What follows belongs to an exercise in optimizing a design on an open flow for small area and a short achievable clock period; a production flow would make more cautious choices. At most, simulation tests tie the RTL to the original design; equivalence was not proved. The series may have gaps, and a smaller design here may also do less where the tests do not look. No functional check of the RTL was part of runs 7 and 14. The clock port is modelled as an ideal driver, which makes a skipped or thinned clock tree look cheaper than it is; a real chip needs a root buffer or a tree. No activity file was given, so power comes from the tool's default toggle rates.

==> flow/design.v <==
`timescale 1ns/10ps
module IOTDF( clk, rst, in_en, iot_in, fn_sel, busy, valid, iot_out);
input          clk;
input          rst;
input          in_en;
input  [7:0]   iot_in;
input  [2:0]   fn_sel;
output         busy;
output         valid;
output [127:0] iot_out;
reg  [127:0] x;         
reg  [127:0] y;         
reg  [2:0]   s3;        
reg          carry;     
reg          r;         
reg          ones;      
reg          copy_r;    
reg          emit_r;    
reg          valid_r;
reg  [3:0]   cnt;       
reg          started;   
reg          have;      
reg  [2:0]   pos;       
reg          r0done;    
wire ph0  = (cnt == 4'd0);
wire ph1  = (cnt == 4'd1);
wire ph15 = (cnt == 4'd15);
wire f_max  = (fn_sel == 3'b001);
wire f_min  = (fn_sel == 3'b010);
wire f_avg  = (fn_sel == 3'b011);
wire f_ext  = (fn_sel == 3'b100);
wire f_exc  = (fn_sel == 3'b101);
wire f_peak = (fn_sel[2:1] == 2'b11);
wire f_less = (fn_sel == 3'b010) | (fn_sel == 3'b111);
wire [7:0] a = x[127:120];
wire [7:0] b = y[127:120];
wire r_prev = ph1 ? 1'b0 : r;
wire r_next = (a == b) ? r_prev : ((a > b) ^ f_less);
wire ones_next = (a == 8'hFF) & (ph1 | ones);
wire better = r_next;
wire first  = (pos == 3'd0) & ~(f_peak & r0done);
wire last   = (pos == 3'd7);
wire ext_ok = (a >= 8'h70) & ((a < 8'hAF) | ((a == 8'hAF) & ~ones));
wire exc_ok = (a < 8'h7F) | ((a == 8'h7F) & ~ones) | (a >= 8'hC0);
wire copy_now = f_ext | f_exc | first | better;
wire emit_now = have & ((f_max | f_min | f_avg) ? last :
                        f_peak ? (r0done ? better : last) :
                        f_ext  ? ext_ok :
                        f_exc  ? exc_ok : 1'b0);
wire copy = ph0 ? copy_now : copy_r;
wire [3:0] low  = (first ? 3'd0 : s3) + x[2:0];
wire       cin  = ph0 ? low[3] : carry;
wire [7:0] addend = {ph15 ? 3'd0 : x[10:8], x[7:3]};
wire [8:0] asum = (first ? 8'd0 : y[7:0]) + addend + cin;
wire [7:0] yin = f_avg ? asum[7:0] : (copy ? x[7:0] : y[7:0]);
assign busy    = 1'b0;
assign valid   = valid_r;
assign iot_out = y;
always @(posedge clk) begin
	x <= {iot_in, x[127:8]};
	y <= {yin, y[127:8]};
	r <= r_next;
	ones <= ones_next;
	carry <= asum[8];
	if (ph0) begin
		s3     <= low[2:0];
		copy_r <= copy_now;
		emit_r <= emit_now;
	end
end
always @(posedge clk or posedge rst) begin
	if (rst) begin
		valid_r <= 1'b0;
		cnt     <= 4'd0;
		started <= 1'b0;
		have    <= 1'b0;
		pos     <= 3'd0;
		r0done  <= 1'b0;
	end
	else begin
		valid_r <= ph15 & emit_r;
		if (in_en | started)
			cnt <= cnt + 4'd1;
		if (in_en)
			started <= 1'b1;
		if (ph15) begin
			have <= in_en;
			if (have) begin
				pos <= pos + 3'd1;
				if (last)
					r0done <= 1'b1;
			end
		end
	end
end
endmodule
==> flow/run.sh <==
#!/bin/bash
# synth_recipe.tcl (not shown) runs the flow's synth.tcl, then flattens the netlist and writes it again
# the make line also repeats each setting of config.mk as NAME=value (left out here)
make -C /OpenROAD-flow-scripts/flow DESIGN_CONFIG=/design/flow/config.mk WORK_HOME=/design/flow/orfs CLKGATE_MAP_FILE= SYNTH_SCRIPT=/design/flow/synth_recipe.tcl finish
==> flow/config.mk <==
export PLATFORM = sky130hd
export DESIGN_NAME = IOTDF
export DESIGN_NICKNAME = IOTDF
export VERILOG_FILES = /design/flow/design.v
export SDC_FILE = /design/flow/constraint.sdc
export NUM_CORES = 4
export LEC_CHECK = 0
export CAP_MARGIN = 20
export CORE_MARGIN = 2
export CORE_UTILIZATION = 40
export SETUP_SLACK_MARGIN = 0.3
export SLEW_MARGIN = 20
==> flow/constraint.sdc <==
create_clock -name core_clock -period 10.0 [get_ports {clk}]
set_input_delay 2.0000 -clock core_clock [delete_from_list [all_inputs] [get_ports {clk}]]
set_output_delay 2.0000 -clock core_clock [all_outputs]
set_load 0.01 [all_outputs]
==> impl_metrics.csv, run 1 <==
group,metric,value,unit
outcome,status,"finished clean",
logic_synthesis,synth_area,0.007086,mm2
floorplanning,placementRows,48,
logic_synthesis,syn-num-nets,525,
route,vias,3967,
worst_setup_path,reg2reg_to,"y[127]",
route,routed.top_layer,"met4",
pwr,powerDensity,370.2,mW/mm2
finish,largest_class,"registers",
logic_synthesis,synth-edff-count,4,
floorplanning,taps,225,
pwr,power,3.570,mW
route,wl_met3,762,um
min_path,worstHoldEndpoint,"x[65]",
worst_setup_path,criticalPathCategory,"in -> reg",
place,gp_congestion,0.8101,
route,routed_wl,12.97,mm
pwr,swShare,27.68,%
floorplanning,start_util,40.96,%
clock_network,hold_buffers,0,
min_path,hold_start,"x[73]",
route,dr_wl_met2,5.915,mm
global_route,grt_max_degree,16,
finish,regArea,0.005600,mm2
floorplanning,core_area,0.01730,mm2
worst_setup_path,slowest_delay,0.65,ns
worst_setup_path,cp-start-kind,"primary input",
global_route,grt_use_met2,21.75,%
timing,rsz0062_at_grt,"false",
pwr,p_clk,0.984,mW
job,drv_cap,0,
logic_synthesis,postSynth.asyncResetShare,4.000,%
logic_synthesis,synth_fa_ha_area_share,5.086,%
route,wire_per_inst,14.52,um
pwr,pwr-share-comb,27.5,%
logic_synthesis,synth_xor_area_share,0.8653,%
min_path,worst_hold_path.num_cells,0,
pwr,ir_worst_vdd,226.0,uV
clock_network,cts_tree,"built",
logic_synthesis,synth_top_family_by_area,"compound AO/OA/AOI/OAI gates",
logic_synthesis,synth_mux_area_share,0.3179,%
finish,area_growth_syn_to_layout,36.11,%
worst_setup_path,worstReg2RegStart,"pos[0]",
[run 1: cells in the mapped netlist (4+ instances only)]
library cell / n
nand2b_1: 5
and3_1: 5
inv_1: 24
o221ai_1: 6
ha_1: 24
edfxtp_1: 4
o21ai_0: 14
and2_1: 12
o21a_1: 5
dfxtp_1: 260
clkbuf_1: 4
a21oi_1: 9
xnor2_1: 6
o221a_1: 6
nor2_1: 9
dfrtp_1: 11
nand2_1: 20
[run 1: flip-flops by register name, summed over array words and instances (netlist names), 3 cells and up]
| register | cells |
|---|---|
| cnt | 4 |
| pos | 3 |
| s3 | 3 |
| x | 128 |
| y | 128 |
[run 1: stage by stage]
stage | cell area, um2 | hold WS, ns | std cells
after floorplan | 7086 | 0.3096 | 484
after global placement | 8750 | 0.3097 | 844
after detailed placement | 8750 | 0.3121 | 844
after CTS | 9644 | 0.3228 | 893
after global routing | 9644 | 0.3268 | 893
final | 9644 | 0.3218 | 893
[run 1: critical path: cells and delay by family]
family / cells / cell delay, ns
compound gates: 7 / 1.43
simple gates: 6 / 1.33
fa+ha+maj: 2 / 0.50
buf+inv: 2 / 0.73
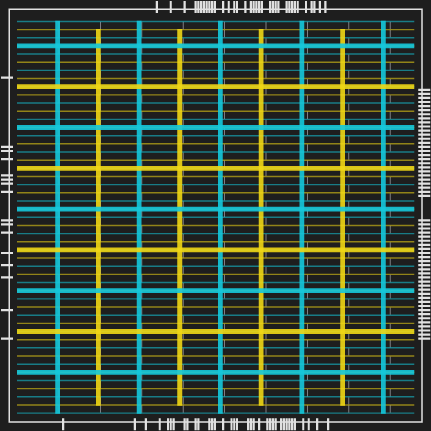
(run_1/floorplan.png)
Scale: 3 px per um. Pins as bars on the die edge. Tap cells in grey.
legend:
  VSS:
    colour: cyan
  VDD:
    colour: yellow
signal pins: 144
met5 straps: 9
rows: 48
met1 rails: 49
met4 straps: 9

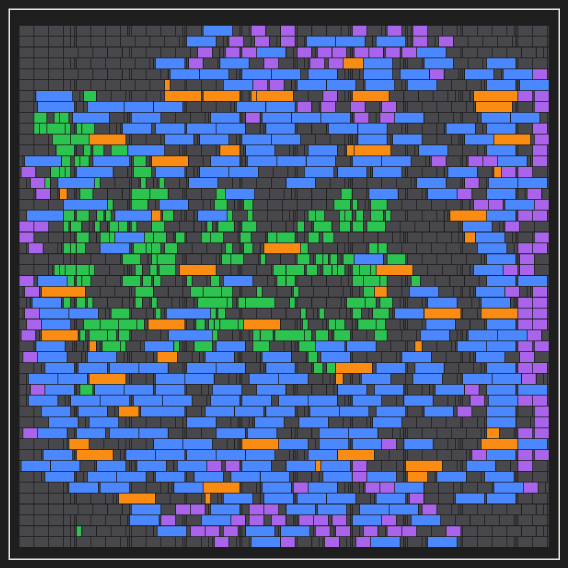
(run_1/class_map.png)
Scale: 4 px per um. Fill, decap, tap and diode cells in grey.
legend:
  clock drivers and dummy loads:
    colour: orange
    cells: 49
  remaining buffers and delay cells:
    colour: purple
    cells: 142
  registers:
    colour: blue
    cells: 275
  remaining logic cells:
    colour: green
    cells: 202

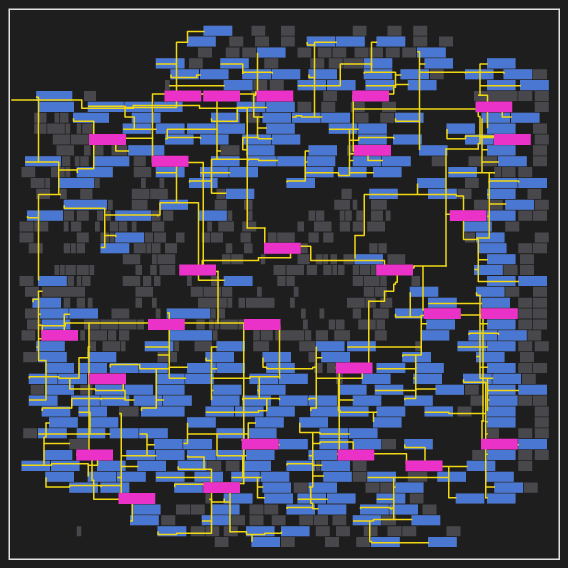
(run_1/clock_wires.png)
Scale: 4 px per um.
legend:
  flip-flops:
    colour: blue
    count: 275
  clock wires:
    colour: yellow
    length: 2,680 um
  clock-net drivers:
    colour: magenta
    count: 27
routed clock nets: 28
flops lie: all over the die

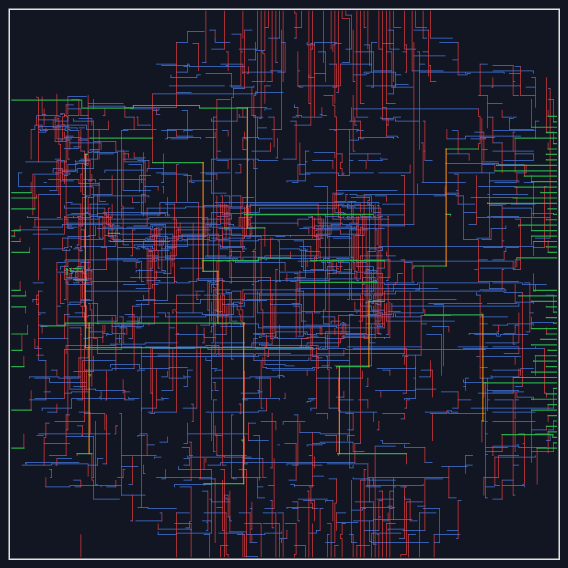
(run_1/layers.png)
Scale: 4 px per um.
legend:
  M1:
    colour: blue
    wire_length: 6,010 um
  M3:
    colour: green
    wire_length: 762 um
  M4:
    colour: orange
    wire_length: 285 um
  M2:
    colour: red
    wire_length: 5,920 um

--- run 2 (diff from run 1) ---
--- a/flow/design.v
+++ b/flow/design.v
@@ -17,4 +17,5 @@
 reg          copy_r;    
 reg          emit_r;    
+reg  [2:0]   fn;        
 reg          valid_r;
 reg  [3:0]   cnt;       
@@ -26,11 +27,11 @@
 wire ph1  = (cnt == 4'd1);
 wire ph15 = (cnt == 4'd15);
-wire f_max  = (fn_sel == 3'b001);
-wire f_min  = (fn_sel == 3'b010);
-wire f_avg  = (fn_sel == 3'b011);
-wire f_ext  = (fn_sel == 3'b100);
-wire f_exc  = (fn_sel == 3'b101);
-wire f_peak = (fn_sel[2:1] == 2'b11);
-wire f_less = (fn_sel == 3'b010) | (fn_sel == 3'b111);
+wire f_max  = (fn == 3'b001);
+wire f_min  = (fn == 3'b010);
+wire f_avg  = (fn == 3'b011);
+wire f_ext  = (fn == 3'b100);
+wire f_exc  = (fn == 3'b101);
+wire f_peak = (fn[2:1] == 2'b11);
+wire f_less = (fn == 3'b010) | (fn == 3'b111);
 wire [7:0] a = x[127:120];
 wire [7:0] b = y[127:120];
@@ -49,8 +50,8 @@
                         f_exc  ? exc_ok : 1'b0);
 wire copy = ph0 ? copy_now : copy_r;
-wire [3:0] low  = (first ? 3'd0 : s3) + x[2:0];
-wire       cin  = ph0 ? low[3] : carry;
+wire       first_in = ~have | last;     
+wire [3:0] low    = (first_in ? 3'd0 : s3) + x[10:8];
 wire [7:0] addend = {ph15 ? 3'd0 : x[10:8], x[7:3]};
-wire [8:0] asum = (first ? 8'd0 : y[7:0]) + addend + cin;
+wire [8:0] asum   = (first ? 8'd0 : y[7:0]) + addend + carry;
 wire [7:0] yin = f_avg ? asum[7:0] : (copy ? x[7:0] : y[7:0]);
 assign busy    = 1'b0;
@@ -60,9 +61,14 @@
 	x <= {iot_in, x[127:8]};
 	y <= {yin, y[127:8]};
+	fn <= fn_sel;
 	r <= r_next;
 	ones <= ones_next;
-	carry <= asum[8];
+	if (ph15) begin
+		carry <= low[3];
+		s3    <= low[2:0];
+	end
+	else
+		carry <= asum[8];
 	if (ph0) begin
-		s3     <= low[2:0];
 		copy_r <= copy_now;
 		emit_r <= emit_now;
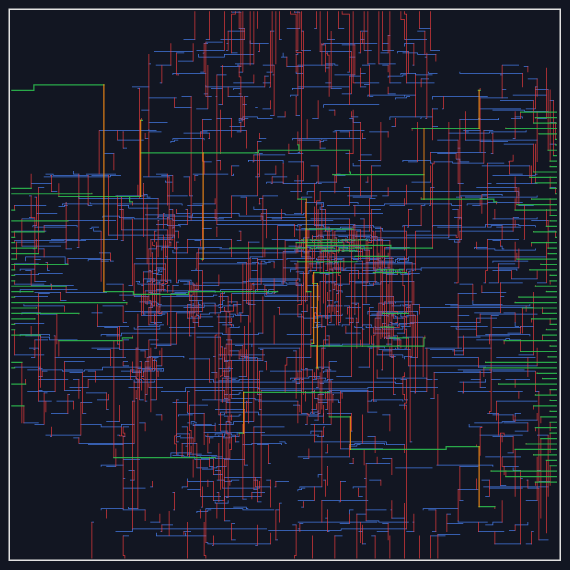
(run_2/layers.png)
Scale: 4 px per um.
legend:
  M1:
    colour: blue
    wire_length: 5,440 um
  M2:
    colour: red
    wire_length: 5,380 um
  M4:
    colour: orange
    wire_length: 220 um
  M3:
    colour: green
    wire_length: 1,070 um

==> impl_metrics.csv, run 2 <==
group,metric,value,unit
outcome,status,"finished clean",
timing,finalCriticalPeriod,3.552,ns
logic_synthesis,seq_area_frac_synth,79.52,%
job,drv_cap,0,
timing,rsz0062_at_grt,"false",
finish,final_cells,897,
pwr,power,3.486,mW
logic_synthesis,ys_ff_latch,278,
global_route,antenna_found_initial,0,
pwr,powerDensity,362.9,mW/mm2
clock_network,ctsResizeCount,0,
route,dr_wl_met2,5.384,mm
worst_setup_path,slowest_delay,0.59,ns
floorplanning,taps,225,
worst_setup_path,critical_path_buf_inv_count,1,
route,routed.top_layer,"met4",
logic_synthesis,synthTopCellsByCount,"dfxtp_1 (263), inv_1 (28), ha_1 (24), nand2_1 (15), and2_1 (13)",
worst_setup_path,cp-start-kind,"flop",
logic_synthesis,synth_cells,491,
route,drtIter0Drc,178,
timing,clock_skew,0.009021,ns
route,wl_met1,5.437,mm
floorplanning,start_util,41.01,%
finish,largest_class,"registers",
clock_network,clk_path_buf_depth,3,
logic_synthesis,yosys_most_used_dff,"dfxtp_1",
logic_synthesis,synth_area_leaders,"dfxtp_1 (74%), ha_1 (4.2%), dfrtp_1 (3.9%)",
worst_setup_path,required,8.00,ns
logic_synthesis,yosysMostFrequentCell,"dfxtp_1",
global_route,grt_use_met2,19.71,%
logic_synthesis,synth_area,0.007118,mm2
clock_network,cts_tree,"built",
finish,multiInputGateArea,0.001310,mm2
worst_setup_path,criticalPathCategory,"reg -> out",
place,place.port_buffers,142,
place,gp_congestion,0.7760,
logic_synthesis,postSynth.asyncResetShare,3.957,%
finish,top_regs,"x x128, y x128, cnt x4",
route,wire_per_inst,13.50,um
route,routed_wl,12.11,mm
timing,setup-tns-final,0,ns
place,dp_cells,851,
route,wl_met3,1.066,mm
global_route,grt_max_degree,14,
floorplanning,core_area,0.01736,mm2
finish,regArea,0.005660,mm2
floorplanning,placementRows,48,
finish,seq_cells,278,
finish,finalInstanceArea,0.009607,mm2
logic_synthesis,synth-edff-count,4,
clock_network,hold_buffers,0,
route,vias,4032,
pwr,ir_worst_vdd,221.5,uV
place,placed_cell_area,0.008778,mm2
worst_setup_path,crit_family,"buffers and inverters",
finish,most-common-layout-cells,"dfxtp_1 (263), clkdlybuf4s50_1 (142), inv_1 (28)",
timing,holdWs,0.3233,ns
finish,area_growth_syn_to_layout,34.96,%
logic_synthesis,syn-num-nets,532,
timing,drv_slew,0,
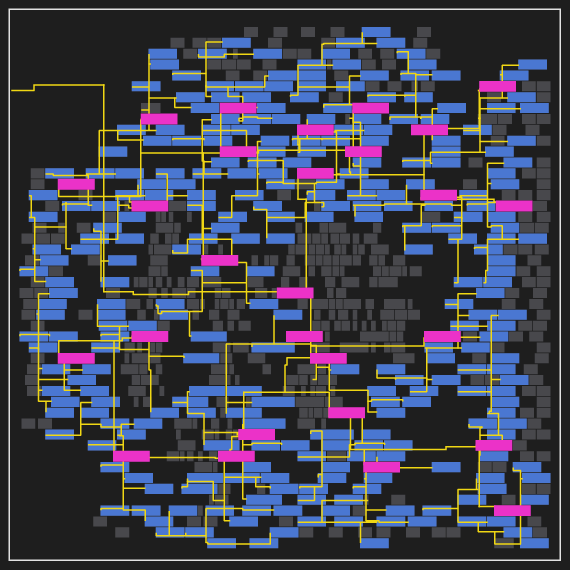
(run_2/clock_wires.png)
Scale: 4 px per um.
legend:
  flip-flops:
    colour: blue
    count: 278
  clock wires:
    colour: yellow
    length: 2,620 um
  clock-net drivers:
    colour: magenta
    count: 27
routed clock nets: 28
flops lie: all over the die

run 2: cell types whose count changed after synthesis, moves of 4 or more:
cell	delta
nor3_1	+7
o221a_1	-6
nand2_1	-5
or3_1	+5
and3_1	-4
inv_1	+4
o311a_1	+4
run 2: worst paths after layout:
path / startpoint / to / slack [ns] / cells past startpoint
setup / recovery: y[121] / iot_out[121] / 6.45 / 1
hold / removal: x[68] / x[60] / 0.32 / 0
setup reg to reg: pos[0] / y[126] / 6.94 / 13
hold reg to reg: x[68] / x[60] / 0.32 / 0
max in group asynchronous: rst / pos[0] / 7.93 / 2
min in group asynchronous: rst / started / 1.78 / 2
run 2: kinds of logic after synthesis:
| family | Yosys count | synth area share (%) |
|---|---|---|
| compound gates | 57 | 5.590 |
| xor+xnor | 7 | 0.8613 |
| fa+ha+maj | 27 | 5.062 |
| buf+inv | 35 | 2.074 |
| flops | 278 | 79.52 |
| mux | 3 | 0.4570 |
| other cells | 1 | 0.05268 |
| simple gates | 83 | 6.381 |
run 2: power breakdown:
part | switching [mW] | total (mW) | internal (mW)
logic | 0.400 | 0.957 | 0.558
registers | 0.180 | 1.61 | 1.43
clock network | 0.371 | 0.916 | 0.544
total | 0.951 | 3.49 | 2.54
--- run 3 (diff from run 2) ---
==> flow/flow/run.sh (new file) <==
#!/bin/bash
# The standard layout, with plain sky130_fd_sc_hd__buf_1 cells as the port buffers.
set -euo pipefail
export BUFFER_PORTS_ARGS="-buffer_cell sky130_fd_sc_hd__buf_1"
bash standard.sh > flow_standard.log 2>&1
==> flow/standard.sh (new file) <==
#!/bin/bash
# synth_recipe.tcl (not shown) runs the flow's synth.tcl, then flattens the netlist and writes it again
# the make line also repeats each setting of config.mk as NAME=value (left out here)
make -C /OpenROAD-flow-scripts/flow DESIGN_CONFIG=/design/flow/config.mk WORK_HOME=/design/flow/orfs CLKGATE_MAP_FILE= SYNTH_SCRIPT=/design/flow/synth_recipe.tcl "${@:-finish}"
removed: flow/run.sh
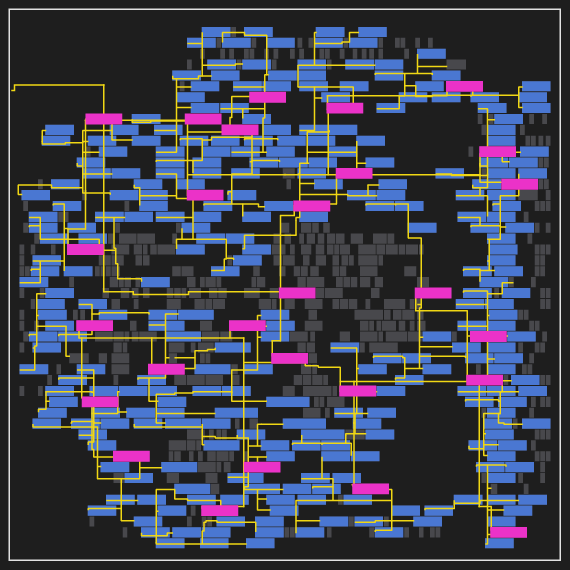
(run_3/clock_wires.png)
Scale: 4 px per um.
legend:
  clock-net drivers:
    colour: magenta
    count: 27
  flip-flops:
    colour: blue
    count: 278
  clock wires:
    colour: yellow
    length: 2,730 um
routed clock nets: 28
flops lie: all over the die

==> impl_metrics.csv, run 3 <==
group,metric,value,unit
worst_setup_path,r2r_slack,6.95,ns
min_path,worstHoldEndpoint,"x[4]",
logic_synthesis,yosysMostFrequentCell,"dfxtp_1",
floorplanning,core_area,0.01736,mm2
worst_setup_path,cp.depth,1,
clock_network,hold_buffers,0,
pwr,p_clk,0.902,mW
global_route,grt_use_met2,19.54,%
pwr,swShare,30.33,%
outcome,status,"finished clean",
logic_synthesis,synthTopCellsByCount,"dfxtp_1 (263), inv_1 (28), ha_1 (24), nand2_1 (15), and2_1 (13)",
logic_synthesis,synth_top_family_by_area,"simple AND/OR/NAND/NOR gates",
worst_setup_path,worstReg2RegStart,"pos[0]",
pwr,maxPowerGroup,"sequential cells",
worst_setup_path,cp-start-kind,"flop",
route,routed_wl,11.90,mm
logic_synthesis,synth_compound_area_share,5.590,%
worst_setup_path,critical_path_buf_inv_count,1,
min_path,hold_start,"x[12]",
finish,top_regs,"x x128, y x128, cnt x4",
global_route,antenna_found_initial,0,
route,wire_per_inst,13.28,um
worst_setup_path,crit_family,"flip-flops",
route,dr_wl_met2,5.120,mm
route,wl_met1,5.550,mm
logic_synthesis,yosys_most_used_dff,"dfxtp_1",
timing,drv_slew,0,
pwr,comb_power,0.631,mW
pwr,power,3.149,mW
clock_network,ctsResizeCount,0,
pwr,switchingPower,0.9550,mW
logic_synthesis,synth-edff-count,4,
timing,finalCriticalPeriod,3.155,ns
logic_synthesis,postSynth.asyncResetShare,3.957,%
logic_synthesis,synth_area,0.007118,mm2
pwr,powerDensity,362.4,mW/mm2
worst_setup_path,required,8.00,ns
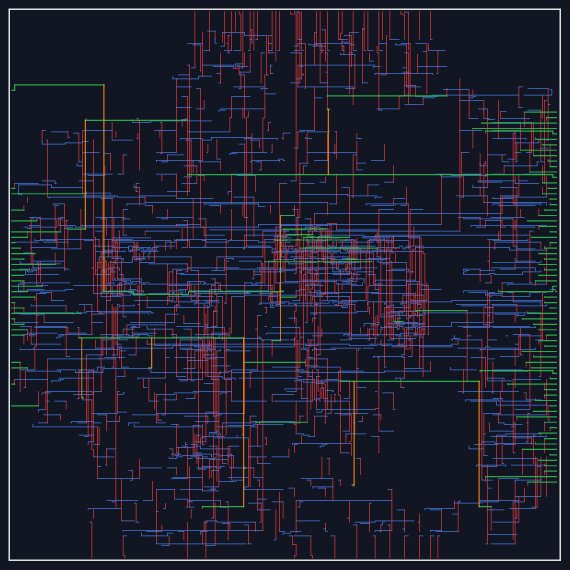
(run_3/layers.png)
Scale: 4 px per um.
legend:
  M1:
    colour: blue
    wire_length: 5,550 um
  M2:
    colour: red
    wire_length: 5,120 um
  M4:
    colour: orange
    wire_length: 248 um
  M3:
    colour: green
    wire_length: 982 um

-- run 3: how the worst max path moves through the flow --
| stage | start | to | slack [ns] |
|---|---|---|---|
| 6_report | y[124] | iot_out[124] | 6.84 |
| 5_1_grt | pos[0] | y[126] | 6.60 |
| 4_1_cts | y[121] | iot_out[121] | 6.81 |
| 3_5_place_dp | pos[0] | y[126] | 7.02 |
| 3_3_place_gp | pos[0] | y[126] | 7.08 |
| 2_1_floorplan | pos[0] | y[126] | 7.26 |
-- run 3: metrics by stage --
step	cell area, um2	cells
global placement	7890	851
detailed placement	7890	851
floorplan	7118	491
finish	8688	896
global route	8688	896
CTS	8688	896
-- run 3: logic make-up after synthesis --
family,after synthesis
mux,3
xor+xnor,7
simple gates,83
buf+inv,35
flops,278
fa+ha+maj,27
other cells,1
compound gates,57
-- run 3: layout make-up --
type	instances	area [um2]
Clock inverter	6	37.54
Clock buffer	39	760.7
Inverter	28	105.1
Multi-Input combinational cell	178	1310
Tap cell	225	281.5
Fill cell	1506	8668
Timing Repair Buffer	142	533.0
Sequential cell	278	5660
--- run 4 (diff from run 3) ---
--- a/flow/config.mk
+++ b/flow/config.mk
@@ -8,5 +8,9 @@
 export CAP_MARGIN = 20
 export CORE_MARGIN = 2
-export CORE_UTILIZATION = 40
+export CORE_UTILIZATION = 65
+export CTS_BUF_LIST = sky130_fd_sc_hd__clkbuf_8
+export CTS_CLUSTER_DIAMETER = 50
+export CTS_CLUSTER_SIZE = 22
+export PLACE_DENSITY = 0.75
 export SETUP_SLACK_MARGIN = 0.3
 export SLEW_MARGIN = 20
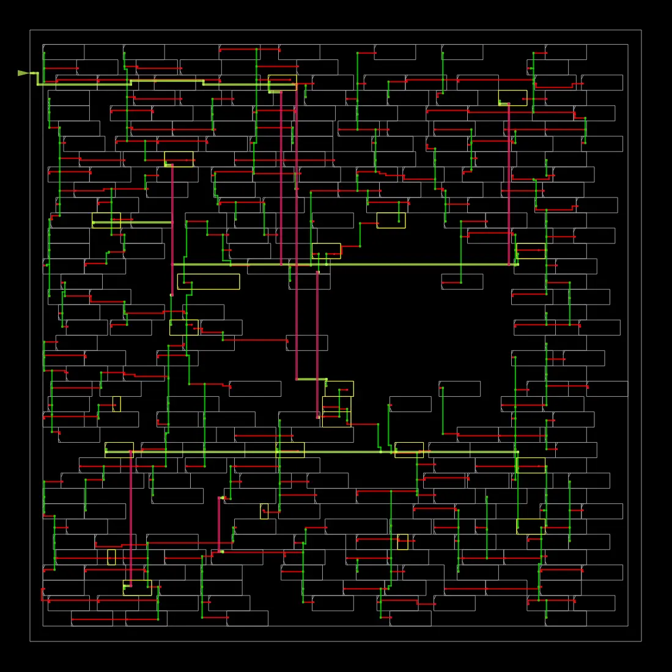
(run_4/clock_nets.png)
total CTS buffers: 16
Clock Latency Late Sink: 0.51 ns
Num Clock Sinks: 278
clkbuf count: 17

==> impl_metrics.csv, run 4 <==
group,metric,value,unit
logic_synthesis,synthTopCellsByCount,"dfxtp_1 (263), inv_1 (28), ha_1 (24), nand2_1 (15), and2_1 (13)",
place,place.port_buffers,142,
logic_synthesis,synth_cells,491,
floorplanning,core_area,0.01075,mm2
route,vias,3886,
finish,final_cells,788,
place,gp_congestion,0.8744,
timing,clock_skew,0.03419,ns
finish,most-common-layout-cells,"dfxtp_1 (263), buf_1 (142), inv_1 (31)",
outcome,status,"finished clean",
route,drtIter0Drc,154,
worst_setup_path,crit_family,"flip-flops",
worst_setup_path,r2r_slack,6.96,ns
worst_setup_path,cp-endpoint,"iot_out[5]",
logic_synthesis,synth_area,0.007118,mm2
min_path,hold_start,"x[115]",
timing,finalCriticalPeriod,3.164,ns
worst_setup_path,required,8.00,ns
logic_synthesis,synth_top_family_by_area,"simple AND/OR/NAND/NOR gates",
job,drv_cap,0,
logic_synthesis,synth_area_leaders,"dfxtp_1 (74%), ha_1 (4.2%), dfrtp_1 (3.9%)",
timing,rsz0062_at_grt,"false",
floorplanning,placementRows,38,
clock_network,hold_buffers,0,
logic_synthesis,ys_ff_latch,278,
finish,area_growth_syn_to_layout,13.29,%
pwr,power,2.724,mW
logic_synthesis,synth-edff-count,4,
clock_network,clk_path_buf_depth,3,
worst_setup_path,worstReg2RegStart,"pos[0]",
min_path,worst_hold_path.num_cells,0,
route,routed_wl,11.86,mm
logic_synthesis,yosys_most_used_dff,"dfxtp_1",
finish,top_regs,"x x128, y x128, cnt x4",
min_path,worstHoldEndpoint,"x[107]",
floorplanning,start_util,66.24,%
worst_setup_path,critical_path_buf_inv_count,1,
logic_synthesis,yosys.area_share.simple,6.381,%
worst_setup_path,reg2reg_to,"y[126]",
timing,drv_slew,0,
place,dp_cells,766,
logic_synthesis,seq_area_frac_synth,79.52,%
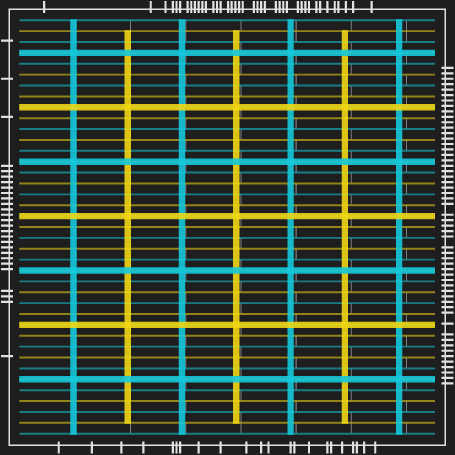
(run_4/floorplan.png)
Scale: 4 px per um. Pins as bars on the die edge. Tap cells in grey.
legend:
  VSS:
    colour: cyan
  VDD:
    colour: yellow
tap cells: 140
rows: 38
met4 straps: 7
met1 rails: 39

==> run 4: cell counts after synthesis <==
No cell type changed its count.
==> run 4: final cells by class <==
type / count / area [um2] / area share (%)
sequential: 278 / 5660 / 70.19
multi-input combinational: 178 / 1310 / 16.25
timing repair buffer: 142 / 533.0 / 6.610
clock buffer: 17 / 234.0 / 2.901
tap: 140 / 175.2 / 2.172
inverter: 28 / 105.1 / 1.303
clock inverter: 5 / 46.29 / 0.5741
==> run 4: per-layer routing <==
layer,track usage [%],share of wire (%),up-vias
met5,0,0,-
met3,3.825,5.8,18
met1,24.72,44,1819
li1,-,-,1926
met2,35.63,49,123
met4,5.769,1.9,0
==> run 4: power breakdown <==
group	internal [mW]	leakage (nW)	switching, mW	total, mW
combinational	0.237	0.820	0.396	0.634
sequential	1.43	2.39	0.182	1.61
clock	0.183	0.156	0.296	0.479
total	1.85	3.36	0.874	2.72
==> run 4: cell families (layout without fill, tap and decap cells) <==
kind of cell / Yosys count / after routing
compound gates: 57 / 57
xor+xnor: 7 / 7
fa+ha+maj: 27 / 27
buf+inv: 35 / 192
flops: 278 / 278
mux: 3 / 3
other cells: 1 / 1
simple gates: 83 / 83
--- run 5 (diff from run 4) ---
--- a/flow/config.mk
+++ b/flow/config.mk
@@ -10,6 +10,6 @@
 export CORE_UTILIZATION = 65
 export CTS_BUF_LIST = sky130_fd_sc_hd__clkbuf_8
-export CTS_CLUSTER_DIAMETER = 50
-export CTS_CLUSTER_SIZE = 22
+export CTS_CLUSTER_DIAMETER = 60
+export CTS_CLUSTER_SIZE = 18
 export PLACE_DENSITY = 0.75
 export SETUP_SLACK_MARGIN = 0.3
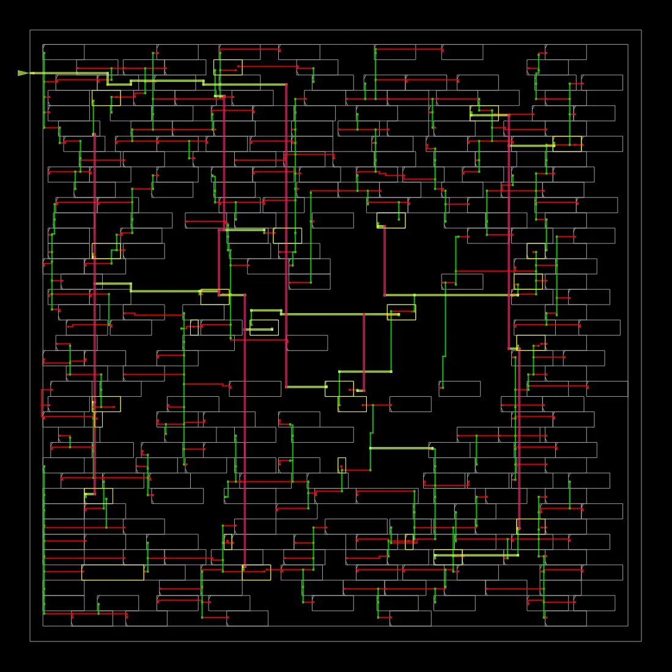
(run_5/clock_nets.png)
Seq Cell Count: 278
Clk. pwr: 0.508 mW
clkbuf count: 19
total CTS buffers: 19

==> impl_metrics.csv, run 5 <==
group,metric,value,unit
global_route,grt_use_met2,35.67,%
logic_synthesis,synth_cells,491,
finish,top_regs,"x x128, y x128, cnt x4",
clock_network,cts.sinks,278,
outcome,status,"finished clean",
pwr,ir_worst_vdd,205.2,uV
global_route,grtUsageMet1,25.50,%
place,place.port_buffers,142,
route,routed.top_layer,"met4",
worst_setup_path,cp-endpoint,"iot_out[120]",
route,wl_met3,754,um
place,placed_cell_area,0.007784,mm2
logic_synthesis,syn-num-nets,532,
clock_network,hold_buffers,0,
logic_synthesis,yosysMostFrequentCell,"dfxtp_1",
route,routed_wl,11.99,mm
finish,final_cells,792,
clock_network,clk_path_buf_depth,3,
job,drv_cap,0,
timing,finalCriticalPeriod,3.145,ns
min_path,worst_hold_path.num_cells,0,
route,wl_met1,5.148,mm
worst_setup_path,r2r_slack,6.94,ns
worst_setup_path,reg2reg_to,"y[126]",
floorplanning,placementRows,38,
route,wire_per_inst,15.14,um
route,vias,3924,
clock_network,cts_tree,"built",
logic_synthesis,yosys_most_used_dff,"dfxtp_1",
timing,drv_slew,0,
worst_setup_path,cp.depth,1,
finish,finalInstanceArea,0.008103,mm2
global_route,met3_usage,3.825,%
finish,most-common-layout-cells,"dfxtp_1 (263), buf_1 (142), inv_1 (33)",
worst_setup_path,criticalPathCategory,"reg -> out",
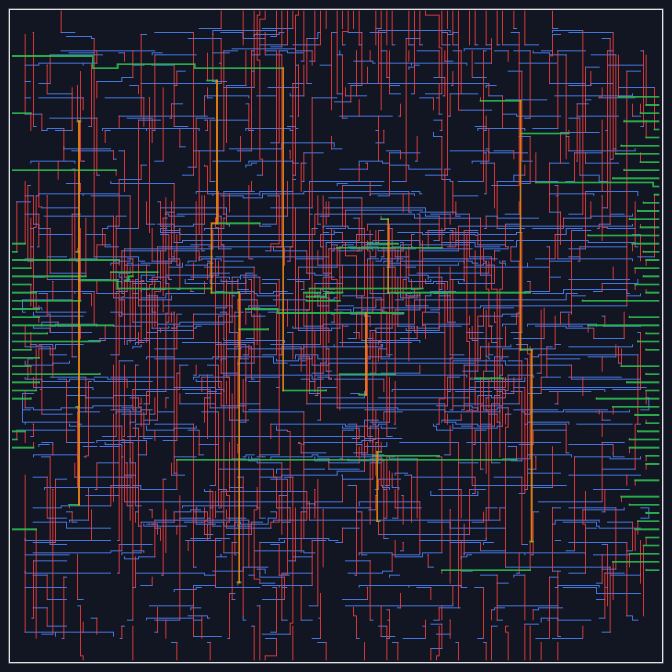
(run_5/layers.png)
Scale: 6 px per um.
legend:
  M2:
    colour: red
    wire_length: 5,770 um
  M1:
    colour: blue
    wire_length: 5,150 um
  M4:
    colour: orange
    wire_length: 313 um
  M3:
    colour: green
    wire_length: 755 um

## run 5: cell counts after synthesis
No cell type changed its count.
## run 5: area by class of cell
type | instances | area, um2 | area share, %
Clock inverter | 7 | 57.56 | 0.7103
Clock buffer | 19 | 261.5 | 3.227
Multi-Input combinational cell | 178 | 1310 | 16.17
Sequential cell | 278 | 5660 | 69.86
Tap cell | 140 | 175.2 | 2.162
Timing Repair Buffer | 142 | 533.0 | 6.578
Inverter | 28 | 105.1 | 1.297
## run 5: kinds of logic after synthesis
| group | share of synthesized area (%) |
|---|---|
| buffers and inverters | 2.074 |
| adder cells (fa/ha/maj) | 5.062 |
| XOR/XNOR | 0.8613 |
| multiplexers | 0.4570 |
| flip-flops | 79.52 |
| AO/OA/AOI/OAI | 5.590 |
| other | 0.05268 |
| AND/OR/NAND/NOR | 6.381 |
## run 5: where the power goes
group | switching [mW] | internal, mW
Clock | 0.305 | 0.203
Sequential | 0.182 | 1.43
Combinational | 0.397 | 0.238
Total | 0.884 | 1.87
--- run 6 (diff from run 5) ---
==> flow/flow/run.sh (replaced) <==
#!/bin/bash
# The standard layout, with plain sky130_fd_sc_hd__buf_1 cells as the port buffers
# and timing repair aiming for a larger setup slack than the default.
set -euo pipefail
export BUFFER_PORTS_ARGS="-buffer_cell sky130_fd_sc_hd__buf_1"
export SETUP_SLACK_MARGIN=7.0
bash standard.sh > flow_standard.log 2>&1
--- a/flow/config.mk
+++ b/flow/config.mk
@@ -13,4 +13,3 @@
 export CTS_CLUSTER_SIZE = 18
 export PLACE_DENSITY = 0.75
-export SETUP_SLACK_MARGIN = 0.3
 export SLEW_MARGIN = 20
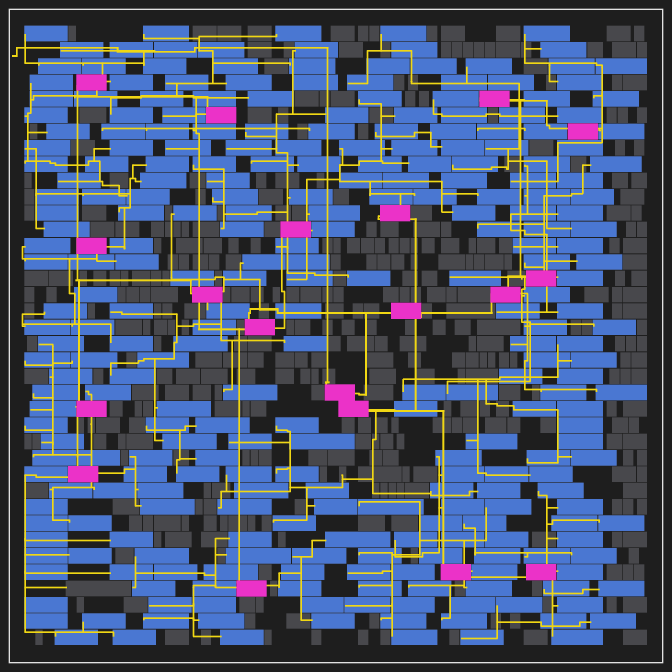
(run_6/clock_wires.png)
Scale: 6 px per um.
legend:
  flip-flops:
    colour: blue
    count: 278
  clock wires:
    colour: yellow
    length: 2,490 um
  clock-net drivers:
    colour: magenta
    count: 19
flops lie: all over the die
routed clock nets: 20

==> impl_metrics.csv, run 6 <==
group,metric,value,unit
outcome,status,"finished clean",
logic_synthesis,synth_area_leaders,"dfxtp_1 (74%), ha_1 (4.2%), dfrtp_1 (3.9%)",
logic_synthesis,seq_area_frac_synth,79.52,%
route,wire_per_inst,17.69,um
place,gp_congestion,0.8744,
worst_setup_path,slowest_delay,0.38,ns
worst_setup_path,cp-endpoint,"iot_out[121]",
clock_network,clk_path_buf_depth,3,
route,vias,4075,
global_route,grt_use_met2,38.30,%
timing,drv_slew,0,
finish,most-common-layout-cells,"dfxtp_1 (147), dfxtp_2 (107), buf_2 (56)",
finish,multi_input_cells,178,
floorplanning,placementRows,38,
worst_setup_path,crit_family,"flip-flops",
worst_setup_path,cp.depth,1,
finish,nonClkBufAreaFrac,13.20,%
finish,inverters,28,
finish,seq_share,65.27,%
logic_synthesis,synth_fa_ha_area_share,5.062,%
logic_synthesis,synth_compound_area_share,5.590,%
logic_synthesis,synth_cells,491,
pwr,comb_power,0.930,mW
logic_synthesis,synth_top_family_by_area,"simple AND/OR/NAND/NOR gates",
route,routed.top_layer,"met4",
finish,multi_input_area_share,14.81,%
finish,seq_cells,278,
finish,n_all_buffers,164,
logic_synthesis,yosys.area_share.simple,6.381,%
min_path,worst_hold_path.num_cells,0,
logic_synthesis,yosys_most_used_dff,"dfxtp_1",
pwr,maxPowerGroup,"sequential cells",
finish,clkbuf_count,19,
pwr,clkPwrFrac,16.7,%
logic_synthesis,synth-edff-count,4,
logic_synthesis,synth_area,0.007118,mm2
place,place.port_buffers,142,
pwr,intPower,2.172,mW
logic_synthesis,syn-num-nets,532,
logic_synthesis,postSynth.asyncResetShare,3.957,%
route,wl_met1,5.941,mm
job,drv_cap,0,
clock_network,cts_tree,"built",
logic_synthesis,synth_xor_area_share,0.8613,%
finish,top_regs,"x x128, y x128, cnt x4",
finish,nFillCells,563,
worst_setup_path,critical_path_buf_inv_count,1,
route,routed_wl,14.40,mm
global_route,grt_max_degree,20,
timing,finalCriticalPeriod,3.011,ns
global_route,met3_usage,4.065,%
global_route,busiest_layer,"met2",
pwr,powerDensity,351.6,mW/mm2
floorplanning,core_area,0.01075,mm2
worst_setup_path,ff2ff_path_depth,13,
finish,area_growth_syn_to_layout,25.44,%
worst_setup_path,worstReg2RegStart,"pos[0]",
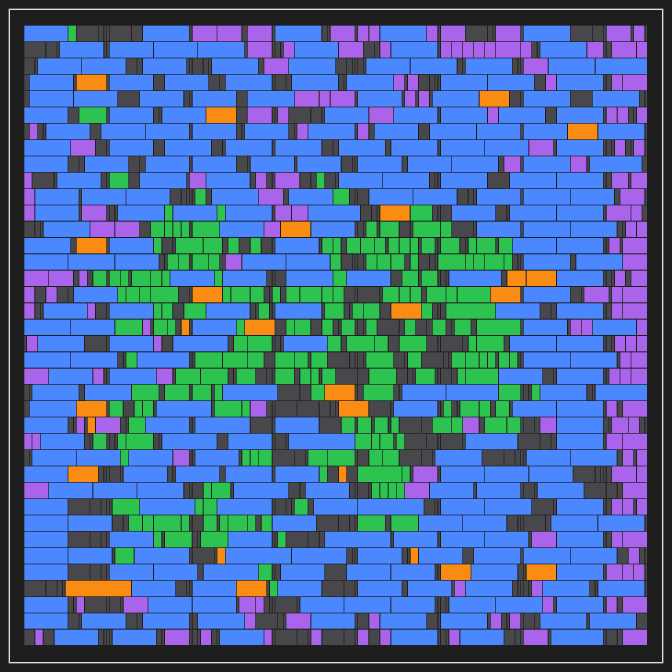
(run_6/class_map.png)
Scale: 6 px per um. Fill, decap, tap and diode cells in grey.
legend:
  remaining buffers and delay cells:
    colour: purple
    cells: 164
  remaining logic cells:
    colour: green
    cells: 206
  registers:
    colour: blue
    cells: 278
  clock drivers and dummy loads:
    colour: orange
    cells: 26

[run 6: cell counts after synthesis]
No cell type changed its count.
[run 6: worst min path at each step]
stage,from,to,slack (ns)
2_1_floorplan,x[108],x[100],0.31
3_3_place_gp,x[76],x[68],0.31
3_5_place_dp,x[25],x[17],0.31
4_1_cts,x[16],x[8],0.33
5_1_grt,x[90],x[82],0.33
6_report,x[32],x[24],0.33
[run 6: repair_timing]
action / 4_1_cts / 5_1_grt
resized for setup: 164 / 150
hold buffers: 0 / 0
buffers inserted: 13 / 9
pin swaps: 0 / 2
endpoints found under the setup margin: 107 / 122
[run 6: metrics by stage]
step	utilization (%)	instance area [um2]	total power, mW	std cells	hold WS (ns)
2_1_floorplan	-	7118	1.967	491	0.3096
3_3_place_gp	72.44	7784	2.247	766	0.3095
3_5_place_dp	72.44	7784	2.279	766	0.3121
4_1_cts	78.74	8461	2.924	805	0.3299
5_1_grt	83.09	8929	3.302	814	0.3260
6_report	83.09	8929	3.139	814	0.3266
--- run 7 (diff from run 6) ---
--- a/flow/design.v
+++ b/flow/design.v
@@ -36,12 +36,24 @@
 wire [7:0] a = x[127:120];
 wire [7:0] b = y[127:120];
-wire r_prev = ph1 ? 1'b0 : r;
-wire r_next = (a == b) ? r_prev : ((a > b) ^ f_less);
+wire r_prev = ~ph1 & r;
+wire [8:0] g;
+assign g[0] = 1'b0;
+genvar k;
+generate
+	for (k = 0; k < 8; k = k + 1) begin : cmp
+		assign g[k+1] = (a[k] & ~b[k]) | (~(a[k] ^ b[k]) & g[k]);
+	end
+endgenerate
+wire r_next = (a == b) ? r_prev : (g[8] ^ f_less);
 wire ones_next = (a == 8'hFF) & (ph1 | ones);
 wire better = r_next;
 wire first  = (pos == 3'd0) & ~(f_peak & r0done);
 wire last   = (pos == 3'd7);
-wire ext_ok = (a >= 8'h70) & ((a < 8'hAF) | ((a == 8'hAF) & ~ones));
-wire exc_ok = (a < 8'h7F) | ((a == 8'h7F) & ~ones) | (a >= 8'hC0);
+wire ge70   = a[7] | (a[6] & a[5] & a[4]);
+wire ltAF   = ~a[7] | (~a[6] & (~a[5] | (~a[4] & ~(&a[3:0]))));
+wire lt7F   = ~a[7] & ~(&a[6:0]);
+wire geC0   = a[7] & a[6];
+wire ext_ok = ge70 & (ltAF | ((a == 8'hAF) & ~ones));
+wire exc_ok = lt7F | ((a == 8'h7F) & ~ones) | geC0;
 wire copy_now = f_ext | f_exc | first | better;
 wire emit_now = have & ((f_max | f_min | f_avg) ? last :
@@ -51,8 +63,24 @@
 wire copy = ph0 ? copy_now : copy_r;
 wire       first_in = ~have | last;     
-wire [3:0] low    = (first_in ? 3'd0 : s3) + x[10:8];
-wire [7:0] addend = {ph15 ? 3'd0 : x[10:8], x[7:3]};
-wire [8:0] asum   = (first ? 8'd0 : y[7:0]) + addend + carry;
-wire [7:0] yin = f_avg ? asum[7:0] : (copy ? x[7:0] : y[7:0]);
+wire [2:0] s3m    = s3 & {3{~first_in}};
+wire [3:0] lc;
+wire [2:0] low;
+wire [7:0] addend = {x[10:8] & {3{~ph15}}, x[7:3]};
+wire [7:0] ym     = y[7:0] & {8{~first}};
+wire [8:0] ac;
+wire [7:0] asum;
+assign lc[0] = 1'b0;
+assign ac[0] = carry;
+generate
+	for (k = 0; k < 3; k = k + 1) begin : lowadd
+		assign low[k]  = s3m[k] ^ x[8+k] ^ lc[k];
+		assign lc[k+1] = (s3m[k] & x[8+k]) | (lc[k] & (s3m[k] ^ x[8+k]));
+	end
+	for (k = 0; k < 8; k = k + 1) begin : add
+		assign asum[k] = ym[k] ^ addend[k] ^ ac[k];
+		assign ac[k+1] = (ym[k] & addend[k]) | (ac[k] & (ym[k] ^ addend[k]));
+	end
+endgenerate
+wire [7:0] yin = f_avg ? asum : (copy ? x[7:0] : y[7:0]);
 assign busy    = 1'b0;
 assign valid   = valid_r;
@@ -65,9 +93,9 @@
 	ones <= ones_next;
 	if (ph15) begin
-		carry <= low[3];
-		s3    <= low[2:0];
+		carry <= lc[3];
+		s3    <= low;
 	end
 	else
-		carry <= asum[8];
+		carry <= ac[8];
 	if (ph0) begin
 		copy_r <= copy_now;
==> flow/flow/run.sh (replaced) <==
#!/bin/bash
# The standard layout, with plain sky130_fd_sc_hd__buf_1 cells as the port buffers.
set -euo pipefail
export BUFFER_PORTS_ARGS="-buffer_cell sky130_fd_sc_hd__buf_1"
bash standard.sh > flow_standard.log 2>&1
--- a/flow/config.mk
+++ b/flow/config.mk
@@ -13,3 +13,4 @@
 export CTS_CLUSTER_SIZE = 18
 export PLACE_DENSITY = 0.75
+export SETUP_SLACK_MARGIN = 0.3
 export SLEW_MARGIN = 20
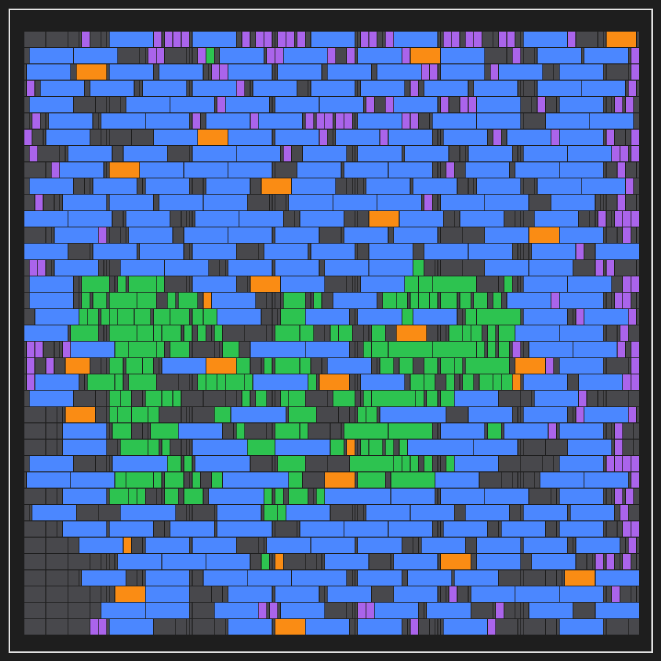
(run_7/class_map.png)
Scale: 6 px per um. Fill, decap, tap and diode cells in grey.
legend:
  remaining logic cells:
    colour: green
    cells: 170
  clock drivers and dummy loads:
    colour: orange
    cells: 25
  remaining buffers and delay cells:
    colour: purple
    cells: 142
  registers:
    colour: blue
    cells: 278

==> impl_metrics.csv, run 7 <==
group,metric,value,unit
logic_synthesis,synth_top_family_by_area,"adder cells",
route,routed.top_layer,"met4",
global_route,grt_max_degree,20,
floorplanning,core_area,0.01032,mm2
worst_setup_path,critical_path_buf_inv_count,3,
logic_synthesis,synth-edff-count,4,
clock_network,clkLatencyLatePin,0.51,ns
pwr,power,2.599,mW
clock_network,cts.sinks,278,
worst_setup_path,crit_family,"adder cells",
place,placed_cell_area,0.007545,mm2
timing,setup-tns-final,0,ns
worst_setup_path,slowest_delay,0.43,ns
min_path,worstHoldEndpoint,"x[68]",
finish,nFillCells,672,
floorplanning,placementRows,37,
worst_setup_path,worstReg2RegStart,"pos[0]",
outcome,status,"finished clean",
finish,finalInstanceArea,0.007836,mm2
pwr,switchingPower,0.8160,mW
timing,holdWs,0.3192,ns
clock_network,ctsResizeCount,0,
logic_synthesis,yosys.area_share.simple,4.382,%
timing,drv_slew,0,
global_route,grtUsageMet1,24.53,%
finish,most-common-layout-cells,"dfxtp_1 (263), buf_1 (142), inv_1 (31)",
clock_network,postCtsSetupRepairBufs,0,
logic_synthesis,synth_area,0.006882,mm2
logic_synthesis,yosysMostFrequentCell,"dfxtp_1",
global_route,grt_use_met2,30.98,%
job,drv_cap,0,
logic_synthesis,syn-num-nets,494,
worst_setup_path,criticalPathCategory,"reg -> reg",
logic_synthesis,ys_ff_latch,278,
worst_setup_path,required,10.43,ns
pwr,swShare,31.40,%
place,gp_congestion,0.8378,
finish,multiInputGateArea,0.001080,mm2
logic_synthesis,postSynth.asyncResetShare,3.957,%
route,wl_met3,814,um
worst_setup_path,r2r_slack,5.74,ns
place,place.port_buffers,142,
pwr,pwr-share-comb,20.8,%
route,wire_per_inst,14.31,um
finish,final_cells,751,
pwr,maxPowerGroup,"sequential cells",
pwr,intPower,1.783,mW
clock_network,numCtsBuffers,19,
logic_synthesis,synth_area_leaders,"dfxtp_1 (77%), dfrtp_1 (4.0%), fa_1 (2.9%)",
timing,rsz0062_at_grt,"false",
pwr,p_seq_share,60.6,%
route,vias,3649,
finish,area_growth_syn_to_layout,13.87,%
pwr,comb_power,0.541,mW
worst_setup_path,ff2ff_path_depth,15,
logic_synthesis,synth_mux_area_share,0.4727,%
pwr,clkPwrFrac,18.6,%
finish,finish.utilization,75.91,%
min_path,worst_hold_path.num_cells,0,
worst_setup_path,cp.depth,15,
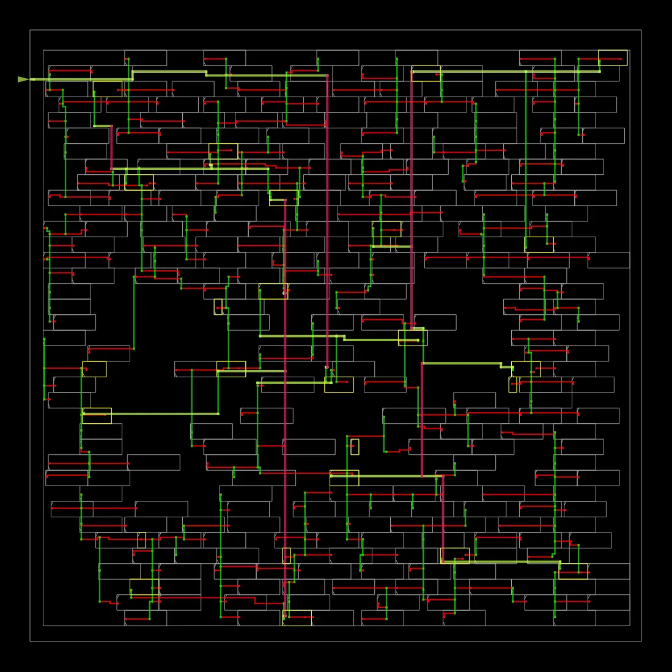
(run_7/clock_nets.png)
Clk. pwr: 0.484 mW
Worst Skew: 0.01593 ns

-- run 7: cell types whose count changed after synthesis, sizes merged, moves of 5 or more --
cell | before | now
fa | 3 | 10
ha | 24 | 15
nand2 | 16 | 21
or3 | 6 | 0
nor3 | 9 | 1
o221ai | 6 | 0
-- run 7: logic make-up after synthesis --
logic type,count (synthesis)
XOR/XNOR,5
other,1
buffers and inverters,34
multiplexers,3
AND/OR/NAND/NOR,61
AO/OA/AOI/OAI,48
flip-flops,278
adder cells (fa/ha/maj),25
-- run 7: area by class of cell --
type | count | area share (%)
Clock buffer | 19 | 3.337
Clock inverter | 6 | 0.3832
Inverter | 27 | 1.293
Multi-Input combinational cell | 143 | 13.78
Sequential cell | 278 | 72.23
Tap cell | 136 | 2.171
Timing Repair Buffer | 142 | 6.802
-- run 7: worst max-delay path by stage --
| stage | start | to | slack (ns) |
|---|---|---|---|
| global route | pos[0] | y[127] | 5.51 |
| finish | pos[0] | y[127] | 5.74 |
| floorplan | pos[0] | y[127] | 6.22 |
| global placement | pos[0] | y[127] | 6.05 |
| detailed placement | pos[0] | y[127] | 5.82 |
| CTS | pos[0] | y[127] | 5.79 |
--- run 8 (diff from run 7) ---
==> flow/design.v (replaced) <==
`timescale 1ns/10ps
module IOTDF( clk, rst, in_en, iot_in, fn_sel, busy, valid, iot_out);
input          clk;
input          rst;
input          in_en;
input  [7:0]   iot_in;
input  [2:0]   fn_sel;
output         busy;
output         valid;
output [127:0] iot_out;
reg  [127:0] x;         
reg  [127:0] y;         
reg  [2:0]   s3;        
reg          carry;     
reg          r;         
reg          ones;      
reg          copy_r;    
reg          emit_r;    
reg          first_r;   
reg          valid_r;
reg  [3:0]   cnt;       
reg          have;      
reg  [2:0]   pos;       
reg          r0done;    
wire ph0  = (cnt == 4'd0);
wire ph1  = (cnt == 4'd1);
wire ph15 = (cnt == 4'd15);
wire f_mma  = (fn_sel == 3'b001) | (fn_sel == 3'b010) | (fn_sel == 3'b011);
wire f_avg  = (fn_sel == 3'b011);
wire f_ext  = (fn_sel == 3'b100);
wire f_exc  = (fn_sel == 3'b101);
wire f_peak = (fn_sel[2:1] == 2'b11);
wire f_less = (fn_sel == 3'b010) | (fn_sel == 3'b111);
wire [7:0] a = x[127:120];
wire [7:0] b = y[127:120];
wire r_prev = ~ph1 & r;
wire r_next = (a == b) ? r_prev : ((a > b) ^ f_less);
wire ones_next = (a == 8'hFF) & (ph1 | ones);
wire better = r_next;
wire last   = (pos == 3'd7);
wire ge70   = a[7] | (a[6] & a[5] & a[4]);
wire ltAF   = ~a[7] | (~a[6] & (~a[5] | (~a[4] & ~(&a[3:0]))));
wire lt7F   = ~a[7] & ~(&a[6:0]);
wire geC0   = a[7] & a[6];
wire ext_ok = ge70 & (ltAF | ((a == 8'hAF) & ~ones));
wire exc_ok = lt7F | ((a == 8'h7F) & ~ones) | geC0;
wire copy_now = f_ext | f_exc | first_r | better;
wire emit_now = have & ((f_mma & last) |
                        (f_peak & (r0done ? better : last)) |
                        (f_ext & ext_ok) |
                        (f_exc & exc_ok));
wire copy = ph0 ? copy_now : copy_r;
wire       first_in = ~have | last;     
wire [3:0] low    = (s3 & {3{~first_in}}) + x[10:8];
wire [7:0] addend = {x[10:8] & {3{~ph15}}, x[7:3]};
wire [8:0] asum   = (y[7:0] & {8{~first_r}}) + addend + carry;
wire sel_a = f_avg;
wire sel_x = ~f_avg & copy;
wire sel_y = ~f_avg & ~copy;
wire [7:0] yin = (asum[7:0] & {8{sel_a}}) | (x[7:0] & {8{sel_x}}) | (y[7:0] & {8{sel_y}});
assign busy    = 1'b0;
assign valid   = valid_r;
assign iot_out = y;
always @(posedge clk) begin
	x <= {iot_in, x[127:8]};
	y <= {yin, y[127:8]};
	r <= r_next;
	ones <= ones_next;
	if (ph15) begin
		carry   <= low[3];
		s3      <= low[2:0];
		first_r <= have ? (last & ~f_peak) : ((pos == 3'd0) & ~(f_peak & r0done));
	end
	else
		carry <= asum[8];
	if (ph0) begin
		copy_r <= copy_now;
		emit_r <= emit_now;
	end
end
always @(posedge clk or posedge rst) begin
	if (rst) begin
		valid_r <= 1'b0;
		cnt     <= 4'd0;
		have    <= 1'b0;
		pos     <= 3'd0;
		r0done  <= 1'b0;
	end
	else begin
		valid_r <= ph15 & emit_r;
		if (in_en | have | ~ph0)
			cnt <= cnt + 4'd1;
		if (ph15) begin
			have <= in_en;
			if (have) begin
				pos <= pos + 3'd1;
				if (last)
					r0done <= 1'b1;
			end
		end
	end
end
endmodule
--- a/flow/config.mk
+++ b/flow/config.mk
@@ -6,4 +6,5 @@
 export NUM_CORES = 4
 export LEC_CHECK = 0
+export ABC_AREA = 1
 export CAP_MARGIN = 20
 export CORE_MARGIN = 2
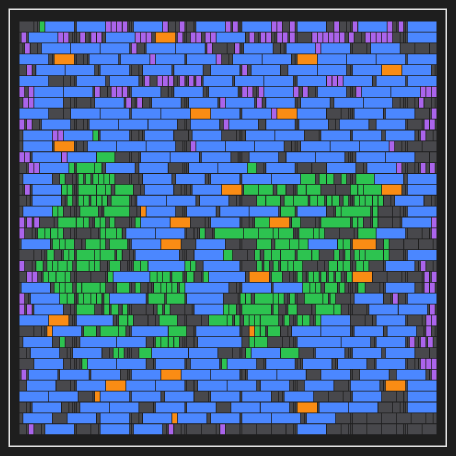
(run_8/class_map.png)
Scale: 4 px per um. Fill, decap, tap and diode cells in grey.
legend:
  remaining buffers and delay cells:
    colour: purple
    cells: 142
  remaining logic cells:
    colour: green
    cells: 253
  clock drivers and dummy loads:
    colour: orange
    cells: 25
  registers:
    colour: blue
    cells: 275

==> impl_metrics.csv, run 8 <==
group,metric,value,unit
outcome,status,"finished clean",
clock_network,postCtsSetupRepairBufs,0,
min_path,worst_hold_path.num_cells,0,
finish,top_regs,"x x128, y x128, cnt x4",
clock_network,cts_tree,"built",
pwr,maxPowerGroup,"sequential cells",
logic_synthesis,synth_area,0.007149,mm2
worst_setup_path,critical_path_buf_inv_count,1,
logic_synthesis,seq_area_frac_synth,78.40,%
min_path,worstHoldEndpoint,"x[9]",
logic_synthesis,synthTopCellsByCount,"dfxtp_1 (260), inv_1 (59), nand2_1 (49), nor2_1 (25), ha_1 (24)",
worst_setup_path,reg2reg_to,"y[127]",
logic_synthesis,yosys_most_used_dff,"dfxtp_1",
timing,holdWs,0.3237,ns
worst_setup_path,r2r_slack,7.13,ns
route,dr_wl_met2,5.476,mm
pwr,ir_worst_vdd,256.7,uV
timing,rsz0062_at_grt,"false",
finish,finish.utilization,75.25,%
global_route,antenna_found_initial,0,
worst_setup_path,slowest_delay,0.46,ns
route,wl_met1,5.251,mm
clock_network,ctsResizeCount,0,
place,dp_cells,810,
global_route,grt_use_met2,31.63,%
pwr,powerDensity,309.9,mW/mm2
pwr,intPower,1.724,mW
pwr,swShare,31.49,%
finish,area_growth_syn_to_layout,13.60,%
logic_synthesis,yosysMostFrequentCell,"dfxtp_1",
place,gp_congestion,0.8359,
logic_synthesis,synth_cells,533,
job,drv_cap,0,
finish,regArea,0.005605,mm2
global_route,busiest_layer,"met2",
logic_synthesis,synth-edff-count,5,
place,placed_cell_area,0.007825,mm2
floorplanning,core_area,0.01079,mm2
clock_network,clk_path_buf_depth,3,
worst_setup_path,ff2ff_path_depth,13,
worst_setup_path,worstReg2RegStart,"cnt[0]",
pwr,power,2.517,mW
worst_setup_path,crit_family,"flip-flops",
logic_synthesis,synth_area_leaders,"dfxtp_1 (73%), ha_1 (4.2%), dfrtp_1 (3.5%)",
finish,multiInputGateArea,0.001282,mm2
floorplanning,placementRows,38,
global_route,met3_usage,3.825,%
global_route,grt_max_degree,21,
pwr,p_seq_share,60.5,%
route,wire_per_inst,13.90,um
finish,most-common-layout-cells,"dfxtp_1 (260), buf_1 (142), inv_1 (64)",
route,routed_wl,11.61,mm
worst_setup_path,required,8.00,ns
place,place.port_buffers,142,
timing,drv_slew,0,
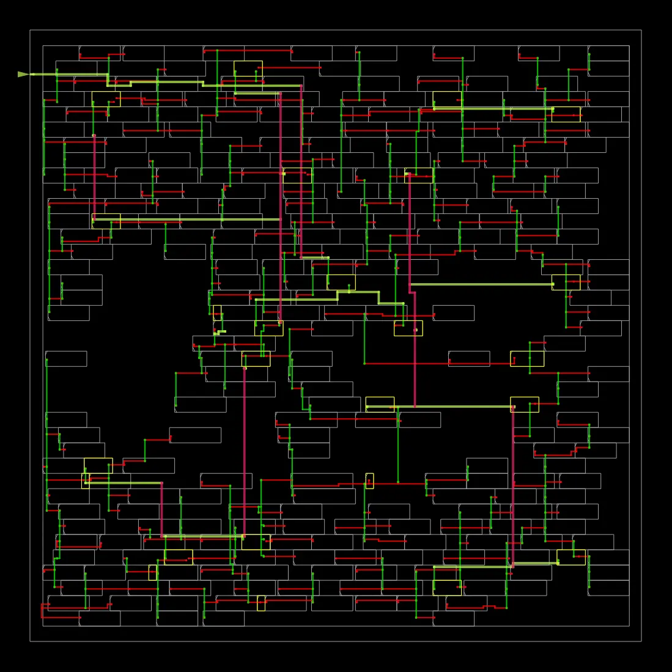
(run_8/clock_nets.png)
Seq Cell Count: 275
Clock Latency Late Sink: 0.50 ns
Num Clock Sinks: 275
Worst Skew: 0.01306 ns
Clk. pwr: 0.481 mW

-- run 8: final cells by class --
type / count / share of cell area, %
clock buffers: 19 / 3.220
multi-input cells: 192 / 15.79
inverters: 61 / 2.819
clock inverters: 6 / 0.4314
repair buffers: 142 / 6.563
well taps: 140 / 2.157
flip-flops and latches: 275 / 69.02
-- run 8: worst max path at each step --
stage                     startpoint      endpoint  slack (ns)  depth (start not counted)
after global placement     fn_sel[2]        y[123]        6.71                          8
after CTS                     y[122]  iot_out[122]        6.83                          1
after detailed placement   fn_sel[2]        y[121]        6.62                          7
after floorplan            fn_sel[2]        y[122]        7.10                         11
final                         y[122]  iot_out[122]        6.86                          1
after global routing          y[122]  iot_out[122]        6.81                          1
-- run 8: cell families (layout without fill, tap and decap cells) --
logic type	after synthesis	after routing	synth area share [%]
AO/OA/AOI/OAI	31	31	2.520
XOR/XNOR	4	4	0.4901
adder cells (fa/ha/maj)	27	27	5.040
buffers and inverters	66	228	3.658
flip-flops	275	275	78.40
multiplexers	1	1	0.1575
other	1	1	0.05245
AND/OR/NAND/NOR	128	128	9.678
--- run 9 (diff from run 8) ---
==> flow/flow/run.sh (replaced) <==
#!/bin/bash
set -euo pipefail
here=$(pwd)
export BUFFER_PORTS_ARGS="-buffer_cell sky130_fd_sc_hd__buf_1"
export POST_CTS_TCL="$here/flow/post_cts.tcl"
bash standard.sh > flow_standard.log 2>&1
==> flow/flow/post_cts.tcl (new file) <==
source [file join [file dirname [info script]] reroot.tcl]
reroot_clock_tree sky130_fd_sc_hd__clkbuf_16
detailed_placement
check_placement -verbose
==> flow/flow/reroot.tcl (new file) <==
proc reroot_clock_tree {root_cell} {
  set db [ord::get_db]
  set block [ord::get_db_block]
  set clknet [[$block findBTerm clk] getNet]
  # walk the tree from the port: collect buffers, and the leaves (buffers
  # whose loads are not buffers)
  set bufs {}
  set leaves {}
  set front {}
  foreach it [$clknet getITerms] { lappend front [$it getInst] }
  while {[llength $front] > 0} {
    set next {}
    foreach inst $front {
      set mname [[$inst getMaster] getName]
      if {![string match "*clkbuf*" $mname]} continue
      lappend bufs $inst
      set onet [[$inst findITerm X] getNet]
      set child_bufs {}
      foreach it [$onet getITerms] {
        if {![$it isInputSignal]} continue
        if {[string match "*clkbuf*" [[[$it getInst] getMaster] getName]]} { lappend child_bufs [$it getInst] }
      }
      if {[llength $child_bufs] == 0} { lappend leaves $inst } else { set next [concat $next $child_bufs] }
    }
    set front $next
  }
  set uppers {}
  foreach b $bufs { if {[lsearch -exact $leaves $b] < 0} { lappend uppers $b } }
  puts "reroot: [llength $leaves] leaves, [llength $uppers] upper buffers"
  # centre of the leaves
  set sx 0; set sy 0
  foreach l $leaves { set bb [$l getBBox]; set sx [expr {$sx + (([$bb xMin]+[$bb xMax])/2)}]; set sy [expr {$sy + (([$bb yMin]+[$bb yMax])/2)}] }
  set cx [expr {$sx / [llength $leaves]}]; set cy [expr {$sy / [llength $leaves]}]
  # quadrants
  array set grp {}
  foreach l $leaves {
    set bb [$l getBBox]
    set q [expr {((([$bb xMin]+[$bb xMax])/2) >= $cx ? 1 : 0) + ((([$bb yMin]+[$bb yMax])/2) >= $cy ? 2 : 0)}]
    lappend grp($q) $l
  }
  # remove the upper buffers and their nets
  foreach u $uppers {
    set onet [[$u findITerm X] getNet]
    foreach it [$u getITerms] { if {[$it getNet] ne "NULL"} { $it disconnect } }
    odb::dbInst_destroy $u
    if {$onet ne "NULL" && $onet ne $clknet} { odb::dbNet_destroy $onet }
  }
  set master [$db findMaster $root_cell]
  set n 0
  foreach q [lsort [array names grp]] {
    set ls $grp($q)
    set sx 0; set sy 0
    foreach l $ls { set bb [$l getBBox]; set sx [expr {$sx + (([$bb xMin]+[$bb xMax])/2)}]; set sy [expr {$sy + (([$bb yMin]+[$bb yMax])/2)}] }
    set x [expr {$sx / [llength $ls]}]; set y [expr {$sy / [llength $ls]}]
    set inst [odb::dbInst_create $block $master "clkroot_$q"]
    $inst setLocation $x $y
    $inst setPlacementStatus PLACED
    set net [odb::dbNet_create $block "clknet_root_$q"]
    $net setSigType CLOCK
    [$inst findITerm A] connect $clknet
    [$inst findITerm X] connect $net
    foreach l $ls { [$l findITerm A] disconnect; [$l findITerm A] connect $net }
    incr n
    puts "reroot: root $q drives [llength $ls] leaves"
  }
}
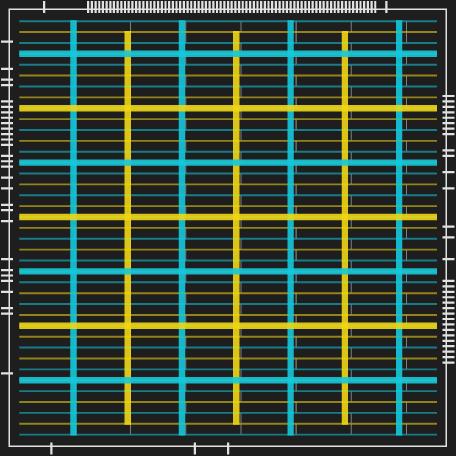
(run_9/floorplan.png)
Scale: 4 px per um. Pins as bars on the die edge. Tap cells in grey.
legend:
  VDD:
    colour: yellow
  VSS:
    colour: cyan
signal pins: 144
met1 rails: 39
met4 straps: 7
tap cells: 140

==> impl_metrics.csv, run 9 <==
group,metric,value,unit
logic_synthesis,yosysMostFrequentCell,"dfxtp_1",
finish,multi_input_area_share,15.67,%
clock_network,cts.sinks,275,
place,place.port_buffers,142,
worst_setup_path,cp-start-kind,"primary input",
finish,multiInputGateArea,0.001282,mm2
place,dp_cells,810,
pwr,comb_power,0.515,mW
logic_synthesis,synth_area_leaders,"dfxtp_1 (73%), ha_1 (4.2%), dfrtp_1 (3.5%)",
pwr,ir_worst_vdd,260.0,uV
outcome,status,"finished clean",
floorplanning,core_area,0.01079,mm2
worst_setup_path,worstReg2RegStart,"cnt[0]",
logic_synthesis,synth-edff-count,5,
worst_setup_path,critical_path_buf_inv_count,3,
pwr,maxPowerGroup,"sequential cells",
finish,finalInstanceArea,0.008183,mm2
timing,holdWs,0.3216,ns
global_route,grt_max_degree,21,
logic_synthesis,synth_area,0.007149,mm2
finish,largest_class,"registers",
finish,nFillCells,718,
timing,finalCriticalPeriod,3.147,ns
logic_synthesis,synthTopCellsByCount,"dfxtp_1 (260), inv_1 (59), nand2_1 (49), nor2_1 (25), ha_1 (24)",
finish,final_cells,837,
pwr,p_seq,1.52,mW
min_path,worstHoldEndpoint,"x[9]",
logic_synthesis,seq_area_frac_synth,78.40,%
job,drv_cap,0,
pwr,switchingPower,0.7860,mW
timing,clock_skew,0.01527,ns
finish,top_regs,"x x128, y x128, cnt x4",
finish,area_growth_syn_to_layout,14.46,%
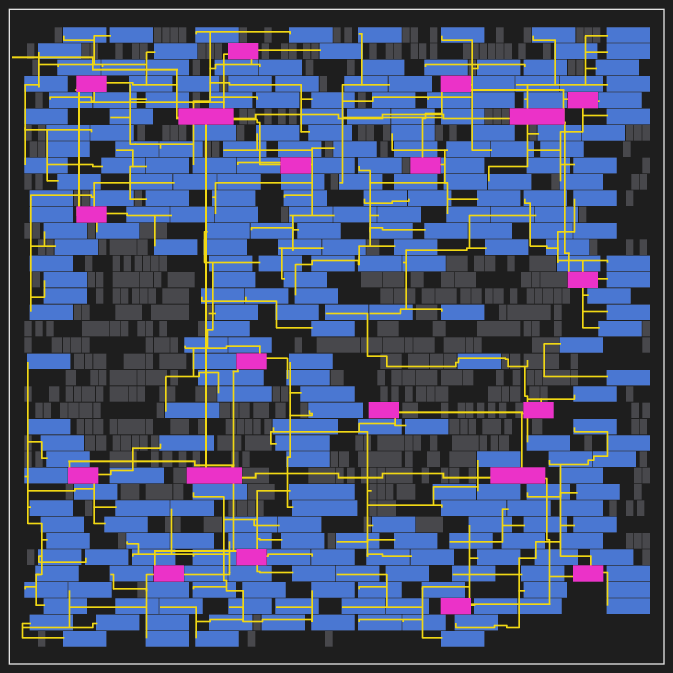
(run_9/clock_wires.png)
Scale: 6 px per um.
legend:
  flip-flops:
    colour: blue
    count: 275
  clock-net drivers:
    colour: magenta
    count: 20
  clock wires:
    colour: yellow
    length: 2,280 um
flops lie: all over the die
routed clock nets: 21

run 9: cell counts after synthesis:
No cell type changed its count.
run 9: worst max-delay path by stage:
stage / from / to / depth (start not counted)
final: fn_sel[2] / y[121] / 7
after global routing: fn_sel[1] / y[122] / 7
after detailed placement: fn_sel[2] / y[121] / 7
after global placement: fn_sel[2] / y[123] / 8
after floorplan: fn_sel[2] / y[122] / 11
run 9: cell families (layout without fill, tap and decap cells):
| group | count (synthesis) | in the layout | share of synthesized area (%) |
|---|---|---|---|
| fa+ha+maj | 27 | 27 | 5.040 |
| buf+inv | 66 | 229 | 3.658 |
| flops | 275 | 275 | 78.40 |
| mux | 1 | 1 | 0.1575 |
| other cells | 1 | 2 | 0.05245 |
| compound gates | 31 | 31 | 2.520 |
| simple gates | 128 | 128 | 9.678 |
| xor+xnor | 4 | 4 | 0.4901 |
run 9: metal layers:
| layer | global-route usage [%] | share of wire [%] |
|---|---|---|
| met3 | 5.081 | 6.6 |
| met4 | 6.136 | 2.0 |
| met2 | 31.90 | 47 |
| met1 | 27.41 | 44 |
| met5 | 0 | 0 |
--- run 10 (diff from run 9) ---
==> flow/flow/run.sh (replaced) <==
#!/bin/bash
# The standard layout, with these changes:
#  - plain sky130_fd_sc_hd__buf_1 cells as the port buffers;
#  - timing repair aims at a period of 10 - SETUP_SLACK_MARGIN ns, and runs
#    after global routing only, once the clock tree has its final form.
set -euo pipefail
here=$(pwd)
export BUFFER_PORTS_ARGS="-buffer_cell sky130_fd_sc_hd__buf_1"
export POST_CTS_TCL="$here/flow/post_cts.tcl"
export SKIP_CTS_REPAIR_TIMING=1
export SETUP_SLACK_MARGIN=7.0
bash standard.sh > flow_standard.log 2>&1
--- a/flow/config.mk
+++ b/flow/config.mk
@@ -14,4 +14,3 @@
 export CTS_CLUSTER_SIZE = 18
 export PLACE_DENSITY = 0.75
-export SETUP_SLACK_MARGIN = 0.3
 export SLEW_MARGIN = 20
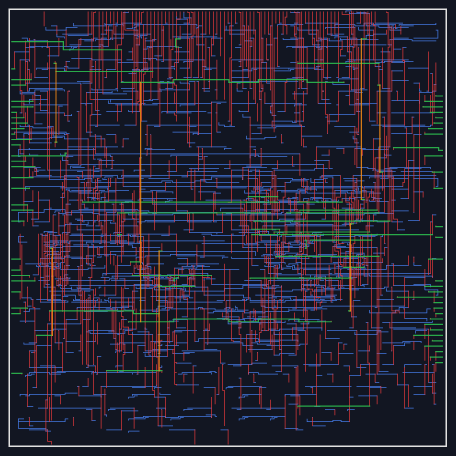
(run_10/layers.png)
Scale: 4 px per um.
legend:
  M1:
    colour: blue
    wire_length: 5,220 um
  M4:
    colour: orange
    wire_length: 215 um
  M2:
    colour: red
    wire_length: 5,590 um
  M3:
    colour: green
    wire_length: 843 um

==> impl_metrics.csv, run 10 <==
group,metric,value,unit
worst_setup_path,crit_family,"flip-flops",
finish,seq_share,67.91,%
finish,largest_class,"registers",
route,wl_met3,842,um
finish,multiInputGateArea,0.001334,mm2
logic_synthesis,ys_ff_latch,275,
floorplanning,taps,140,
logic_synthesis,postSynth.asyncResetShare,3.636,%
global_route,busiest_layer,"met2",
global_route,grt_max_degree,21,
route,wire_per_inst,14.14,um
global_route,met3_usage,5.081,%
pwr,power,2.569,mW
finish,inverters,61,
route,drtIter0Drc,248,
finish,multi_input_area_share,16.16,%
pwr,ir_worst_vdd,260.3,uV
logic_synthesis,synthTopCellsByCount,"dfxtp_1 (260), inv_1 (59), nand2_1 (49), nor2_1 (25), ha_1 (24)",
pwr,pwr-share-comb,20.5,%
outcome,status,"finished clean",
pwr,powerDensity,311.3,mW/mm2
logic_synthesis,yosys_most_used_dff,"dfxtp_1",
finish,nFillCells,707,
floorplanning,core_area,0.01079,mm2
global_route,grtUsageMet1,27.41,%
pwr,p_seq_share,59.3,%
place,dp_cells,810,
pwr,intPower,1.776,mW
pwr,swShare,30.89,%
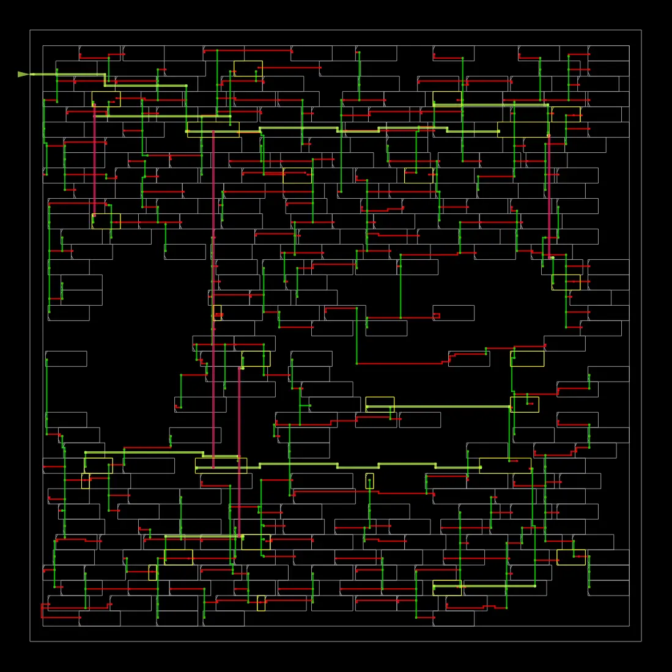
(run_10/clock_nets.png)
Worst Skew: 0.01503 ns
Clock Latency Late Sink: 0.30 ns

[run 10: worst paths after layout]
path / from / end / slack [ns] / depth (start not counted)
worst min register to register: x[17] / x[9] / 0.32 / 0
max in group asynchronous: rst / cnt[2] / 8.07 / 2
worst max register to register: cnt[0] / y[127] / 7.37 / 13
worst min-delay path: x[17] / x[9] / 0.32 / 0
worst max-delay path: y[122] / iot_out[122] / 7.06 / 1
min in group asynchronous: rst / have / 1.64 / 2
[run 10: worst register-to-register path, cell delays in order (launching register included)]
cell and delay, ns:
dfrtp_1 0.44, ha_1 0.19, nand2_1 0.08, nor2_2 0.33, inv_1 0.18, nand2_1 0.12
inv_1 0.05, ha_1 0.32, nand2_1 0.08, inv_1 0.05, a221oi_1 0.37, nand3b_1 0.13
nand3_1 0.12, nand3_2 0.07
[run 10: logic make-up (layout without fill, tap and decap cells)]
kind of cell	after synthesis	after routing	share of synthesized area, %
compound gates	31	31	2.520
xor+xnor	4	4	0.4901
fa+ha+maj	27	27	5.040
buf+inv	66	231	3.658
flops	275	275	78.40
mux	1	1	0.1575
other cells	1	1	0.05245
simple gates	128	130	9.678
--- run 11 (diff from run 10) ---
--- a/flow/flow/run.sh
+++ b/flow/flow/run.sh
@@ -9,4 +9,4 @@
 export POST_CTS_TCL="$here/flow/post_cts.tcl"
 export SKIP_CTS_REPAIR_TIMING=1
-export SETUP_SLACK_MARGIN=7.0
+export SETUP_SLACK_MARGIN=7.1
 bash standard.sh > flow_standard.log 2>&1
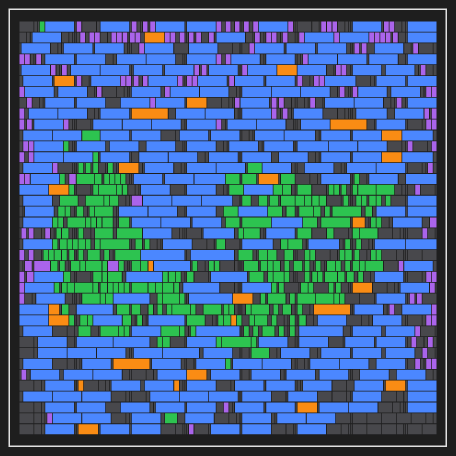
(run_11/class_map.png)
Scale: 4 px per um. Fill, decap, tap and diode cells in grey.
legend:
  remaining logic cells:
    colour: green
    cells: 255
  registers:
    colour: blue
    cells: 275
  remaining buffers and delay cells:
    colour: purple
    cells: 144
  clock drivers and dummy loads:
    colour: orange
    cells: 26

==> impl_metrics.csv, run 11 <==
group,metric,value,unit
route,vias,4005,
route,drtIter0Drc,242,
global_route,grtUsageMet1,28.10,%
global_route,met3_usage,5.499,%
clock_network,clkLatencyLatePin,0.31,ns
logic_synthesis,synth_area,0.007149,mm2
worst_setup_path,ff2ff_path_depth,13,
pwr,ir_worst_vdd,254.2,uV
finish,regArea,0.005624,mm2
clock_network,cts_tree,"built",
pwr,pwr-share-comb,20.5,%
route,routed.top_layer,"met4",
route,dr_wl_met2,5.897,mm
finish,area_growth_syn_to_layout,15.80,%
logic_synthesis,postSynth.asyncResetShare,3.636,%
logic_synthesis,synth_area_leaders,"dfxtp_1 (73%), ha_1 (4.2%), dfrtp_1 (3.5%)",
floorplanning,core_area,0.01079,mm2
pwr,p_seq,1.53,mW
pwr,p_clk,0.521,mW
place,gp_congestion,0.8485,
finish,finalInstanceArea,0.008279,mm2
floorplanning,placementRows,38,
worst_setup_path,crit_start,"fn_sel[1]",
pwr,power,2.581,mW
worst_setup_path,cp-start-kind,"primary input",
pwr,p_seq_share,59.4,%
pwr,swShare,30.96,%
logic_synthesis,seq_area_frac_synth,78.40,%
route,wire_per_inst,14.59,um
min_path,hold_start,"x[26]",
outcome,status,"finished clean",
worst_setup_path,reg2reg_to,"y[127]",
place,placed_cell_area,0.007825,mm2
global_route,grt_max_degree,21,
timing,clock_skew,0.03445,ns
pwr,maxPowerGroup,"sequential cells",
pwr,comb_power,0.529,mW
route,wl_met1,5.416,mm
place,place.port_buffers,142,
clock_network,cts.sinks,275,
worst_setup_path,worstReg2RegStart,"cnt[0]",
logic_synthesis,yosys_most_used_dff,"dfxtp_1",
logic_synthesis,yosysMostFrequentCell,"dfxtp_1",
min_path,worstHoldEndpoint,"x[18]",
worst_setup_path,required,10.20,ns
global_route,busiest_layer,"met2",
route,wl_met3,758,um
timing,holdWs,0.3169,ns
finish,final_cells,840,
worst_setup_path,cp-endpoint,"y[124]",
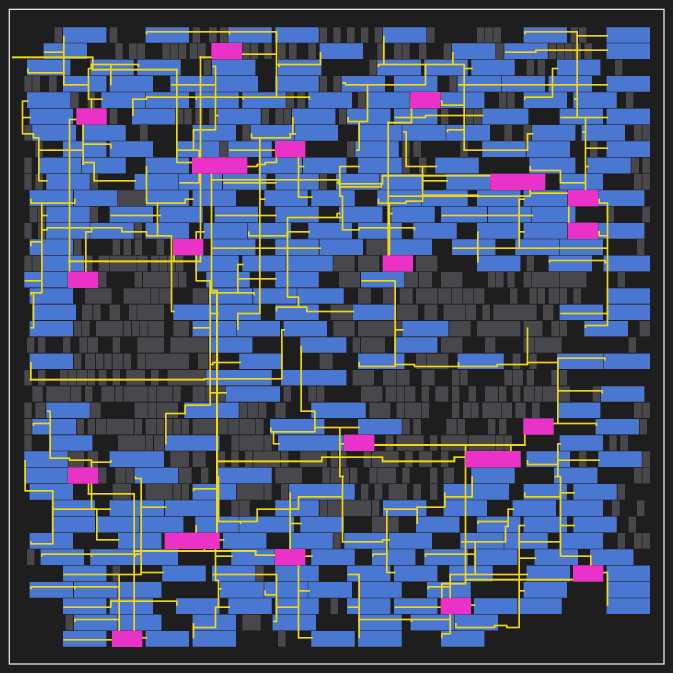
(run_11/clock_wires.png)
Scale: 6 px per um.
legend:
  clock wires:
    colour: yellow
    length: 2,330 um
  clock-net drivers:
    colour: magenta
    count: 20
  flip-flops:
    colour: blue
    count: 275
flops lie: all over the die

==> run 11: cell types whose count changed in the layout (fill, tap and decap cells not counted), moves of 3 or more <==
cell,change
clkbuf_2,+3
dfxtp_2,+15
buf_1,-3
dfxtp_1,-15
==> run 11: cell families after synthesis <==
| family | after synthesis | share of synthesized area, % |
|---|---|---|
| multiplexers | 1 | 0.1575 |
| XOR/XNOR | 4 | 0.4901 |
| AND/OR/NAND/NOR | 128 | 9.678 |
| AO/OA/AOI/OAI | 31 | 2.520 |
| flip-flops | 275 | 78.40 |
| buffers and inverters | 66 | 3.658 |
| other | 1 | 0.05245 |
| adder cells (fa/ha/maj) | 27 | 5.040 |
==> run 11: layout make-up, without the clock buffers <==
type / count / area share, %
timing repair buffer: 144 / 6.770
buffer: 4 / 1.209
inverter: 61 / 2.796
clock inverter: 6 / 0.3778
sequential: 275 / 67.93
multi-input combinational: 194 / 16.14
tap: 140 / 2.116
==> run 11: critical path, stage by stage <==
cell	delay, ns
clkbuf_2	0.13
inv_1	0.13
a211oi_4	0.29
buf_4	0.17
nand3_2	0.12
nand4_1	0.16
nand3_2	0.09
--- run 12 (diff from run 11) ---
--- a/flow/config.mk
+++ b/flow/config.mk
@@ -6,11 +6,11 @@
 export NUM_CORES = 4
 export LEC_CHECK = 0
-export ABC_AREA = 1
+export ABC_AREA = 0
 export CAP_MARGIN = 20
 export CORE_MARGIN = 2
-export CORE_UTILIZATION = 65
+export CORE_UTILIZATION = 75
 export CTS_BUF_LIST = sky130_fd_sc_hd__clkbuf_8
 export CTS_CLUSTER_DIAMETER = 60
 export CTS_CLUSTER_SIZE = 18
-export PLACE_DENSITY = 0.75
+export PLACE_DENSITY = 0.8
 export SLEW_MARGIN = 20
==> impl_metrics.csv, run 12 <==
group,metric,value,unit
place,place_hpwl,10.09,mm
logic_synthesis,synth_area_leaders,"dfxtp_1 (73%), ha_1 (4.2%), dfrtp_1 (3.5%)",
logic_synthesis,syn-num-nets,528,
logic_synthesis,seq_area_frac_synth,78.83,%
logic_synthesis,synthTopCellsByCount,"dfxtp_1 (260), ha_1 (24), inv_1 (24), nand2_1 (17), nor2_1 (14)",
logic_synthesis,synth-edff-count,5,
place,place.port_buffers,142,
floorplanning,die_h,101.4,um
logic_synthesis,synth_top_cell_by_area,"dfxtp_1",
logic_synthesis,yosys_most_used_dff,"dfxtp_1",
place,dp_cells,752,
logic_synthesis,syn_avg_cell_area,14.60,um2
place,gp_congestion,0.8941,
logic_synthesis,postSynth.asyncResetShare,3.636,%
clock_network,cts.sinks,275,
logic_synthesis,yosys_warnings,1,
outcome,status,"stopped before the end",
logic_synthesis,synth.distinct_cells,60,
floorplanning,start_util,76.95,%
logic_synthesis,yosysMostFrequentCell,"dfxtp_1",
logic_synthesis,synthDominantCellAreaShare,73.20,%
outcome,stop_stage,"clock tree synthesis (4_1_cts)",
logic_synthesis,synth_cells,487,
logic_synthesis,ys_ff_latch,275,
floorplanning,die_w,101.4,um
floorplanning,ios,144,
logic_synthesis,synth_area,0.007111,mm2
outcome,error_line,"Error: cts.tcl, 90 invalid command name \"NULL\"",
floorplanning,placementRows,35,
run 12: cell families after synthesis:
group                    after synthesis  synth area share, %
AO/OA/AOI/OAI                         64                6.634
multiplexers                           2               0.3167
buffers and inverters                 31                1.883
other                                  1              0.05274
adder cells (fa/ha/maj)               27                5.068
XOR/XNOR                               8                1.091
AND/OR/NAND/NOR                       79                6.124
flip-flops                           275                78.83
run 12: how the worst max path moves through the flow:
| stage | to | slack [ns] | depth (start not counted) |
|---|---|---|---|
| after global placement | y[122] | 5.89 | 7 |
| after detailed placement | y[124] | 5.77 | 7 |
| after floorplan | y[122] | 6.57 | 8 |
run 12: power groups by stage:
stage	combinational, mW	sequential [mW]	clock, mW
floorplan	0.237	1.71	0
global placement	0.595	1.62	0
detailed placement	0.628	1.64	0
run 12: metrics by stage:
step           power [mW]  instance area [um2]  setup slack, ns
2_1_floorplan       1.942                 7137            6.567
3_3_place_gp        2.210                 7779            5.889
3_5_place_dp        2.272                 7779            5.770
--- run 13 (diff from run 12) ---
==> flow/flow/reroot.tcl (replaced) <==
proc inst_center {inst} {
  set bb [$inst getBBox]
  return [list [expr {([$bb xMin] + [$bb xMax]) / 2}] [expr {([$bb yMin] + [$bb yMax]) / 2}]]
}

proc is_clock_buffer {inst} {
  return [string match "sky130_fd_sc_hd__clkbuf_*" [[$inst getMaster] getName]]
}

proc reroot_clock_tree {root_cell} {
  set db [ord::get_db]
  set block [ord::get_db_block]
  set clknet [[$block findBTerm clk] getNet]
  set bufs {}
  set leaves {}
  set dummies {}
  set front {}
  foreach it [$clknet getITerms] { lappend front [$it getInst] }
  while {[llength $front] > 0} {
    set next {}
    foreach inst $front {
      if {![is_clock_buffer $inst]} {
        error "reroot: clock net drives [[$inst getMaster] getName] [$inst getName] outside the buffer tree"
      }
      set onet [[$inst findITerm X] getNet]
      if {$onet eq "NULL"} { lappend dummies $inst; continue }
      lappend bufs $inst
      set child_bufs {}
      set child_other 0
      foreach it [$onet getITerms] {
        if {[$it getIoType] ne "INPUT"} {
          if {[$it getInst] ne $inst} { error "reroot: net [$onet getName] has a second driver" }
          continue
        }
        set c [$it getInst]
        if {![is_clock_buffer $c]} {
          incr child_other
        } elseif {[[$c findITerm X] getNet] eq "NULL"} {
          lappend dummies $c
        } else {
          lappend child_bufs $c
        }
      }
      if {[llength $child_bufs] == 0} {
        lappend leaves $inst
      } else {
        if {$child_other > 0} { error "reroot: buffer [$inst getName] drives both buffers and sinks" }
        set next [concat $next $child_bufs]
      }
    }
    set front $next
  }
  set uppers {}
  foreach b $bufs { if {[lsearch -exact $leaves $b] < 0} { lappend uppers $b } }
  puts "reroot: [llength $leaves] leaves, [llength $uppers] upper buffers, [llength $dummies] dummy loads"
  if {[llength $leaves] < 2} { puts "reroot: nothing to do"; return }
  foreach d $dummies {
    foreach it [$d getITerms] { if {[$it getNet] ne "NULL"} { $it disconnect } }
    odb::dbInst_destroy $d
  }
  # centre of the leaves, and their quadrants around it
  set sx 0; set sy 0
  foreach l $leaves { lassign [inst_center $l] x y; set sx [expr {$sx + $x}]; set sy [expr {$sy + $y}] }
  set cx [expr {$sx / [llength $leaves]}]; set cy [expr {$sy / [llength $leaves]}]
  array set grp {}
  foreach l $leaves {
    lassign [inst_center $l] x y
    lappend grp([expr {($x >= $cx ? 1 : 0) + ($y >= $cy ? 2 : 0)}]) $l
  }
  # remove the upper buffers and their output nets
  foreach u $uppers {
    set onet [[$u findITerm X] getNet]
    foreach it [$u getITerms] { if {[$it getNet] ne "NULL"} { $it disconnect } }
    odb::dbInst_destroy $u
    if {$onet ne "NULL" && $onet ne $clknet} { odb::dbNet_destroy $onet }
  }
  set master [$db findMaster $root_cell]
  foreach q [lsort [array names grp]] {
    set ls $grp($q)
    set sx 0; set sy 0
    foreach l $ls { lassign [inst_center $l] x y; set sx [expr {$sx + $x}]; set sy [expr {$sy + $y}] }
    set inst [odb::dbInst_create $block $master "clkroot_$q"]
    $inst setLocation [expr {$sx / [llength $ls]}] [expr {$sy / [llength $ls]}]
    $inst setPlacementStatus PLACED
    set net [odb::dbNet_create $block "clknet_root_$q"]
    $net setSigType CLOCK
    [$inst findITerm A] connect $clknet
    [$inst findITerm X] connect $net
    foreach l $ls { [$l findITerm A] disconnect; [$l findITerm A] connect $net }
    puts "reroot: root $q drives [llength $ls] leaves"
  }
}
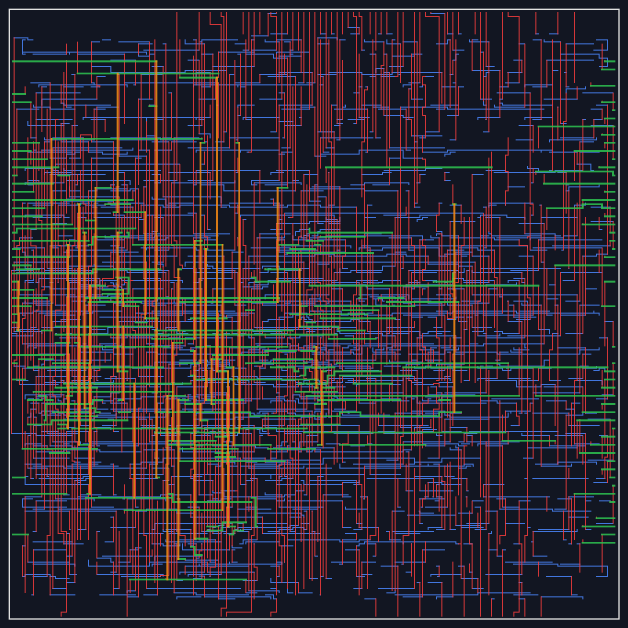
(run_13/layers.png)
Scale: 6 px per um.
legend:
  M2:
    colour: red
    wire_length: 8,730 um
  M3:
    colour: green
    wire_length: 1,660 um
  M4:
    colour: orange
    wire_length: 826 um
  M1:
    colour: blue
    wire_length: 6,070 um

==> impl_metrics.csv, run 13 <==
group,metric,value,unit
pwr,switchingPower,0.9878,mW
worst_setup_path,cpMostUsedCell,"buf_4",
job,drv_cap,0,
logic_synthesis,syn_avg_cell_area,14.60,um2
route,routed.top_layer,"met4",
pwr,pwr-share-comb,24.6,%
route,wl_met1,6.071,mm
route,vias,4499,
global_route,antenna_found_initial,0,
worst_setup_path,slowest_delay,0.42,ns
pwr,p_seq_share,57.0,%
floorplanning,core_area,0.009240,mm2
logic_synthesis,yosys_most_used_dff,"dfxtp_1",
finish,final_cells,787,
clock_network,cts.sinks,275,
finish,finish.utilization,90.20,%
place,gp_congestion,0.8941,
clock_network,clkLatencyLatePin,0.31,ns
logic_synthesis,synth_cells,487,
logic_synthesis,seq_area_frac_synth,78.83,%
route,dr_wl_met2,8.734,mm
place,place_ws,5.770,ns
place,dp_cells,752,
logic_synthesis,synth_top_family_by_area,"compound AO/OA/AOI/OAI gates",
worst_setup_path,cp-start-kind,"primary input",
floorplanning,die_h,101.4,um
global_route,grtUsageMet1,34.10,%
pwr,intPower,1.911,mW
worst_setup_path,crit_family,"compound AO/OA/AOI/OAI gates",
min_path,worst_hold_path.num_cells,0,
logic_synthesis,synth_xor_area_share,1.091,%
finish,area_growth_syn_to_layout,17.21,%
logic_synthesis,synth_mux_area_share,0.3167,%
worst_setup_path,reg2reg_to,"y[120]",
timing,finalCriticalPeriod,3.471,ns
logic_synthesis,synth_top_cell_by_area,"dfxtp_1",
route,routed_wl,17.30,mm
floorplanning,placementRows,35,
place,placed_cell_area,0.007779,mm2
worst_setup_path,r2r_slack,7.07,ns
pwr,powerDensity,347.9,mW/mm2
finish,finalInstanceArea,0.008334,mm2
logic_synthesis,ys_ff_latch,275,
worst_setup_path,path_cells,"buf_12, xnor2_4, o2bb2ai_2, a211oi_2, buf_4, a211oi_4, buf_4, inv_4, o311a_1",
min_path,worstHoldEndpoint,"x[49]",
logic_synthesis,synth_fa_ha_area_share,5.068,%
outcome,status,"finished clean",
global_route,met3_usage,6.901,%
logic_synthesis,syn-num-nets,528,
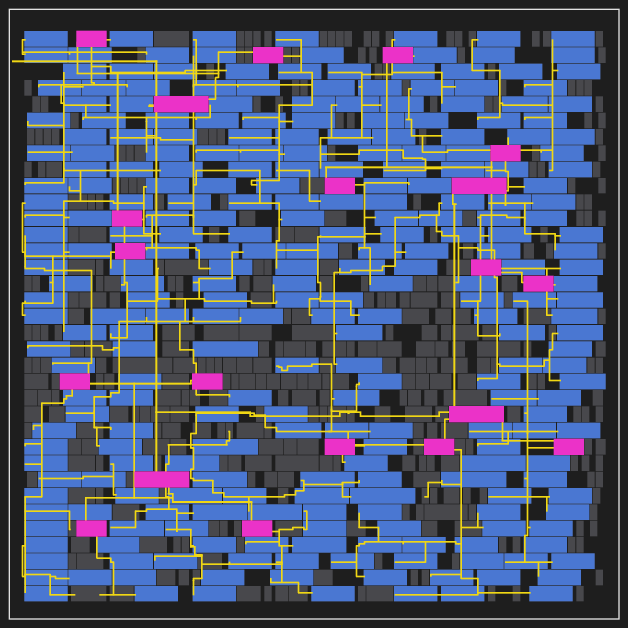
(run_13/clock_wires.png)
Scale: 6 px per um.
legend:
  clock-net drivers:
    colour: magenta
    count: 20
  flip-flops:
    colour: blue
    count: 275
  clock wires:
    colour: yellow
    length: 2,340 um
flops lie: all over the die
routed clock nets: 21

-- run 13: cell counts after synthesis --
Identical to the previous run, type by type.
-- run 13: worst max-delay path by stage --
| stage | start | to | slack [ns] | cells after the start |
|---|---|---|---|---|
| 6_report | fn_sel[2] | y[120] | 6.53 | 9 |
| 3_3_place_gp | fn_sel[0] | y[122] | 5.89 | 7 |
| 5_1_grt | fn_sel[2] | y[120] | 6.52 | 9 |
| 2_1_floorplan | fn_sel[0] | y[122] | 6.57 | 8 |
| 3_5_place_dp | fn_sel[0] | y[124] | 5.77 | 7 |
-- run 13: power groups by stage --
stage | logic [mW] | registers, mW | clock network [mW]
after floorplan | 0.237 | 1.71 | 0
after global placement | 0.595 | 1.62 | 0
after detailed placement | 0.628 | 1.64 | 0
after global routing | 0.775 | 1.67 | 0.573
final | 0.714 | 1.65 | 0.534
-- run 13: area by class of cell, without the clock buffers --
cell class	count	area (um2)
Multi-Input combinational cell	182	1456
Timing Repair Buffer	150	638.1
Tap cell	129	161.4
Sequential cell	275	5627
Buffer	4	100.1
Clock inverter	6	35.03
Fill cell	351	905.9
Inverter	25	96.34
--- run 14 (diff from run 13) ---
--- a/flow/design.v
+++ b/flow/design.v
@@ -35,5 +35,14 @@
 wire [7:0] b = y[127:120];
 wire r_prev = ~ph1 & r;
-wire r_next = (a == b) ? r_prev : ((a > b) ^ f_less);
+wire [7:0] gk = a & ~b;
+wire [7:0] pk = a | ~b;
+wire g10 = gk[1] | (pk[1] & gk[0]), p10 = pk[1] & pk[0];
+wire g32 = gk[3] | (pk[3] & gk[2]), p32 = pk[3] & pk[2];
+wire g54 = gk[5] | (pk[5] & gk[4]), p54 = pk[5] & pk[4];
+wire g76 = gk[7] | (pk[7] & gk[6]), p76 = pk[7] & pk[6];
+wire g30 = g32 | (p32 & g10), p30 = p32 & p10;
+wire g74 = g76 | (p76 & g54), p74 = p76 & p54;
+wire g70 = g74 | (p74 & g30), p70 = p74 & p30;
+wire r_next = f_less ^ (g70 | (p70 & (r_prev ^ f_less)));
 wire ones_next = (a == 8'hFF) & (ph1 | ones);
 wire better = r_next;
--- a/flow/config.mk
+++ b/flow/config.mk
@@ -9,8 +9,8 @@
 export CAP_MARGIN = 20
 export CORE_MARGIN = 2
-export CORE_UTILIZATION = 75
+export CORE_UTILIZATION = 65
 export CTS_BUF_LIST = sky130_fd_sc_hd__clkbuf_8
 export CTS_CLUSTER_DIAMETER = 60
 export CTS_CLUSTER_SIZE = 18
-export PLACE_DENSITY = 0.8
+export PLACE_DENSITY = 0.75
 export SLEW_MARGIN = 20
==> impl_metrics.csv, run 14 <==
group,metric,value,unit
floorplanning,ios,144,
logic_synthesis,synth_top_cell_by_area,"dfxtp_1",
place,dp_cells,739,
logic_synthesis,synth_cells,465,
outcome,status,"stopped before the end",
place,place_ws,6.222,ns
clock_network,cts.sinks,275,
place,place_hpwl,8.074,mm
logic_synthesis,synth_area_leaders,"dfxtp_1 (75%), dfrtp_1 (3.6%), ha_1 (2.9%)",
logic_synthesis,seq_area_frac_synth,81.10,%
logic_synthesis,yosysMostFrequentCell,"dfxtp_1",
place,gp_congestion,0.8503,
place,place.port_buffers,142,
place,placed_cell_area,0.007596,mm2
logic_synthesis,postSynth.asyncResetShare,3.636,%
logic_synthesis,synthTopCellsByCount,"dfxtp_1 (260), inv_1 (21), ha_1 (16), nand2_1 (15)",
floorplanning,die_h,107.1,um
logic_synthesis,syn-num-nets,498,
floorplanning,start_util,66.95,%
floorplanning,placementRows,37,
logic_synthesis,synth_area,0.006912,mm2
floorplanning,die_w,107.1,um
logic_synthesis,ys_ff_latch,275,
logic_synthesis,synthDominantCellAreaShare,75.31,%
logic_synthesis,synth.distinct_cells,46,
outcome,error_line,"Error: cts.tcl, 90 reroot: buffer clkbuf_1_1__f_clk drives both buffers and sinks",
logic_synthesis,yosys_warnings,1,
logic_synthesis,yosys_most_used_dff,"dfxtp_1",
logic_synthesis,synth-edff-count,5,
outcome,stop_stage,"clock tree synthesis (4_1_cts)",
logic_synthesis,syn_avg_cell_area,14.86,um2
## run 14: cell count changes after synthesis, moves of 4 or more
cell      before  now
xnor2_1        5    9
o21a_1         4    0
nand2b_1       4   10
nor2b_1       10   14
mux2i_1        0   11
nor3_1         7    0
ha_1          24   16
o221ai_1       5    0
## run 14: worst min path at each step
stage,start,end,slack [ns],depth (start not counted)
floorplan,x[108],x[100],0.31,0
detailed placement,x[109],x[101],0.31,0
global placement,x[73],x[65],0.31,0
## run 14: cell families after synthesis
| logic type | after synthesis | share of synthesized area, % |
|---|---|---|
| flip-flops | 275 | 81.10 |
| AND/OR/NAND/NOR | 80 | 6.300 |
| AO/OA/AOI/OAI | 41 | 3.910 |
| buffers and inverters | 25 | 1.521 |
| adder cells (fa/ha/maj) | 19 | 3.765 |
| multiplexers | 14 | 2.082 |
| XOR/XNOR | 10 | 1.267 |
| other | 1 | 0.05426 |
## run 14: power groups by stage
stage               clock, mW  combinational (mW)  sequential (mW)
floorplan                   0               0.166             1.53
global placement            0               0.413             1.48
detailed placement          0               0.422             1.49
--- run 15 (diff from run 14) ---
--- a/flow/design.v
+++ b/flow/design.v
@@ -17,5 +17,5 @@
 reg          copy_r;    
 reg          emit_r;    
-reg          first_r;   
+reg  [2:0]   fn;        
 reg          valid_r;
 reg  [3:0]   cnt;       
@@ -24,15 +24,14 @@
 reg          r0done;    
 wire ph0  = (cnt == 4'd0);
-wire ph1  = (cnt == 4'd1);
 wire ph15 = (cnt == 4'd15);
-wire f_mma  = (fn_sel == 3'b001) | (fn_sel == 3'b010) | (fn_sel == 3'b011);
-wire f_avg  = (fn_sel == 3'b011);
-wire f_ext  = (fn_sel == 3'b100);
-wire f_exc  = (fn_sel == 3'b101);
-wire f_peak = (fn_sel[2:1] == 2'b11);
-wire f_less = (fn_sel == 3'b010) | (fn_sel == 3'b111);
+wire f_mma  = (fn == 3'b001) | (fn == 3'b010) | (fn == 3'b011);
+wire f_avg  = (fn == 3'b011);
+wire f_ext  = (fn == 3'b100);
+wire f_exc  = (fn == 3'b101);
+wire f_peak = (fn[2:1] == 2'b11);
+wire f_less = (fn == 3'b010) | (fn == 3'b111);
 wire [7:0] a = x[127:120];
 wire [7:0] b = y[127:120];
-wire r_prev = ~ph1 & r;
+wire r_prev = r;
 wire [7:0] gk = a & ~b;
 wire [7:0] pk = a | ~b;
@@ -45,7 +44,8 @@
 wire g70 = g74 | (p74 & g30), p70 = p74 & p30;
 wire r_next = f_less ^ (g70 | (p70 & (r_prev ^ f_less)));
-wire ones_next = (a == 8'hFF) & (ph1 | ones);
+wire ones_next = (a == 8'hFF) & ones;
 wire better = r_next;
 wire last   = (pos == 3'd7);
+wire first  = (pos == 3'd0) & ~(f_peak & r0done);    
 wire ge70   = a[7] | (a[6] & a[5] & a[4]);
 wire ltAF   = ~a[7] | (~a[6] & (~a[5] | (~a[4] & ~(&a[3:0]))));
@@ -54,5 +54,5 @@
 wire ext_ok = ge70 & (ltAF | ((a == 8'hAF) & ~ones));
 wire exc_ok = lt7F | ((a == 8'h7F) & ~ones) | geC0;
-wire copy_now = f_ext | f_exc | first_r | better;
+wire copy_now = f_ext | f_exc | first | better;
 wire emit_now = have & ((f_mma & last) |
                         (f_peak & (r0done ? better : last)) |
@@ -63,5 +63,5 @@
 wire [3:0] low    = (s3 & {3{~first_in}}) + x[10:8];
 wire [7:0] addend = {x[10:8] & {3{~ph15}}, x[7:3]};
-wire [8:0] asum   = (y[7:0] & {8{~first_r}}) + addend + carry;
+wire [8:0] asum   = (y[7:0] & {8{~first}}) + addend + carry;
 wire sel_a = f_avg;
 wire sel_x = ~f_avg & copy;
@@ -73,11 +73,11 @@
 always @(posedge clk) begin
 	x <= {iot_in, x[127:8]};
+	fn <= fn_sel;
 	y <= {yin, y[127:8]};
-	r <= r_next;
-	ones <= ones_next;
+	r <= ~ph0 & r_next;
+	ones <= ph0 | ones_next;
 	if (ph15) begin
 		carry   <= low[3];
 		s3      <= low[2:0];
-		first_r <= have ? (last & ~f_peak) : ((pos == 3'd0) & ~(f_peak & r0done));
 	end
 	else
--- a/flow/flow/reroot.tcl
+++ b/flow/flow/reroot.tcl
@@ -6,4 +6,12 @@
 proc is_clock_buffer {inst} {
   return [string match "sky130_fd_sc_hd__clkbuf_*" [[$inst getMaster] getName]]
+}
+
+# a cell whose outputs drive nothing: CTS adds such cells to balance loads
+proc is_dummy_load {inst} {
+  foreach it [$inst getITerms] {
+    if {[$it getIoType] eq "OUTPUT" && [$it getNet] ne "NULL"} { return 0 }
+  }
+  return 1
 }
 
@@ -34,10 +42,10 @@
         }
         set c [$it getInst]
-        if {![is_clock_buffer $c]} {
+        if {[is_dummy_load $c]} {
+          lappend dummies $c
+        } elseif {[is_clock_buffer $c]} {
+          lappend child_bufs $c
+        } else {
           incr child_other
-        } elseif {[[$c findITerm X] getNet] eq "NULL"} {
-          lappend dummies $c
-        } else {
-          lappend child_bufs $c
         }
       }
@@ -59,12 +67,19 @@
     odb::dbInst_destroy $d
   }
-  # centre of the leaves, and their quadrants around it
-  set sx 0; set sy 0
-  foreach l $leaves { lassign [inst_center $l] x y; set sx [expr {$sx + $x}]; set sy [expr {$sy + $y}] }
-  set cx [expr {$sx / [llength $leaves]}]; set cy [expr {$sy / [llength $leaves]}]
+  # four groups of leaves of (nearly) equal size: split at the median x, then
+  # each half at its median y
+  set keyed {}
+  foreach l $leaves { lassign [inst_center $l] x y; lappend keyed [list $x $y $l] }
+  set keyed [lsort -real -index 0 $keyed]
+  set h [expr {[llength $keyed] / 2}]
   array set grp {}
-  foreach l $leaves {
-    lassign [inst_center $l] x y
-    lappend grp([expr {($x >= $cx ? 1 : 0) + ($y >= $cy ? 2 : 0)}]) $l
+  set q 0
+  foreach half [list [lrange $keyed 0 [expr {$h - 1}]] [lrange $keyed $h end]] {
+    set half [lsort -real -index 1 $half]
+    set hh [expr {[llength $half] / 2}]
+    foreach part [list [lrange $half 0 [expr {$hh - 1}]] [lrange $half $hh end]] {
+      foreach e $part { lappend grp($q) [lindex $e 2] }
+      incr q
+    }
   }
   # remove the upper buffers and their output nets
--- a/flow/config.mk
+++ b/flow/config.mk
@@ -9,8 +9,8 @@
 export CAP_MARGIN = 20
 export CORE_MARGIN = 2
-export CORE_UTILIZATION = 65
+export CORE_UTILIZATION = 72
 export CTS_BUF_LIST = sky130_fd_sc_hd__clkbuf_8
 export CTS_CLUSTER_DIAMETER = 60
 export CTS_CLUSTER_SIZE = 18
-export PLACE_DENSITY = 0.75
+export PLACE_DENSITY = 0.8
 export SLEW_MARGIN = 20
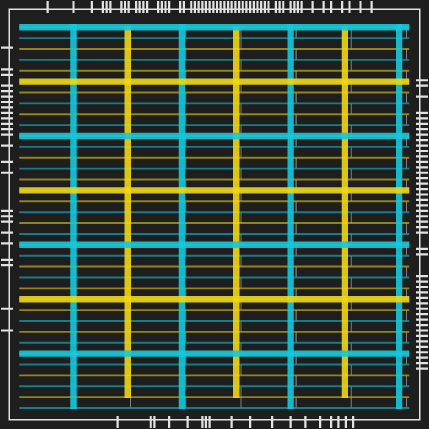
(run_15/floorplan.png)
Scale: 4 px per um. Pins as bars on the die edge. Tap cells in grey.
legend:
  VDD:
    colour: yellow
  VSS:
    colour: cyan
signal pins: 144
met4 straps: 7

==> impl_metrics.csv, run 15 <==
group,metric,value,unit
outcome,status,"finished clean",
logic_synthesis,yosysMostFrequentCell,"dfxtp_1",
logic_synthesis,postSynth.asyncResetShare,3.610,%
timing,finalCriticalPeriod,2.879,ns
worst_setup_path,crit_start,"y[2]",
pwr,power,2.703,mW
global_route,antenna_found_initial,1,
timing,setup-tns-final,0,ns
pwr,swShare,31.16,%
logic_synthesis,seq_area_frac_synth,81.12,%
worst_setup_path,cp-start-kind,"flop",
worst_setup_path,critical_path_buf_inv_count,1,
floorplanning,die_w,102.2,um
place,place_hpwl,8.511,mm
timing,rsz0062_at_grt,"false",
min_path,worstHoldEndpoint,"x[64]",
logic_synthesis,ys_ff_latch,277,
pwr,switchingPower,0.8422,mW
logic_synthesis,syn-num-nets,494,
worst_setup_path,crit_slowest_cell,"dfxtp_1",
finish,top_regs,"x x128, y x128, cnt x4",
finish,area_growth_syn_to_layout,15.06,%
pwr,clkPwrFrac,18.7,%
worst_setup_path,reg2reg_to,"y[126]",
place,placed_cell_area,0.007630,mm2
finish,finalInstanceArea,0.007993,mm2
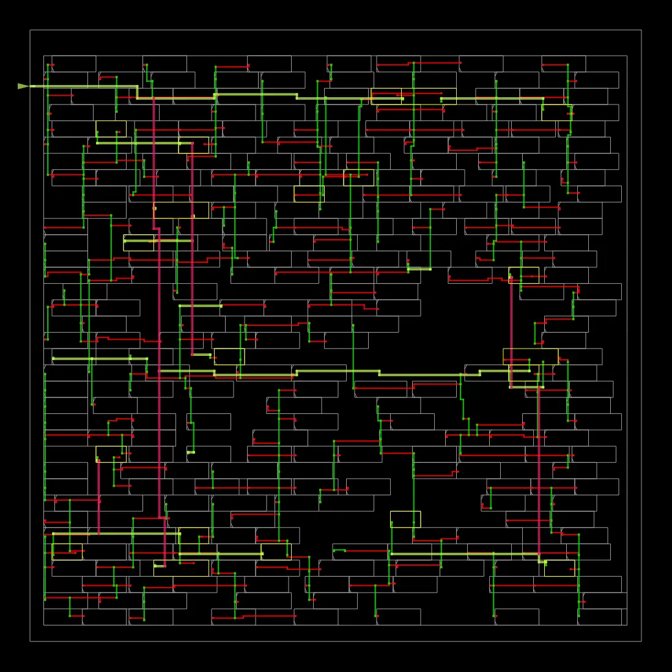
(run_15/clock_nets.png)
Seq Cell Count: 277
Clock Latency Late Sink: 0.29 ns
Num Clock Sinks: 277
Worst Skew: 0.03899 ns

run 15: cell count changes after synthesis, sizes merged, moves of 3 or more:
cell,change
nand2b,-4
dfxtp,+3
nand3,-3
and2,+5
nand2,-3
run 15: cell type report, without the clock buffers:
cell class / instances / area (um2)
inverters: 22 / 85.08
plain buffers: 4 / 100.1
repair buffers: 143 / 548.0
fillers: 444 / 1291
multi-input cells: 161 / 1219
flip-flops and latches: 277 / 5659
well taps: 129 / 161.4
run 15: metrics by stage:
step	std cells	worst slack (ns)	util (%)	hold WS, ns
3_3_place_gp	731	7.363	82.18	0.3098
5_1_grt	752	7.073	86.09	0.2950
2_1_floorplan	462	7.535	-	0.3096
3_5_place_dp	731	7.256	82.18	0.3121
6_report	752	7.121	86.09	0.2903
run 15: logic make-up (layout without fill, tap and decap cells):
group,Yosys count,count (layout),synth area share (%)
AOI/OAI and AO/OA,44,44,4.341
DFF,277,277,81.12
buffers and inverters,24,185,1.387
other,1,1,0.05398
muxes,12,12,1.765
and+or+nand+nor,76,76,6.484
xor gates and xnor gates,9,9,1.135
adders and majority gates,19,19,3.710
--- run 16 (diff from run 15) ---
--- a/flow/config.mk
+++ b/flow/config.mk
@@ -9,8 +9,8 @@
 export CAP_MARGIN = 20
 export CORE_MARGIN = 2
-export CORE_UTILIZATION = 72
+export CORE_UTILIZATION = 65
 export CTS_BUF_LIST = sky130_fd_sc_hd__clkbuf_8
 export CTS_CLUSTER_DIAMETER = 60
 export CTS_CLUSTER_SIZE = 18
-export PLACE_DENSITY = 0.8
+export PLACE_DENSITY = 0.75
 export SLEW_MARGIN = 20
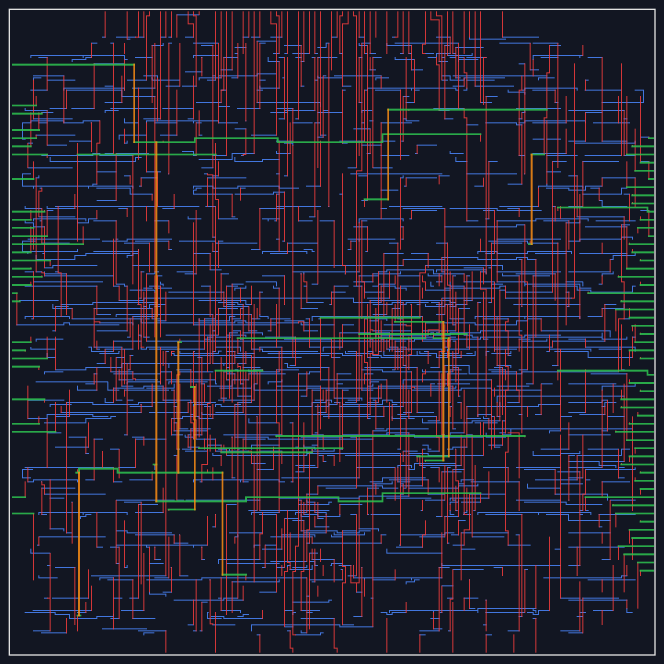
(run_16/layers.png)
Scale: 6 px per um.
legend:
  M3:
    colour: green
    wire_length: 747 um
  M1:
    colour: blue
    wire_length: 4,950 um
  M4:
    colour: orange
    wire_length: 229 um
  M2:
    colour: red
    wire_length: 5,160 um

==> impl_metrics.csv, run 16 <==
group,metric,value,unit
floorplanning,ios,144,
worst_setup_path,cp-endpoint,"iot_out[125]",
worst_setup_path,crit_start,"y[125]",
logic_synthesis,synth.distinct_cells,51,
floorplanning,core_area,0.01037,mm2
finish,top_regs,"x x128, y x128, cnt x4",
finish,finalInstanceArea,0.008008,mm2
logic_synthesis,yosys_most_used_dff,"dfxtp_1",
route,drtIter0Drc,110,
global_route,grt_max_degree,19,
outcome,status,"finished clean",
place,place.port_buffers,142,
clock_network,clkLatencyLatePin,0.30,ns
logic_synthesis,yosysMostFrequentCell,"dfxtp_1",
route,routed_wl,11.08,mm
worst_setup_path,worstReg2RegStart,"pos[0]",
pwr,powerDensity,332.3,mW/mm2
finish,area_growth_syn_to_layout,15.27,%
timing,rsz0062_at_grt,"false",
worst_setup_path,cp.depth,1,
pwr,power,2.661,mW
floorplanning,die_h,107.4,um
timing,clock_skew,0.03444,ns
worst_setup_path,ff2ff_path_depth,13,
logic_synthesis,syn-num-nets,494,
timing,drv_slew,0,
worst_setup_path,r2r_slack,7.34,ns
logic_synthesis,synth-edff-count,4,
worst_setup_path,required,8.00,ns
timing,setup-tns-final,0,ns
route,vias,3656,
timing,postLayoutSetupSlackWorst,7.135,ns
worst_setup_path,cp-start-kind,"flop",
logic_synthesis,seq_area_frac_synth,81.12,%
logic_synthesis,synth_top_cell_by_area,"dfxtp_1",
logic_synthesis,ys_ff_latch,277,
worst_setup_path,slowest_delay,0.42,ns
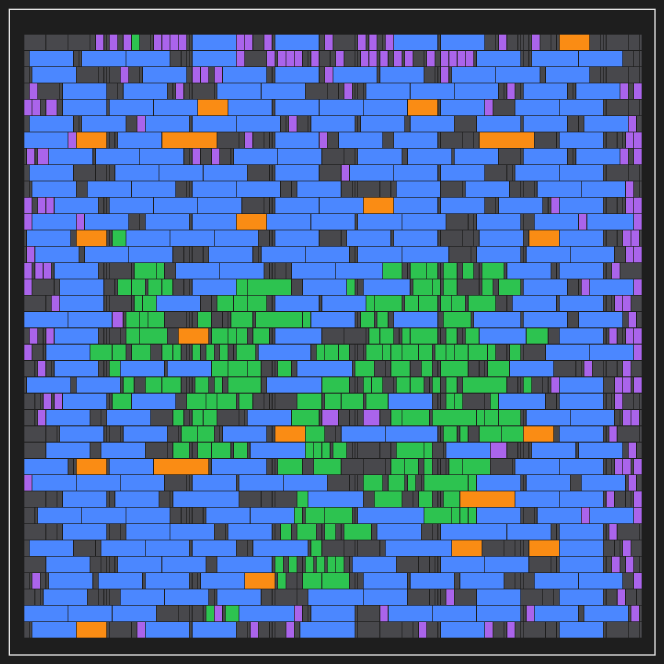
(run_16/class_map.png)
Scale: 6 px per um. Fill, decap, tap and diode cells in grey.
legend:
  clock-net drivers:
    colour: orange
    cells: 20
  remaining buffers and delay cells:
    colour: purple
    cells: 145
  remaining logic cells:
    colour: green
    cells: 183
  registers:
    colour: blue
    cells: 277

## run 16: layer usage
| layer | vias up | share of wire [%] | track usage [%] |
|---|---|---|---|
| met5 | - | 0 | 0 |
| met4 | 0 | 2.1 | 6.502 |
| met3 | 21 | 6.7 | 5.085 |
| met2 | 119 | 47 | 31.19 |
| met1 | 1692 | 45 | 24.99 |
| li1 | 1824 | - | - |
## run 16: layout make-up, without the clock buffers
type / instances / area (um2)
Fill cell: 679 / 2362
Tap cell: 136 / 170.2
Buffer: 4 / 100.1
Multi-Input combinational cell: 161 / 1219
Inverter: 22 / 85.08
Sequential cell: 277 / 5654
Timing Repair Buffer: 145 / 559.3
## run 16: cells by family (layout without fill, tap and decap cells)
logic type,Yosys count,after routing,synth area share [%]
adder cells (fa/ha/maj),19,19,3.710
buffers and inverters,24,187,1.387
AND/OR/NAND/NOR,76,76,6.484
flip-flops,277,277,81.12
multiplexers,12,12,1.765
XOR/XNOR,9,9,1.135
other,1,1,0.05398
AO/OA/AOI/OAI,44,44,4.341
## run 16: power by group
group | internal [mW] | switching [mW] | total, mW
Combinational | 0.238 | 0.349 | 0.587
Clock | 0.217 | 0.290 | 0.507
Sequential | 1.40 | 0.164 | 1.57
Total | 1.86 | 0.802 | 2.66
--- run 17 (diff from run 16) ---
--- a/flow/design.v
+++ b/flow/design.v
@@ -16,5 +16,4 @@
 reg          ones;      
 reg          copy_r;    
-reg          emit_r;    
 reg  [2:0]   fn;        
 reg          valid_r;
@@ -54,10 +53,8 @@
 wire ext_ok = ge70 & (ltAF | ((a == 8'hAF) & ~ones));
 wire exc_ok = lt7F | ((a == 8'h7F) & ~ones) | geC0;
-wire copy_now = f_ext | f_exc | first | better;
-wire emit_now = have & ((f_mma & last) |
-                        (f_peak & (r0done ? better : last)) |
-                        (f_ext & ext_ok) |
-                        (f_exc & exc_ok));
-wire copy = ph0 ? copy_now : copy_r;
+wire copy_now = (f_ext & ext_ok) | (f_exc & exc_ok) | (~f_ext & ~f_exc & (first | better));
+wire copy = (f_ext | f_exc) | (ph0 ? copy_now : copy_r);
+wire emit = have & (((f_mma | (f_peak & ~r0done)) & last) |
+                    ((f_ext | f_exc | (f_peak & r0done)) & copy_r));
 wire       first_in = ~have | last;     
 wire [3:0] low    = (s3 & {3{~first_in}}) + x[10:8];
@@ -85,5 +82,4 @@
 	if (ph0) begin
 		copy_r <= copy_now;
-		emit_r <= emit_now;
 	end
 end
@@ -97,5 +93,5 @@
 	end
 	else begin
-		valid_r <= ph15 & emit_r;
+		valid_r <= ph15 & emit;
 		if (in_en | have | ~ph0)
 			cnt <= cnt + 4'd1;
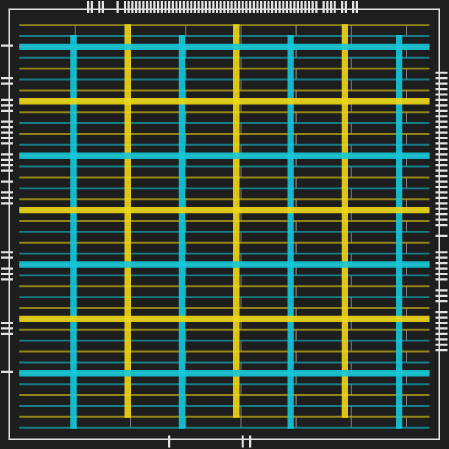
(run_17/floorplan.png)
Scale: 4 px per um. Pins as bars on the die edge. Tap cells in grey.
legend:
  VSS:
    colour: cyan
  VDD:
    colour: yellow
signal pins: 144
rows: 37
met4 straps: 7
met5 straps: 7
tap cells: 136

==> impl_metrics.csv, run 17 <==
group,metric,value,unit
global_route,grt_use_met2,37.70,%
floorplanning,ios,144,
worst_setup_path,crit_start,"y[123]",
timing,rsz0062_at_grt,"true",
worst_setup_path,critical_path_buf_inv_count,1,
outcome,status,"finished clean",
timing,finalCriticalPeriod,2.876,ns
finish,final_cells,762,
place,placed_cell_area,0.007607,mm2
global_route,busiest_layer,"met2",
timing,setup-tns-final,0,ns
finish,finalInstanceArea,0.007998,mm2
logic_synthesis,synth_cells,461,
logic_synthesis,synth_top_cell_by_area,"dfxtp_1",
logic_synthesis,syn-num-nets,493,
pwr,powerDensity,350.4,mW/mm2
logic_synthesis,syn_avg_cell_area,15.00,um2
floorplanning,start_util,66.99,%
finish,most-common-layout-cells,"dfxtp_1 (251), buf_1 (136), inv_1 (19)",
timing,clock_skew,0.03840,ns
pwr,ir_worst_vdd,280.1,uV
worst_setup_path,r2r_slack,7.31,ns
route,wire_per_inst,16.42,um
place,gp_congestion,0.8834,
logic_synthesis,synthDominantCellAreaShare,76.14,%
worst_setup_path,crit_family,"flip-flops",
logic_synthesis,synth-edff-count,3,
timing,postLayoutSetupSlackWorst,7.124,ns
logic_synthesis,synth.distinct_cells,50,
timing,drv_slew,0,
place,place_hpwl,8.721,mm
worst_setup_path,cp.depth,1,
finish,area_growth_syn_to_layout,15.65,%
min_path,hold_start,"x[58]",
timing,holdWs,0.2886,ns
route,routed_wl,12.51,mm
place,place_ws,7.126,ns
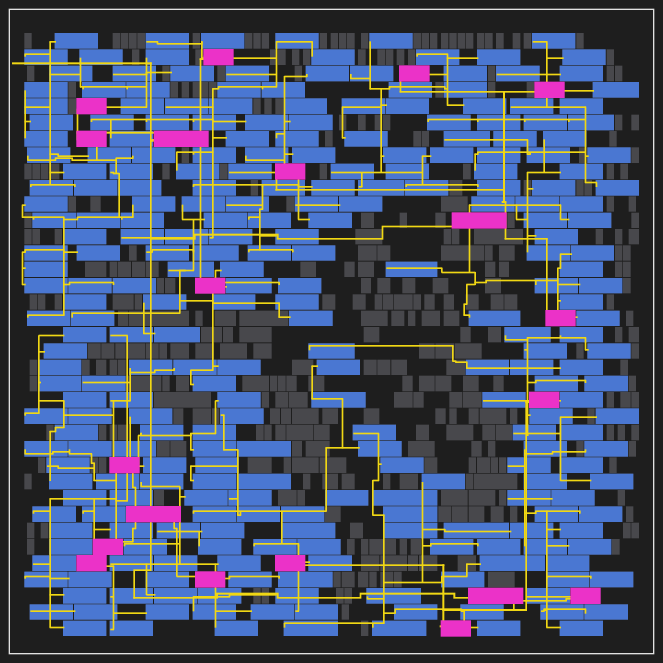
(run_17/clock_wires.png)
Scale: 6 px per um.
legend:
  clock wires:
    colour: yellow
    length: 2,410 um
  flip-flops:
    colour: blue
    count: 276
  clock-net drivers:
    colour: magenta
    count: 20
flops lie: all over the die
routed clock nets: 21

## run 17: kinds of logic (layout without fill, tap and decap cells)
family | after synthesis | in the layout | share of synthesized area, %
flip-flops | 276 | 276 | 81.06
XOR/XNOR | 12 | 12 | 1.520
AO/OA/AOI/OAI | 57 | 57 | 6.043
AND/OR/NAND/NOR | 66 | 66 | 5.175
multiplexers | 6 | 6 | 1.158
buffers and inverters | 25 | 190 | 1.411
adder cells (fa/ha/maj) | 18 | 18 | 3.582
other | 1 | 1 | 0.05423
## run 17: worst min-delay path by stage
stage                        end  cells past startpoint
after detailed placement  x[109]                      0
final                      x[50]                      0
after global placement     x[81]                      0
after floorplan           x[100]                      0
after global routing       x[54]                      0
## run 17: final cells by class, without the clock buffers
type                       count  area [um2]
tap                          136       170.2
buffer                         4       100.1
multi-input combinational    160        1217
sequential                   276        5625
timing repair buffer         147       578.1
inverter                      23       86.33
fill                         639        2326
## run 17: power breakdown
group / internal, mW / total [mW] / switching (mW) / leakage [nW]
combinational: 0.268 / 0.683 / 0.415 / 0.797
sequential: 1.43 / 1.61 / 0.183 / 2.37
clock: 0.217 / 0.510 / 0.293 / 0.164
total: 1.91 / 2.80 / 0.891 / 3.33
--- run 18 (diff from run 17) ---
--- a/flow/flow/run.sh
+++ b/flow/flow/run.sh
@@ -9,4 +9,4 @@
 export POST_CTS_TCL="$here/flow/post_cts.tcl"
 export SKIP_CTS_REPAIR_TIMING=1
-export SETUP_SLACK_MARGIN=7.1
+export SETUP_SLACK_MARGIN=7.0
 bash standard.sh > flow_standard.log 2>&1
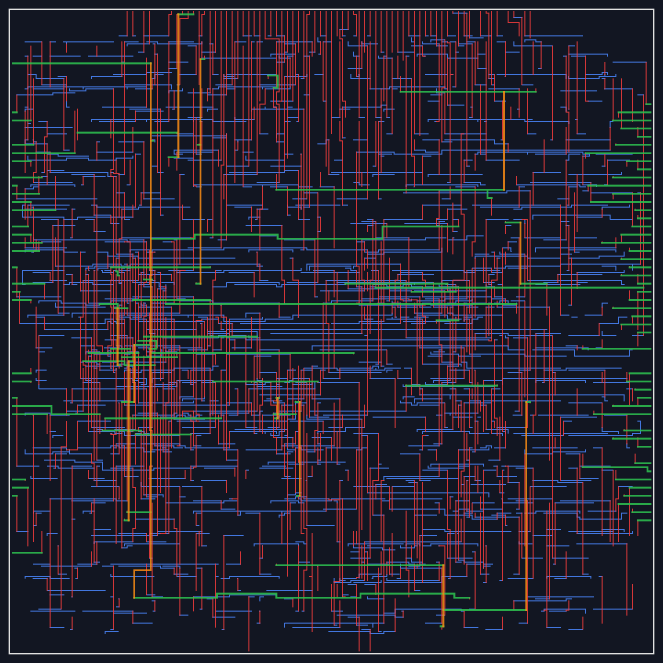
(run_18/layers.png)
Scale: 6 px per um.
legend:
  M1:
    colour: blue
    wire_length: 5,100 um
  M2:
    colour: red
    wire_length: 6,150 um
  M4:
    colour: orange
    wire_length: 289 um
  M3:
    colour: green
    wire_length: 947 um

==> impl_metrics.csv, run 18 <==
group,metric,value,unit
outcome,status,"finished clean",
worst_setup_path,required,8.00,ns
logic_synthesis,synth_area,0.006915,mm2
logic_synthesis,syn_avg_cell_area,15.00,um2
finish,finalInstanceArea,0.007955,mm2
pwr,power,2.787,mW
floorplanning,ios,144,
route,drtIter0Drc,178,
floorplanning,die_h,107.1,um
route,wire_per_inst,16.44,um
finish,top_regs,"x x128, y x128, cnt x4",
route,routed_wl,12.49,mm
logic_synthesis,yosys_warnings,1,
logic_synthesis,yosys_most_used_dff,"dfxtp_1",
place,gp_congestion,0.8834,
job,drv_cap,0,
clock_network,clkLatencyLatePin,0.29,ns
pwr,clkPwrFrac,18.3,%
worst_setup_path,slowest_delay,0.46,ns
worst_setup_path,critical_path_buf_inv_count,1,
timing,drv_slew,0,
timing,setup-tns-final,0,ns
logic_synthesis,yosysMostFrequentCell,"dfxtp_1",
finish,finish.utilization,77.06,%
worst_setup_path,r2r_slack,7.24,ns
worst_setup_path,path_cells,"buf_1",
place,place_hpwl,8.721,mm
logic_synthesis,synthTopCellsByCount,"dfxtp_1 (263), inv_1 (19), nand2_1 (18), ha_1 (15), and2_1 (13)",
timing,finalCriticalPeriod,2.944,ns
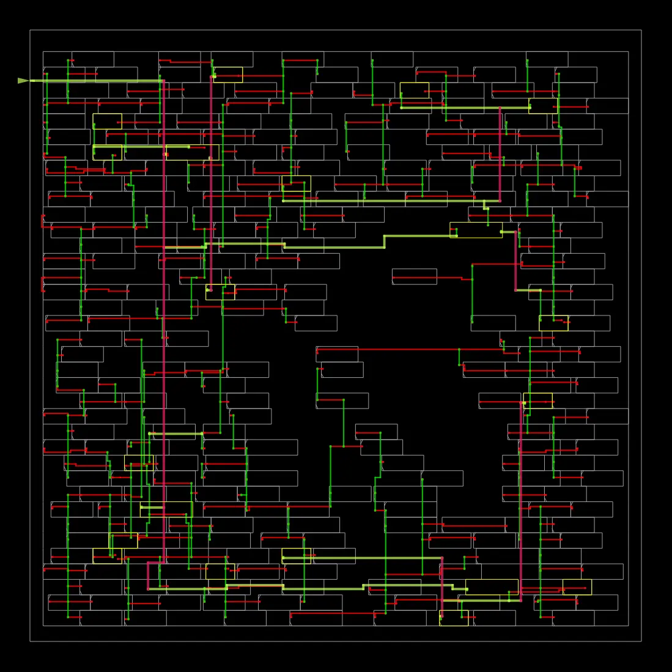
(run_18/clock_nets.png)
Seq Cell Count: 276
Clk. pwr: 0.511 mW
Worst Skew: 0.04038 ns
Num Clock Sinks: 276

run 18: cell counts after synthesis:
Identical to the previous run, type by type.
run 18: path summary, 6_finish.rpt:
path	startpoint	end	cells past startpoint
setup / recovery	y[127]	iot_out[127]	1
hold reg to reg	x[58]	x[50]	0
setup reg to reg	pos[0]	y[126]	13
hold / removal	x[58]	x[50]	0
min in group asynchronous	rst	have	2
max in group asynchronous	rst	valid_r	2
run 18: cell families after synthesis:
logic type      share of synthesized area (%)
xor+xnor                                1.520
buf+inv                                 1.411
simple gates                            5.175
flops                                   81.06
mux                                     1.158
fa+ha+maj                               3.582
other cells                           0.05423
compound gates                          6.043
run 18: layer usage:
layer / wire length (um) / part of all wire [%] / GRT usage, % / vias to the layer above
met2: 6152 / 49 / 37.70 / 155
met4: 289 / 2.3 / 7.607 / 0
met3: 947 / 7.6 / 5.836 / 29
met1: 5104 / 41 / 27.25 / 1775
li1: - / - / - / 1845
met5: 0 / 0 / 0 / -
run 18: final cells by class, without the clock buffers:
type / count / area [um2]
buffer: 4 / 100.1
fill: 645 / 2369
inverter: 23 / 86.33
multi-input combinational: 160 / 1215
sequential: 276 / 5608
tap: 136 / 170.2
timing repair buffer: 145 / 555.5

==> what the ideal ports hide <==
How much do the figures lean on ideal ports? The routed layouts below were timed once more, with nothing changed but the port constraints. Step 1 sets driving cells, clkbuf_16 on the clock port and buf_2 on the other inputs (assumed; they add their load-dependent delay and slew). Step 2 also shifts input and output timing later by t, the mid clock arrival at the registers, as if the neighbouring blocks saw the same clock. Three values: ideal, step 1, step 2; two values: the first two.
run | t, ns | slack for setup (ns) | clock arrival spread, ns | worst data-port slew with drivers (ns)
run 1 | 0.550 | 4.454 / 4.471 / 3.922 | 0.009 / 0.009 | 0.03
run 2 | 0.545 | 6.448 / 6.406 / 6.911 | 0.010 / 0.010 | 0.04
run 3 | 0.554 | 6.845 / 6.801 / 6.953 | 0.022 / 0.022 | 0.04
run 4 | 0.528 | 6.836 / 6.801 / 6.962 | 0.034 / 0.035 | 0.04
run 5 | 0.539 | 6.855 / 6.817 / 6.942 | 0.016 / 0.016 | 0.04
run 6 | 0.536 | 6.989 / 6.952 / 7.120 | 0.017 / 0.016 | 0.04
run 7 | 0.538 | 5.736 / 5.736 / 5.736 | 0.017 / 0.017 | 0.03
run 8 | 0.526 | 6.862 / 6.829 / 6.548 | 0.015 / 0.015 | 0.03
run 9 | 0.374 | 6.853 / 6.916 / 6.542 | 0.016 / 0.017 | 0.03
run 10 | 0.374 | 7.061 / 6.978 / 6.797 | 0.017 / 0.018 | 0.03
run 11 | 0.375 | 7.099 / 7.032 / 6.782 | 0.034 / 0.034 | 0.04
run 13 | 0.381 | 6.529 / 6.553 / 6.173 | 0.033 / 0.033 | 0.08
run 15 | 0.363 | 7.121 / 7.034 / 7.245 | 0.054 / 0.054 | 0.05
run 16 | 0.368 | 7.135 / 7.052 / 7.342 | 0.036 / 0.036 | 0.04
run 17 | 0.364 | 7.124 / 7.035 / 7.257 | 0.052 / 0.053 | 0.04
run 18 | 0.364 | 7.056 / 6.968 / 7.241 | 0.055 / 0.054 | 0.04
After both steps setup and hold are still met in every run listed. For run 1, which loses most, drivers alone change the setup slack by +0.017 ns; drivers and shift together by -0.532 ns.
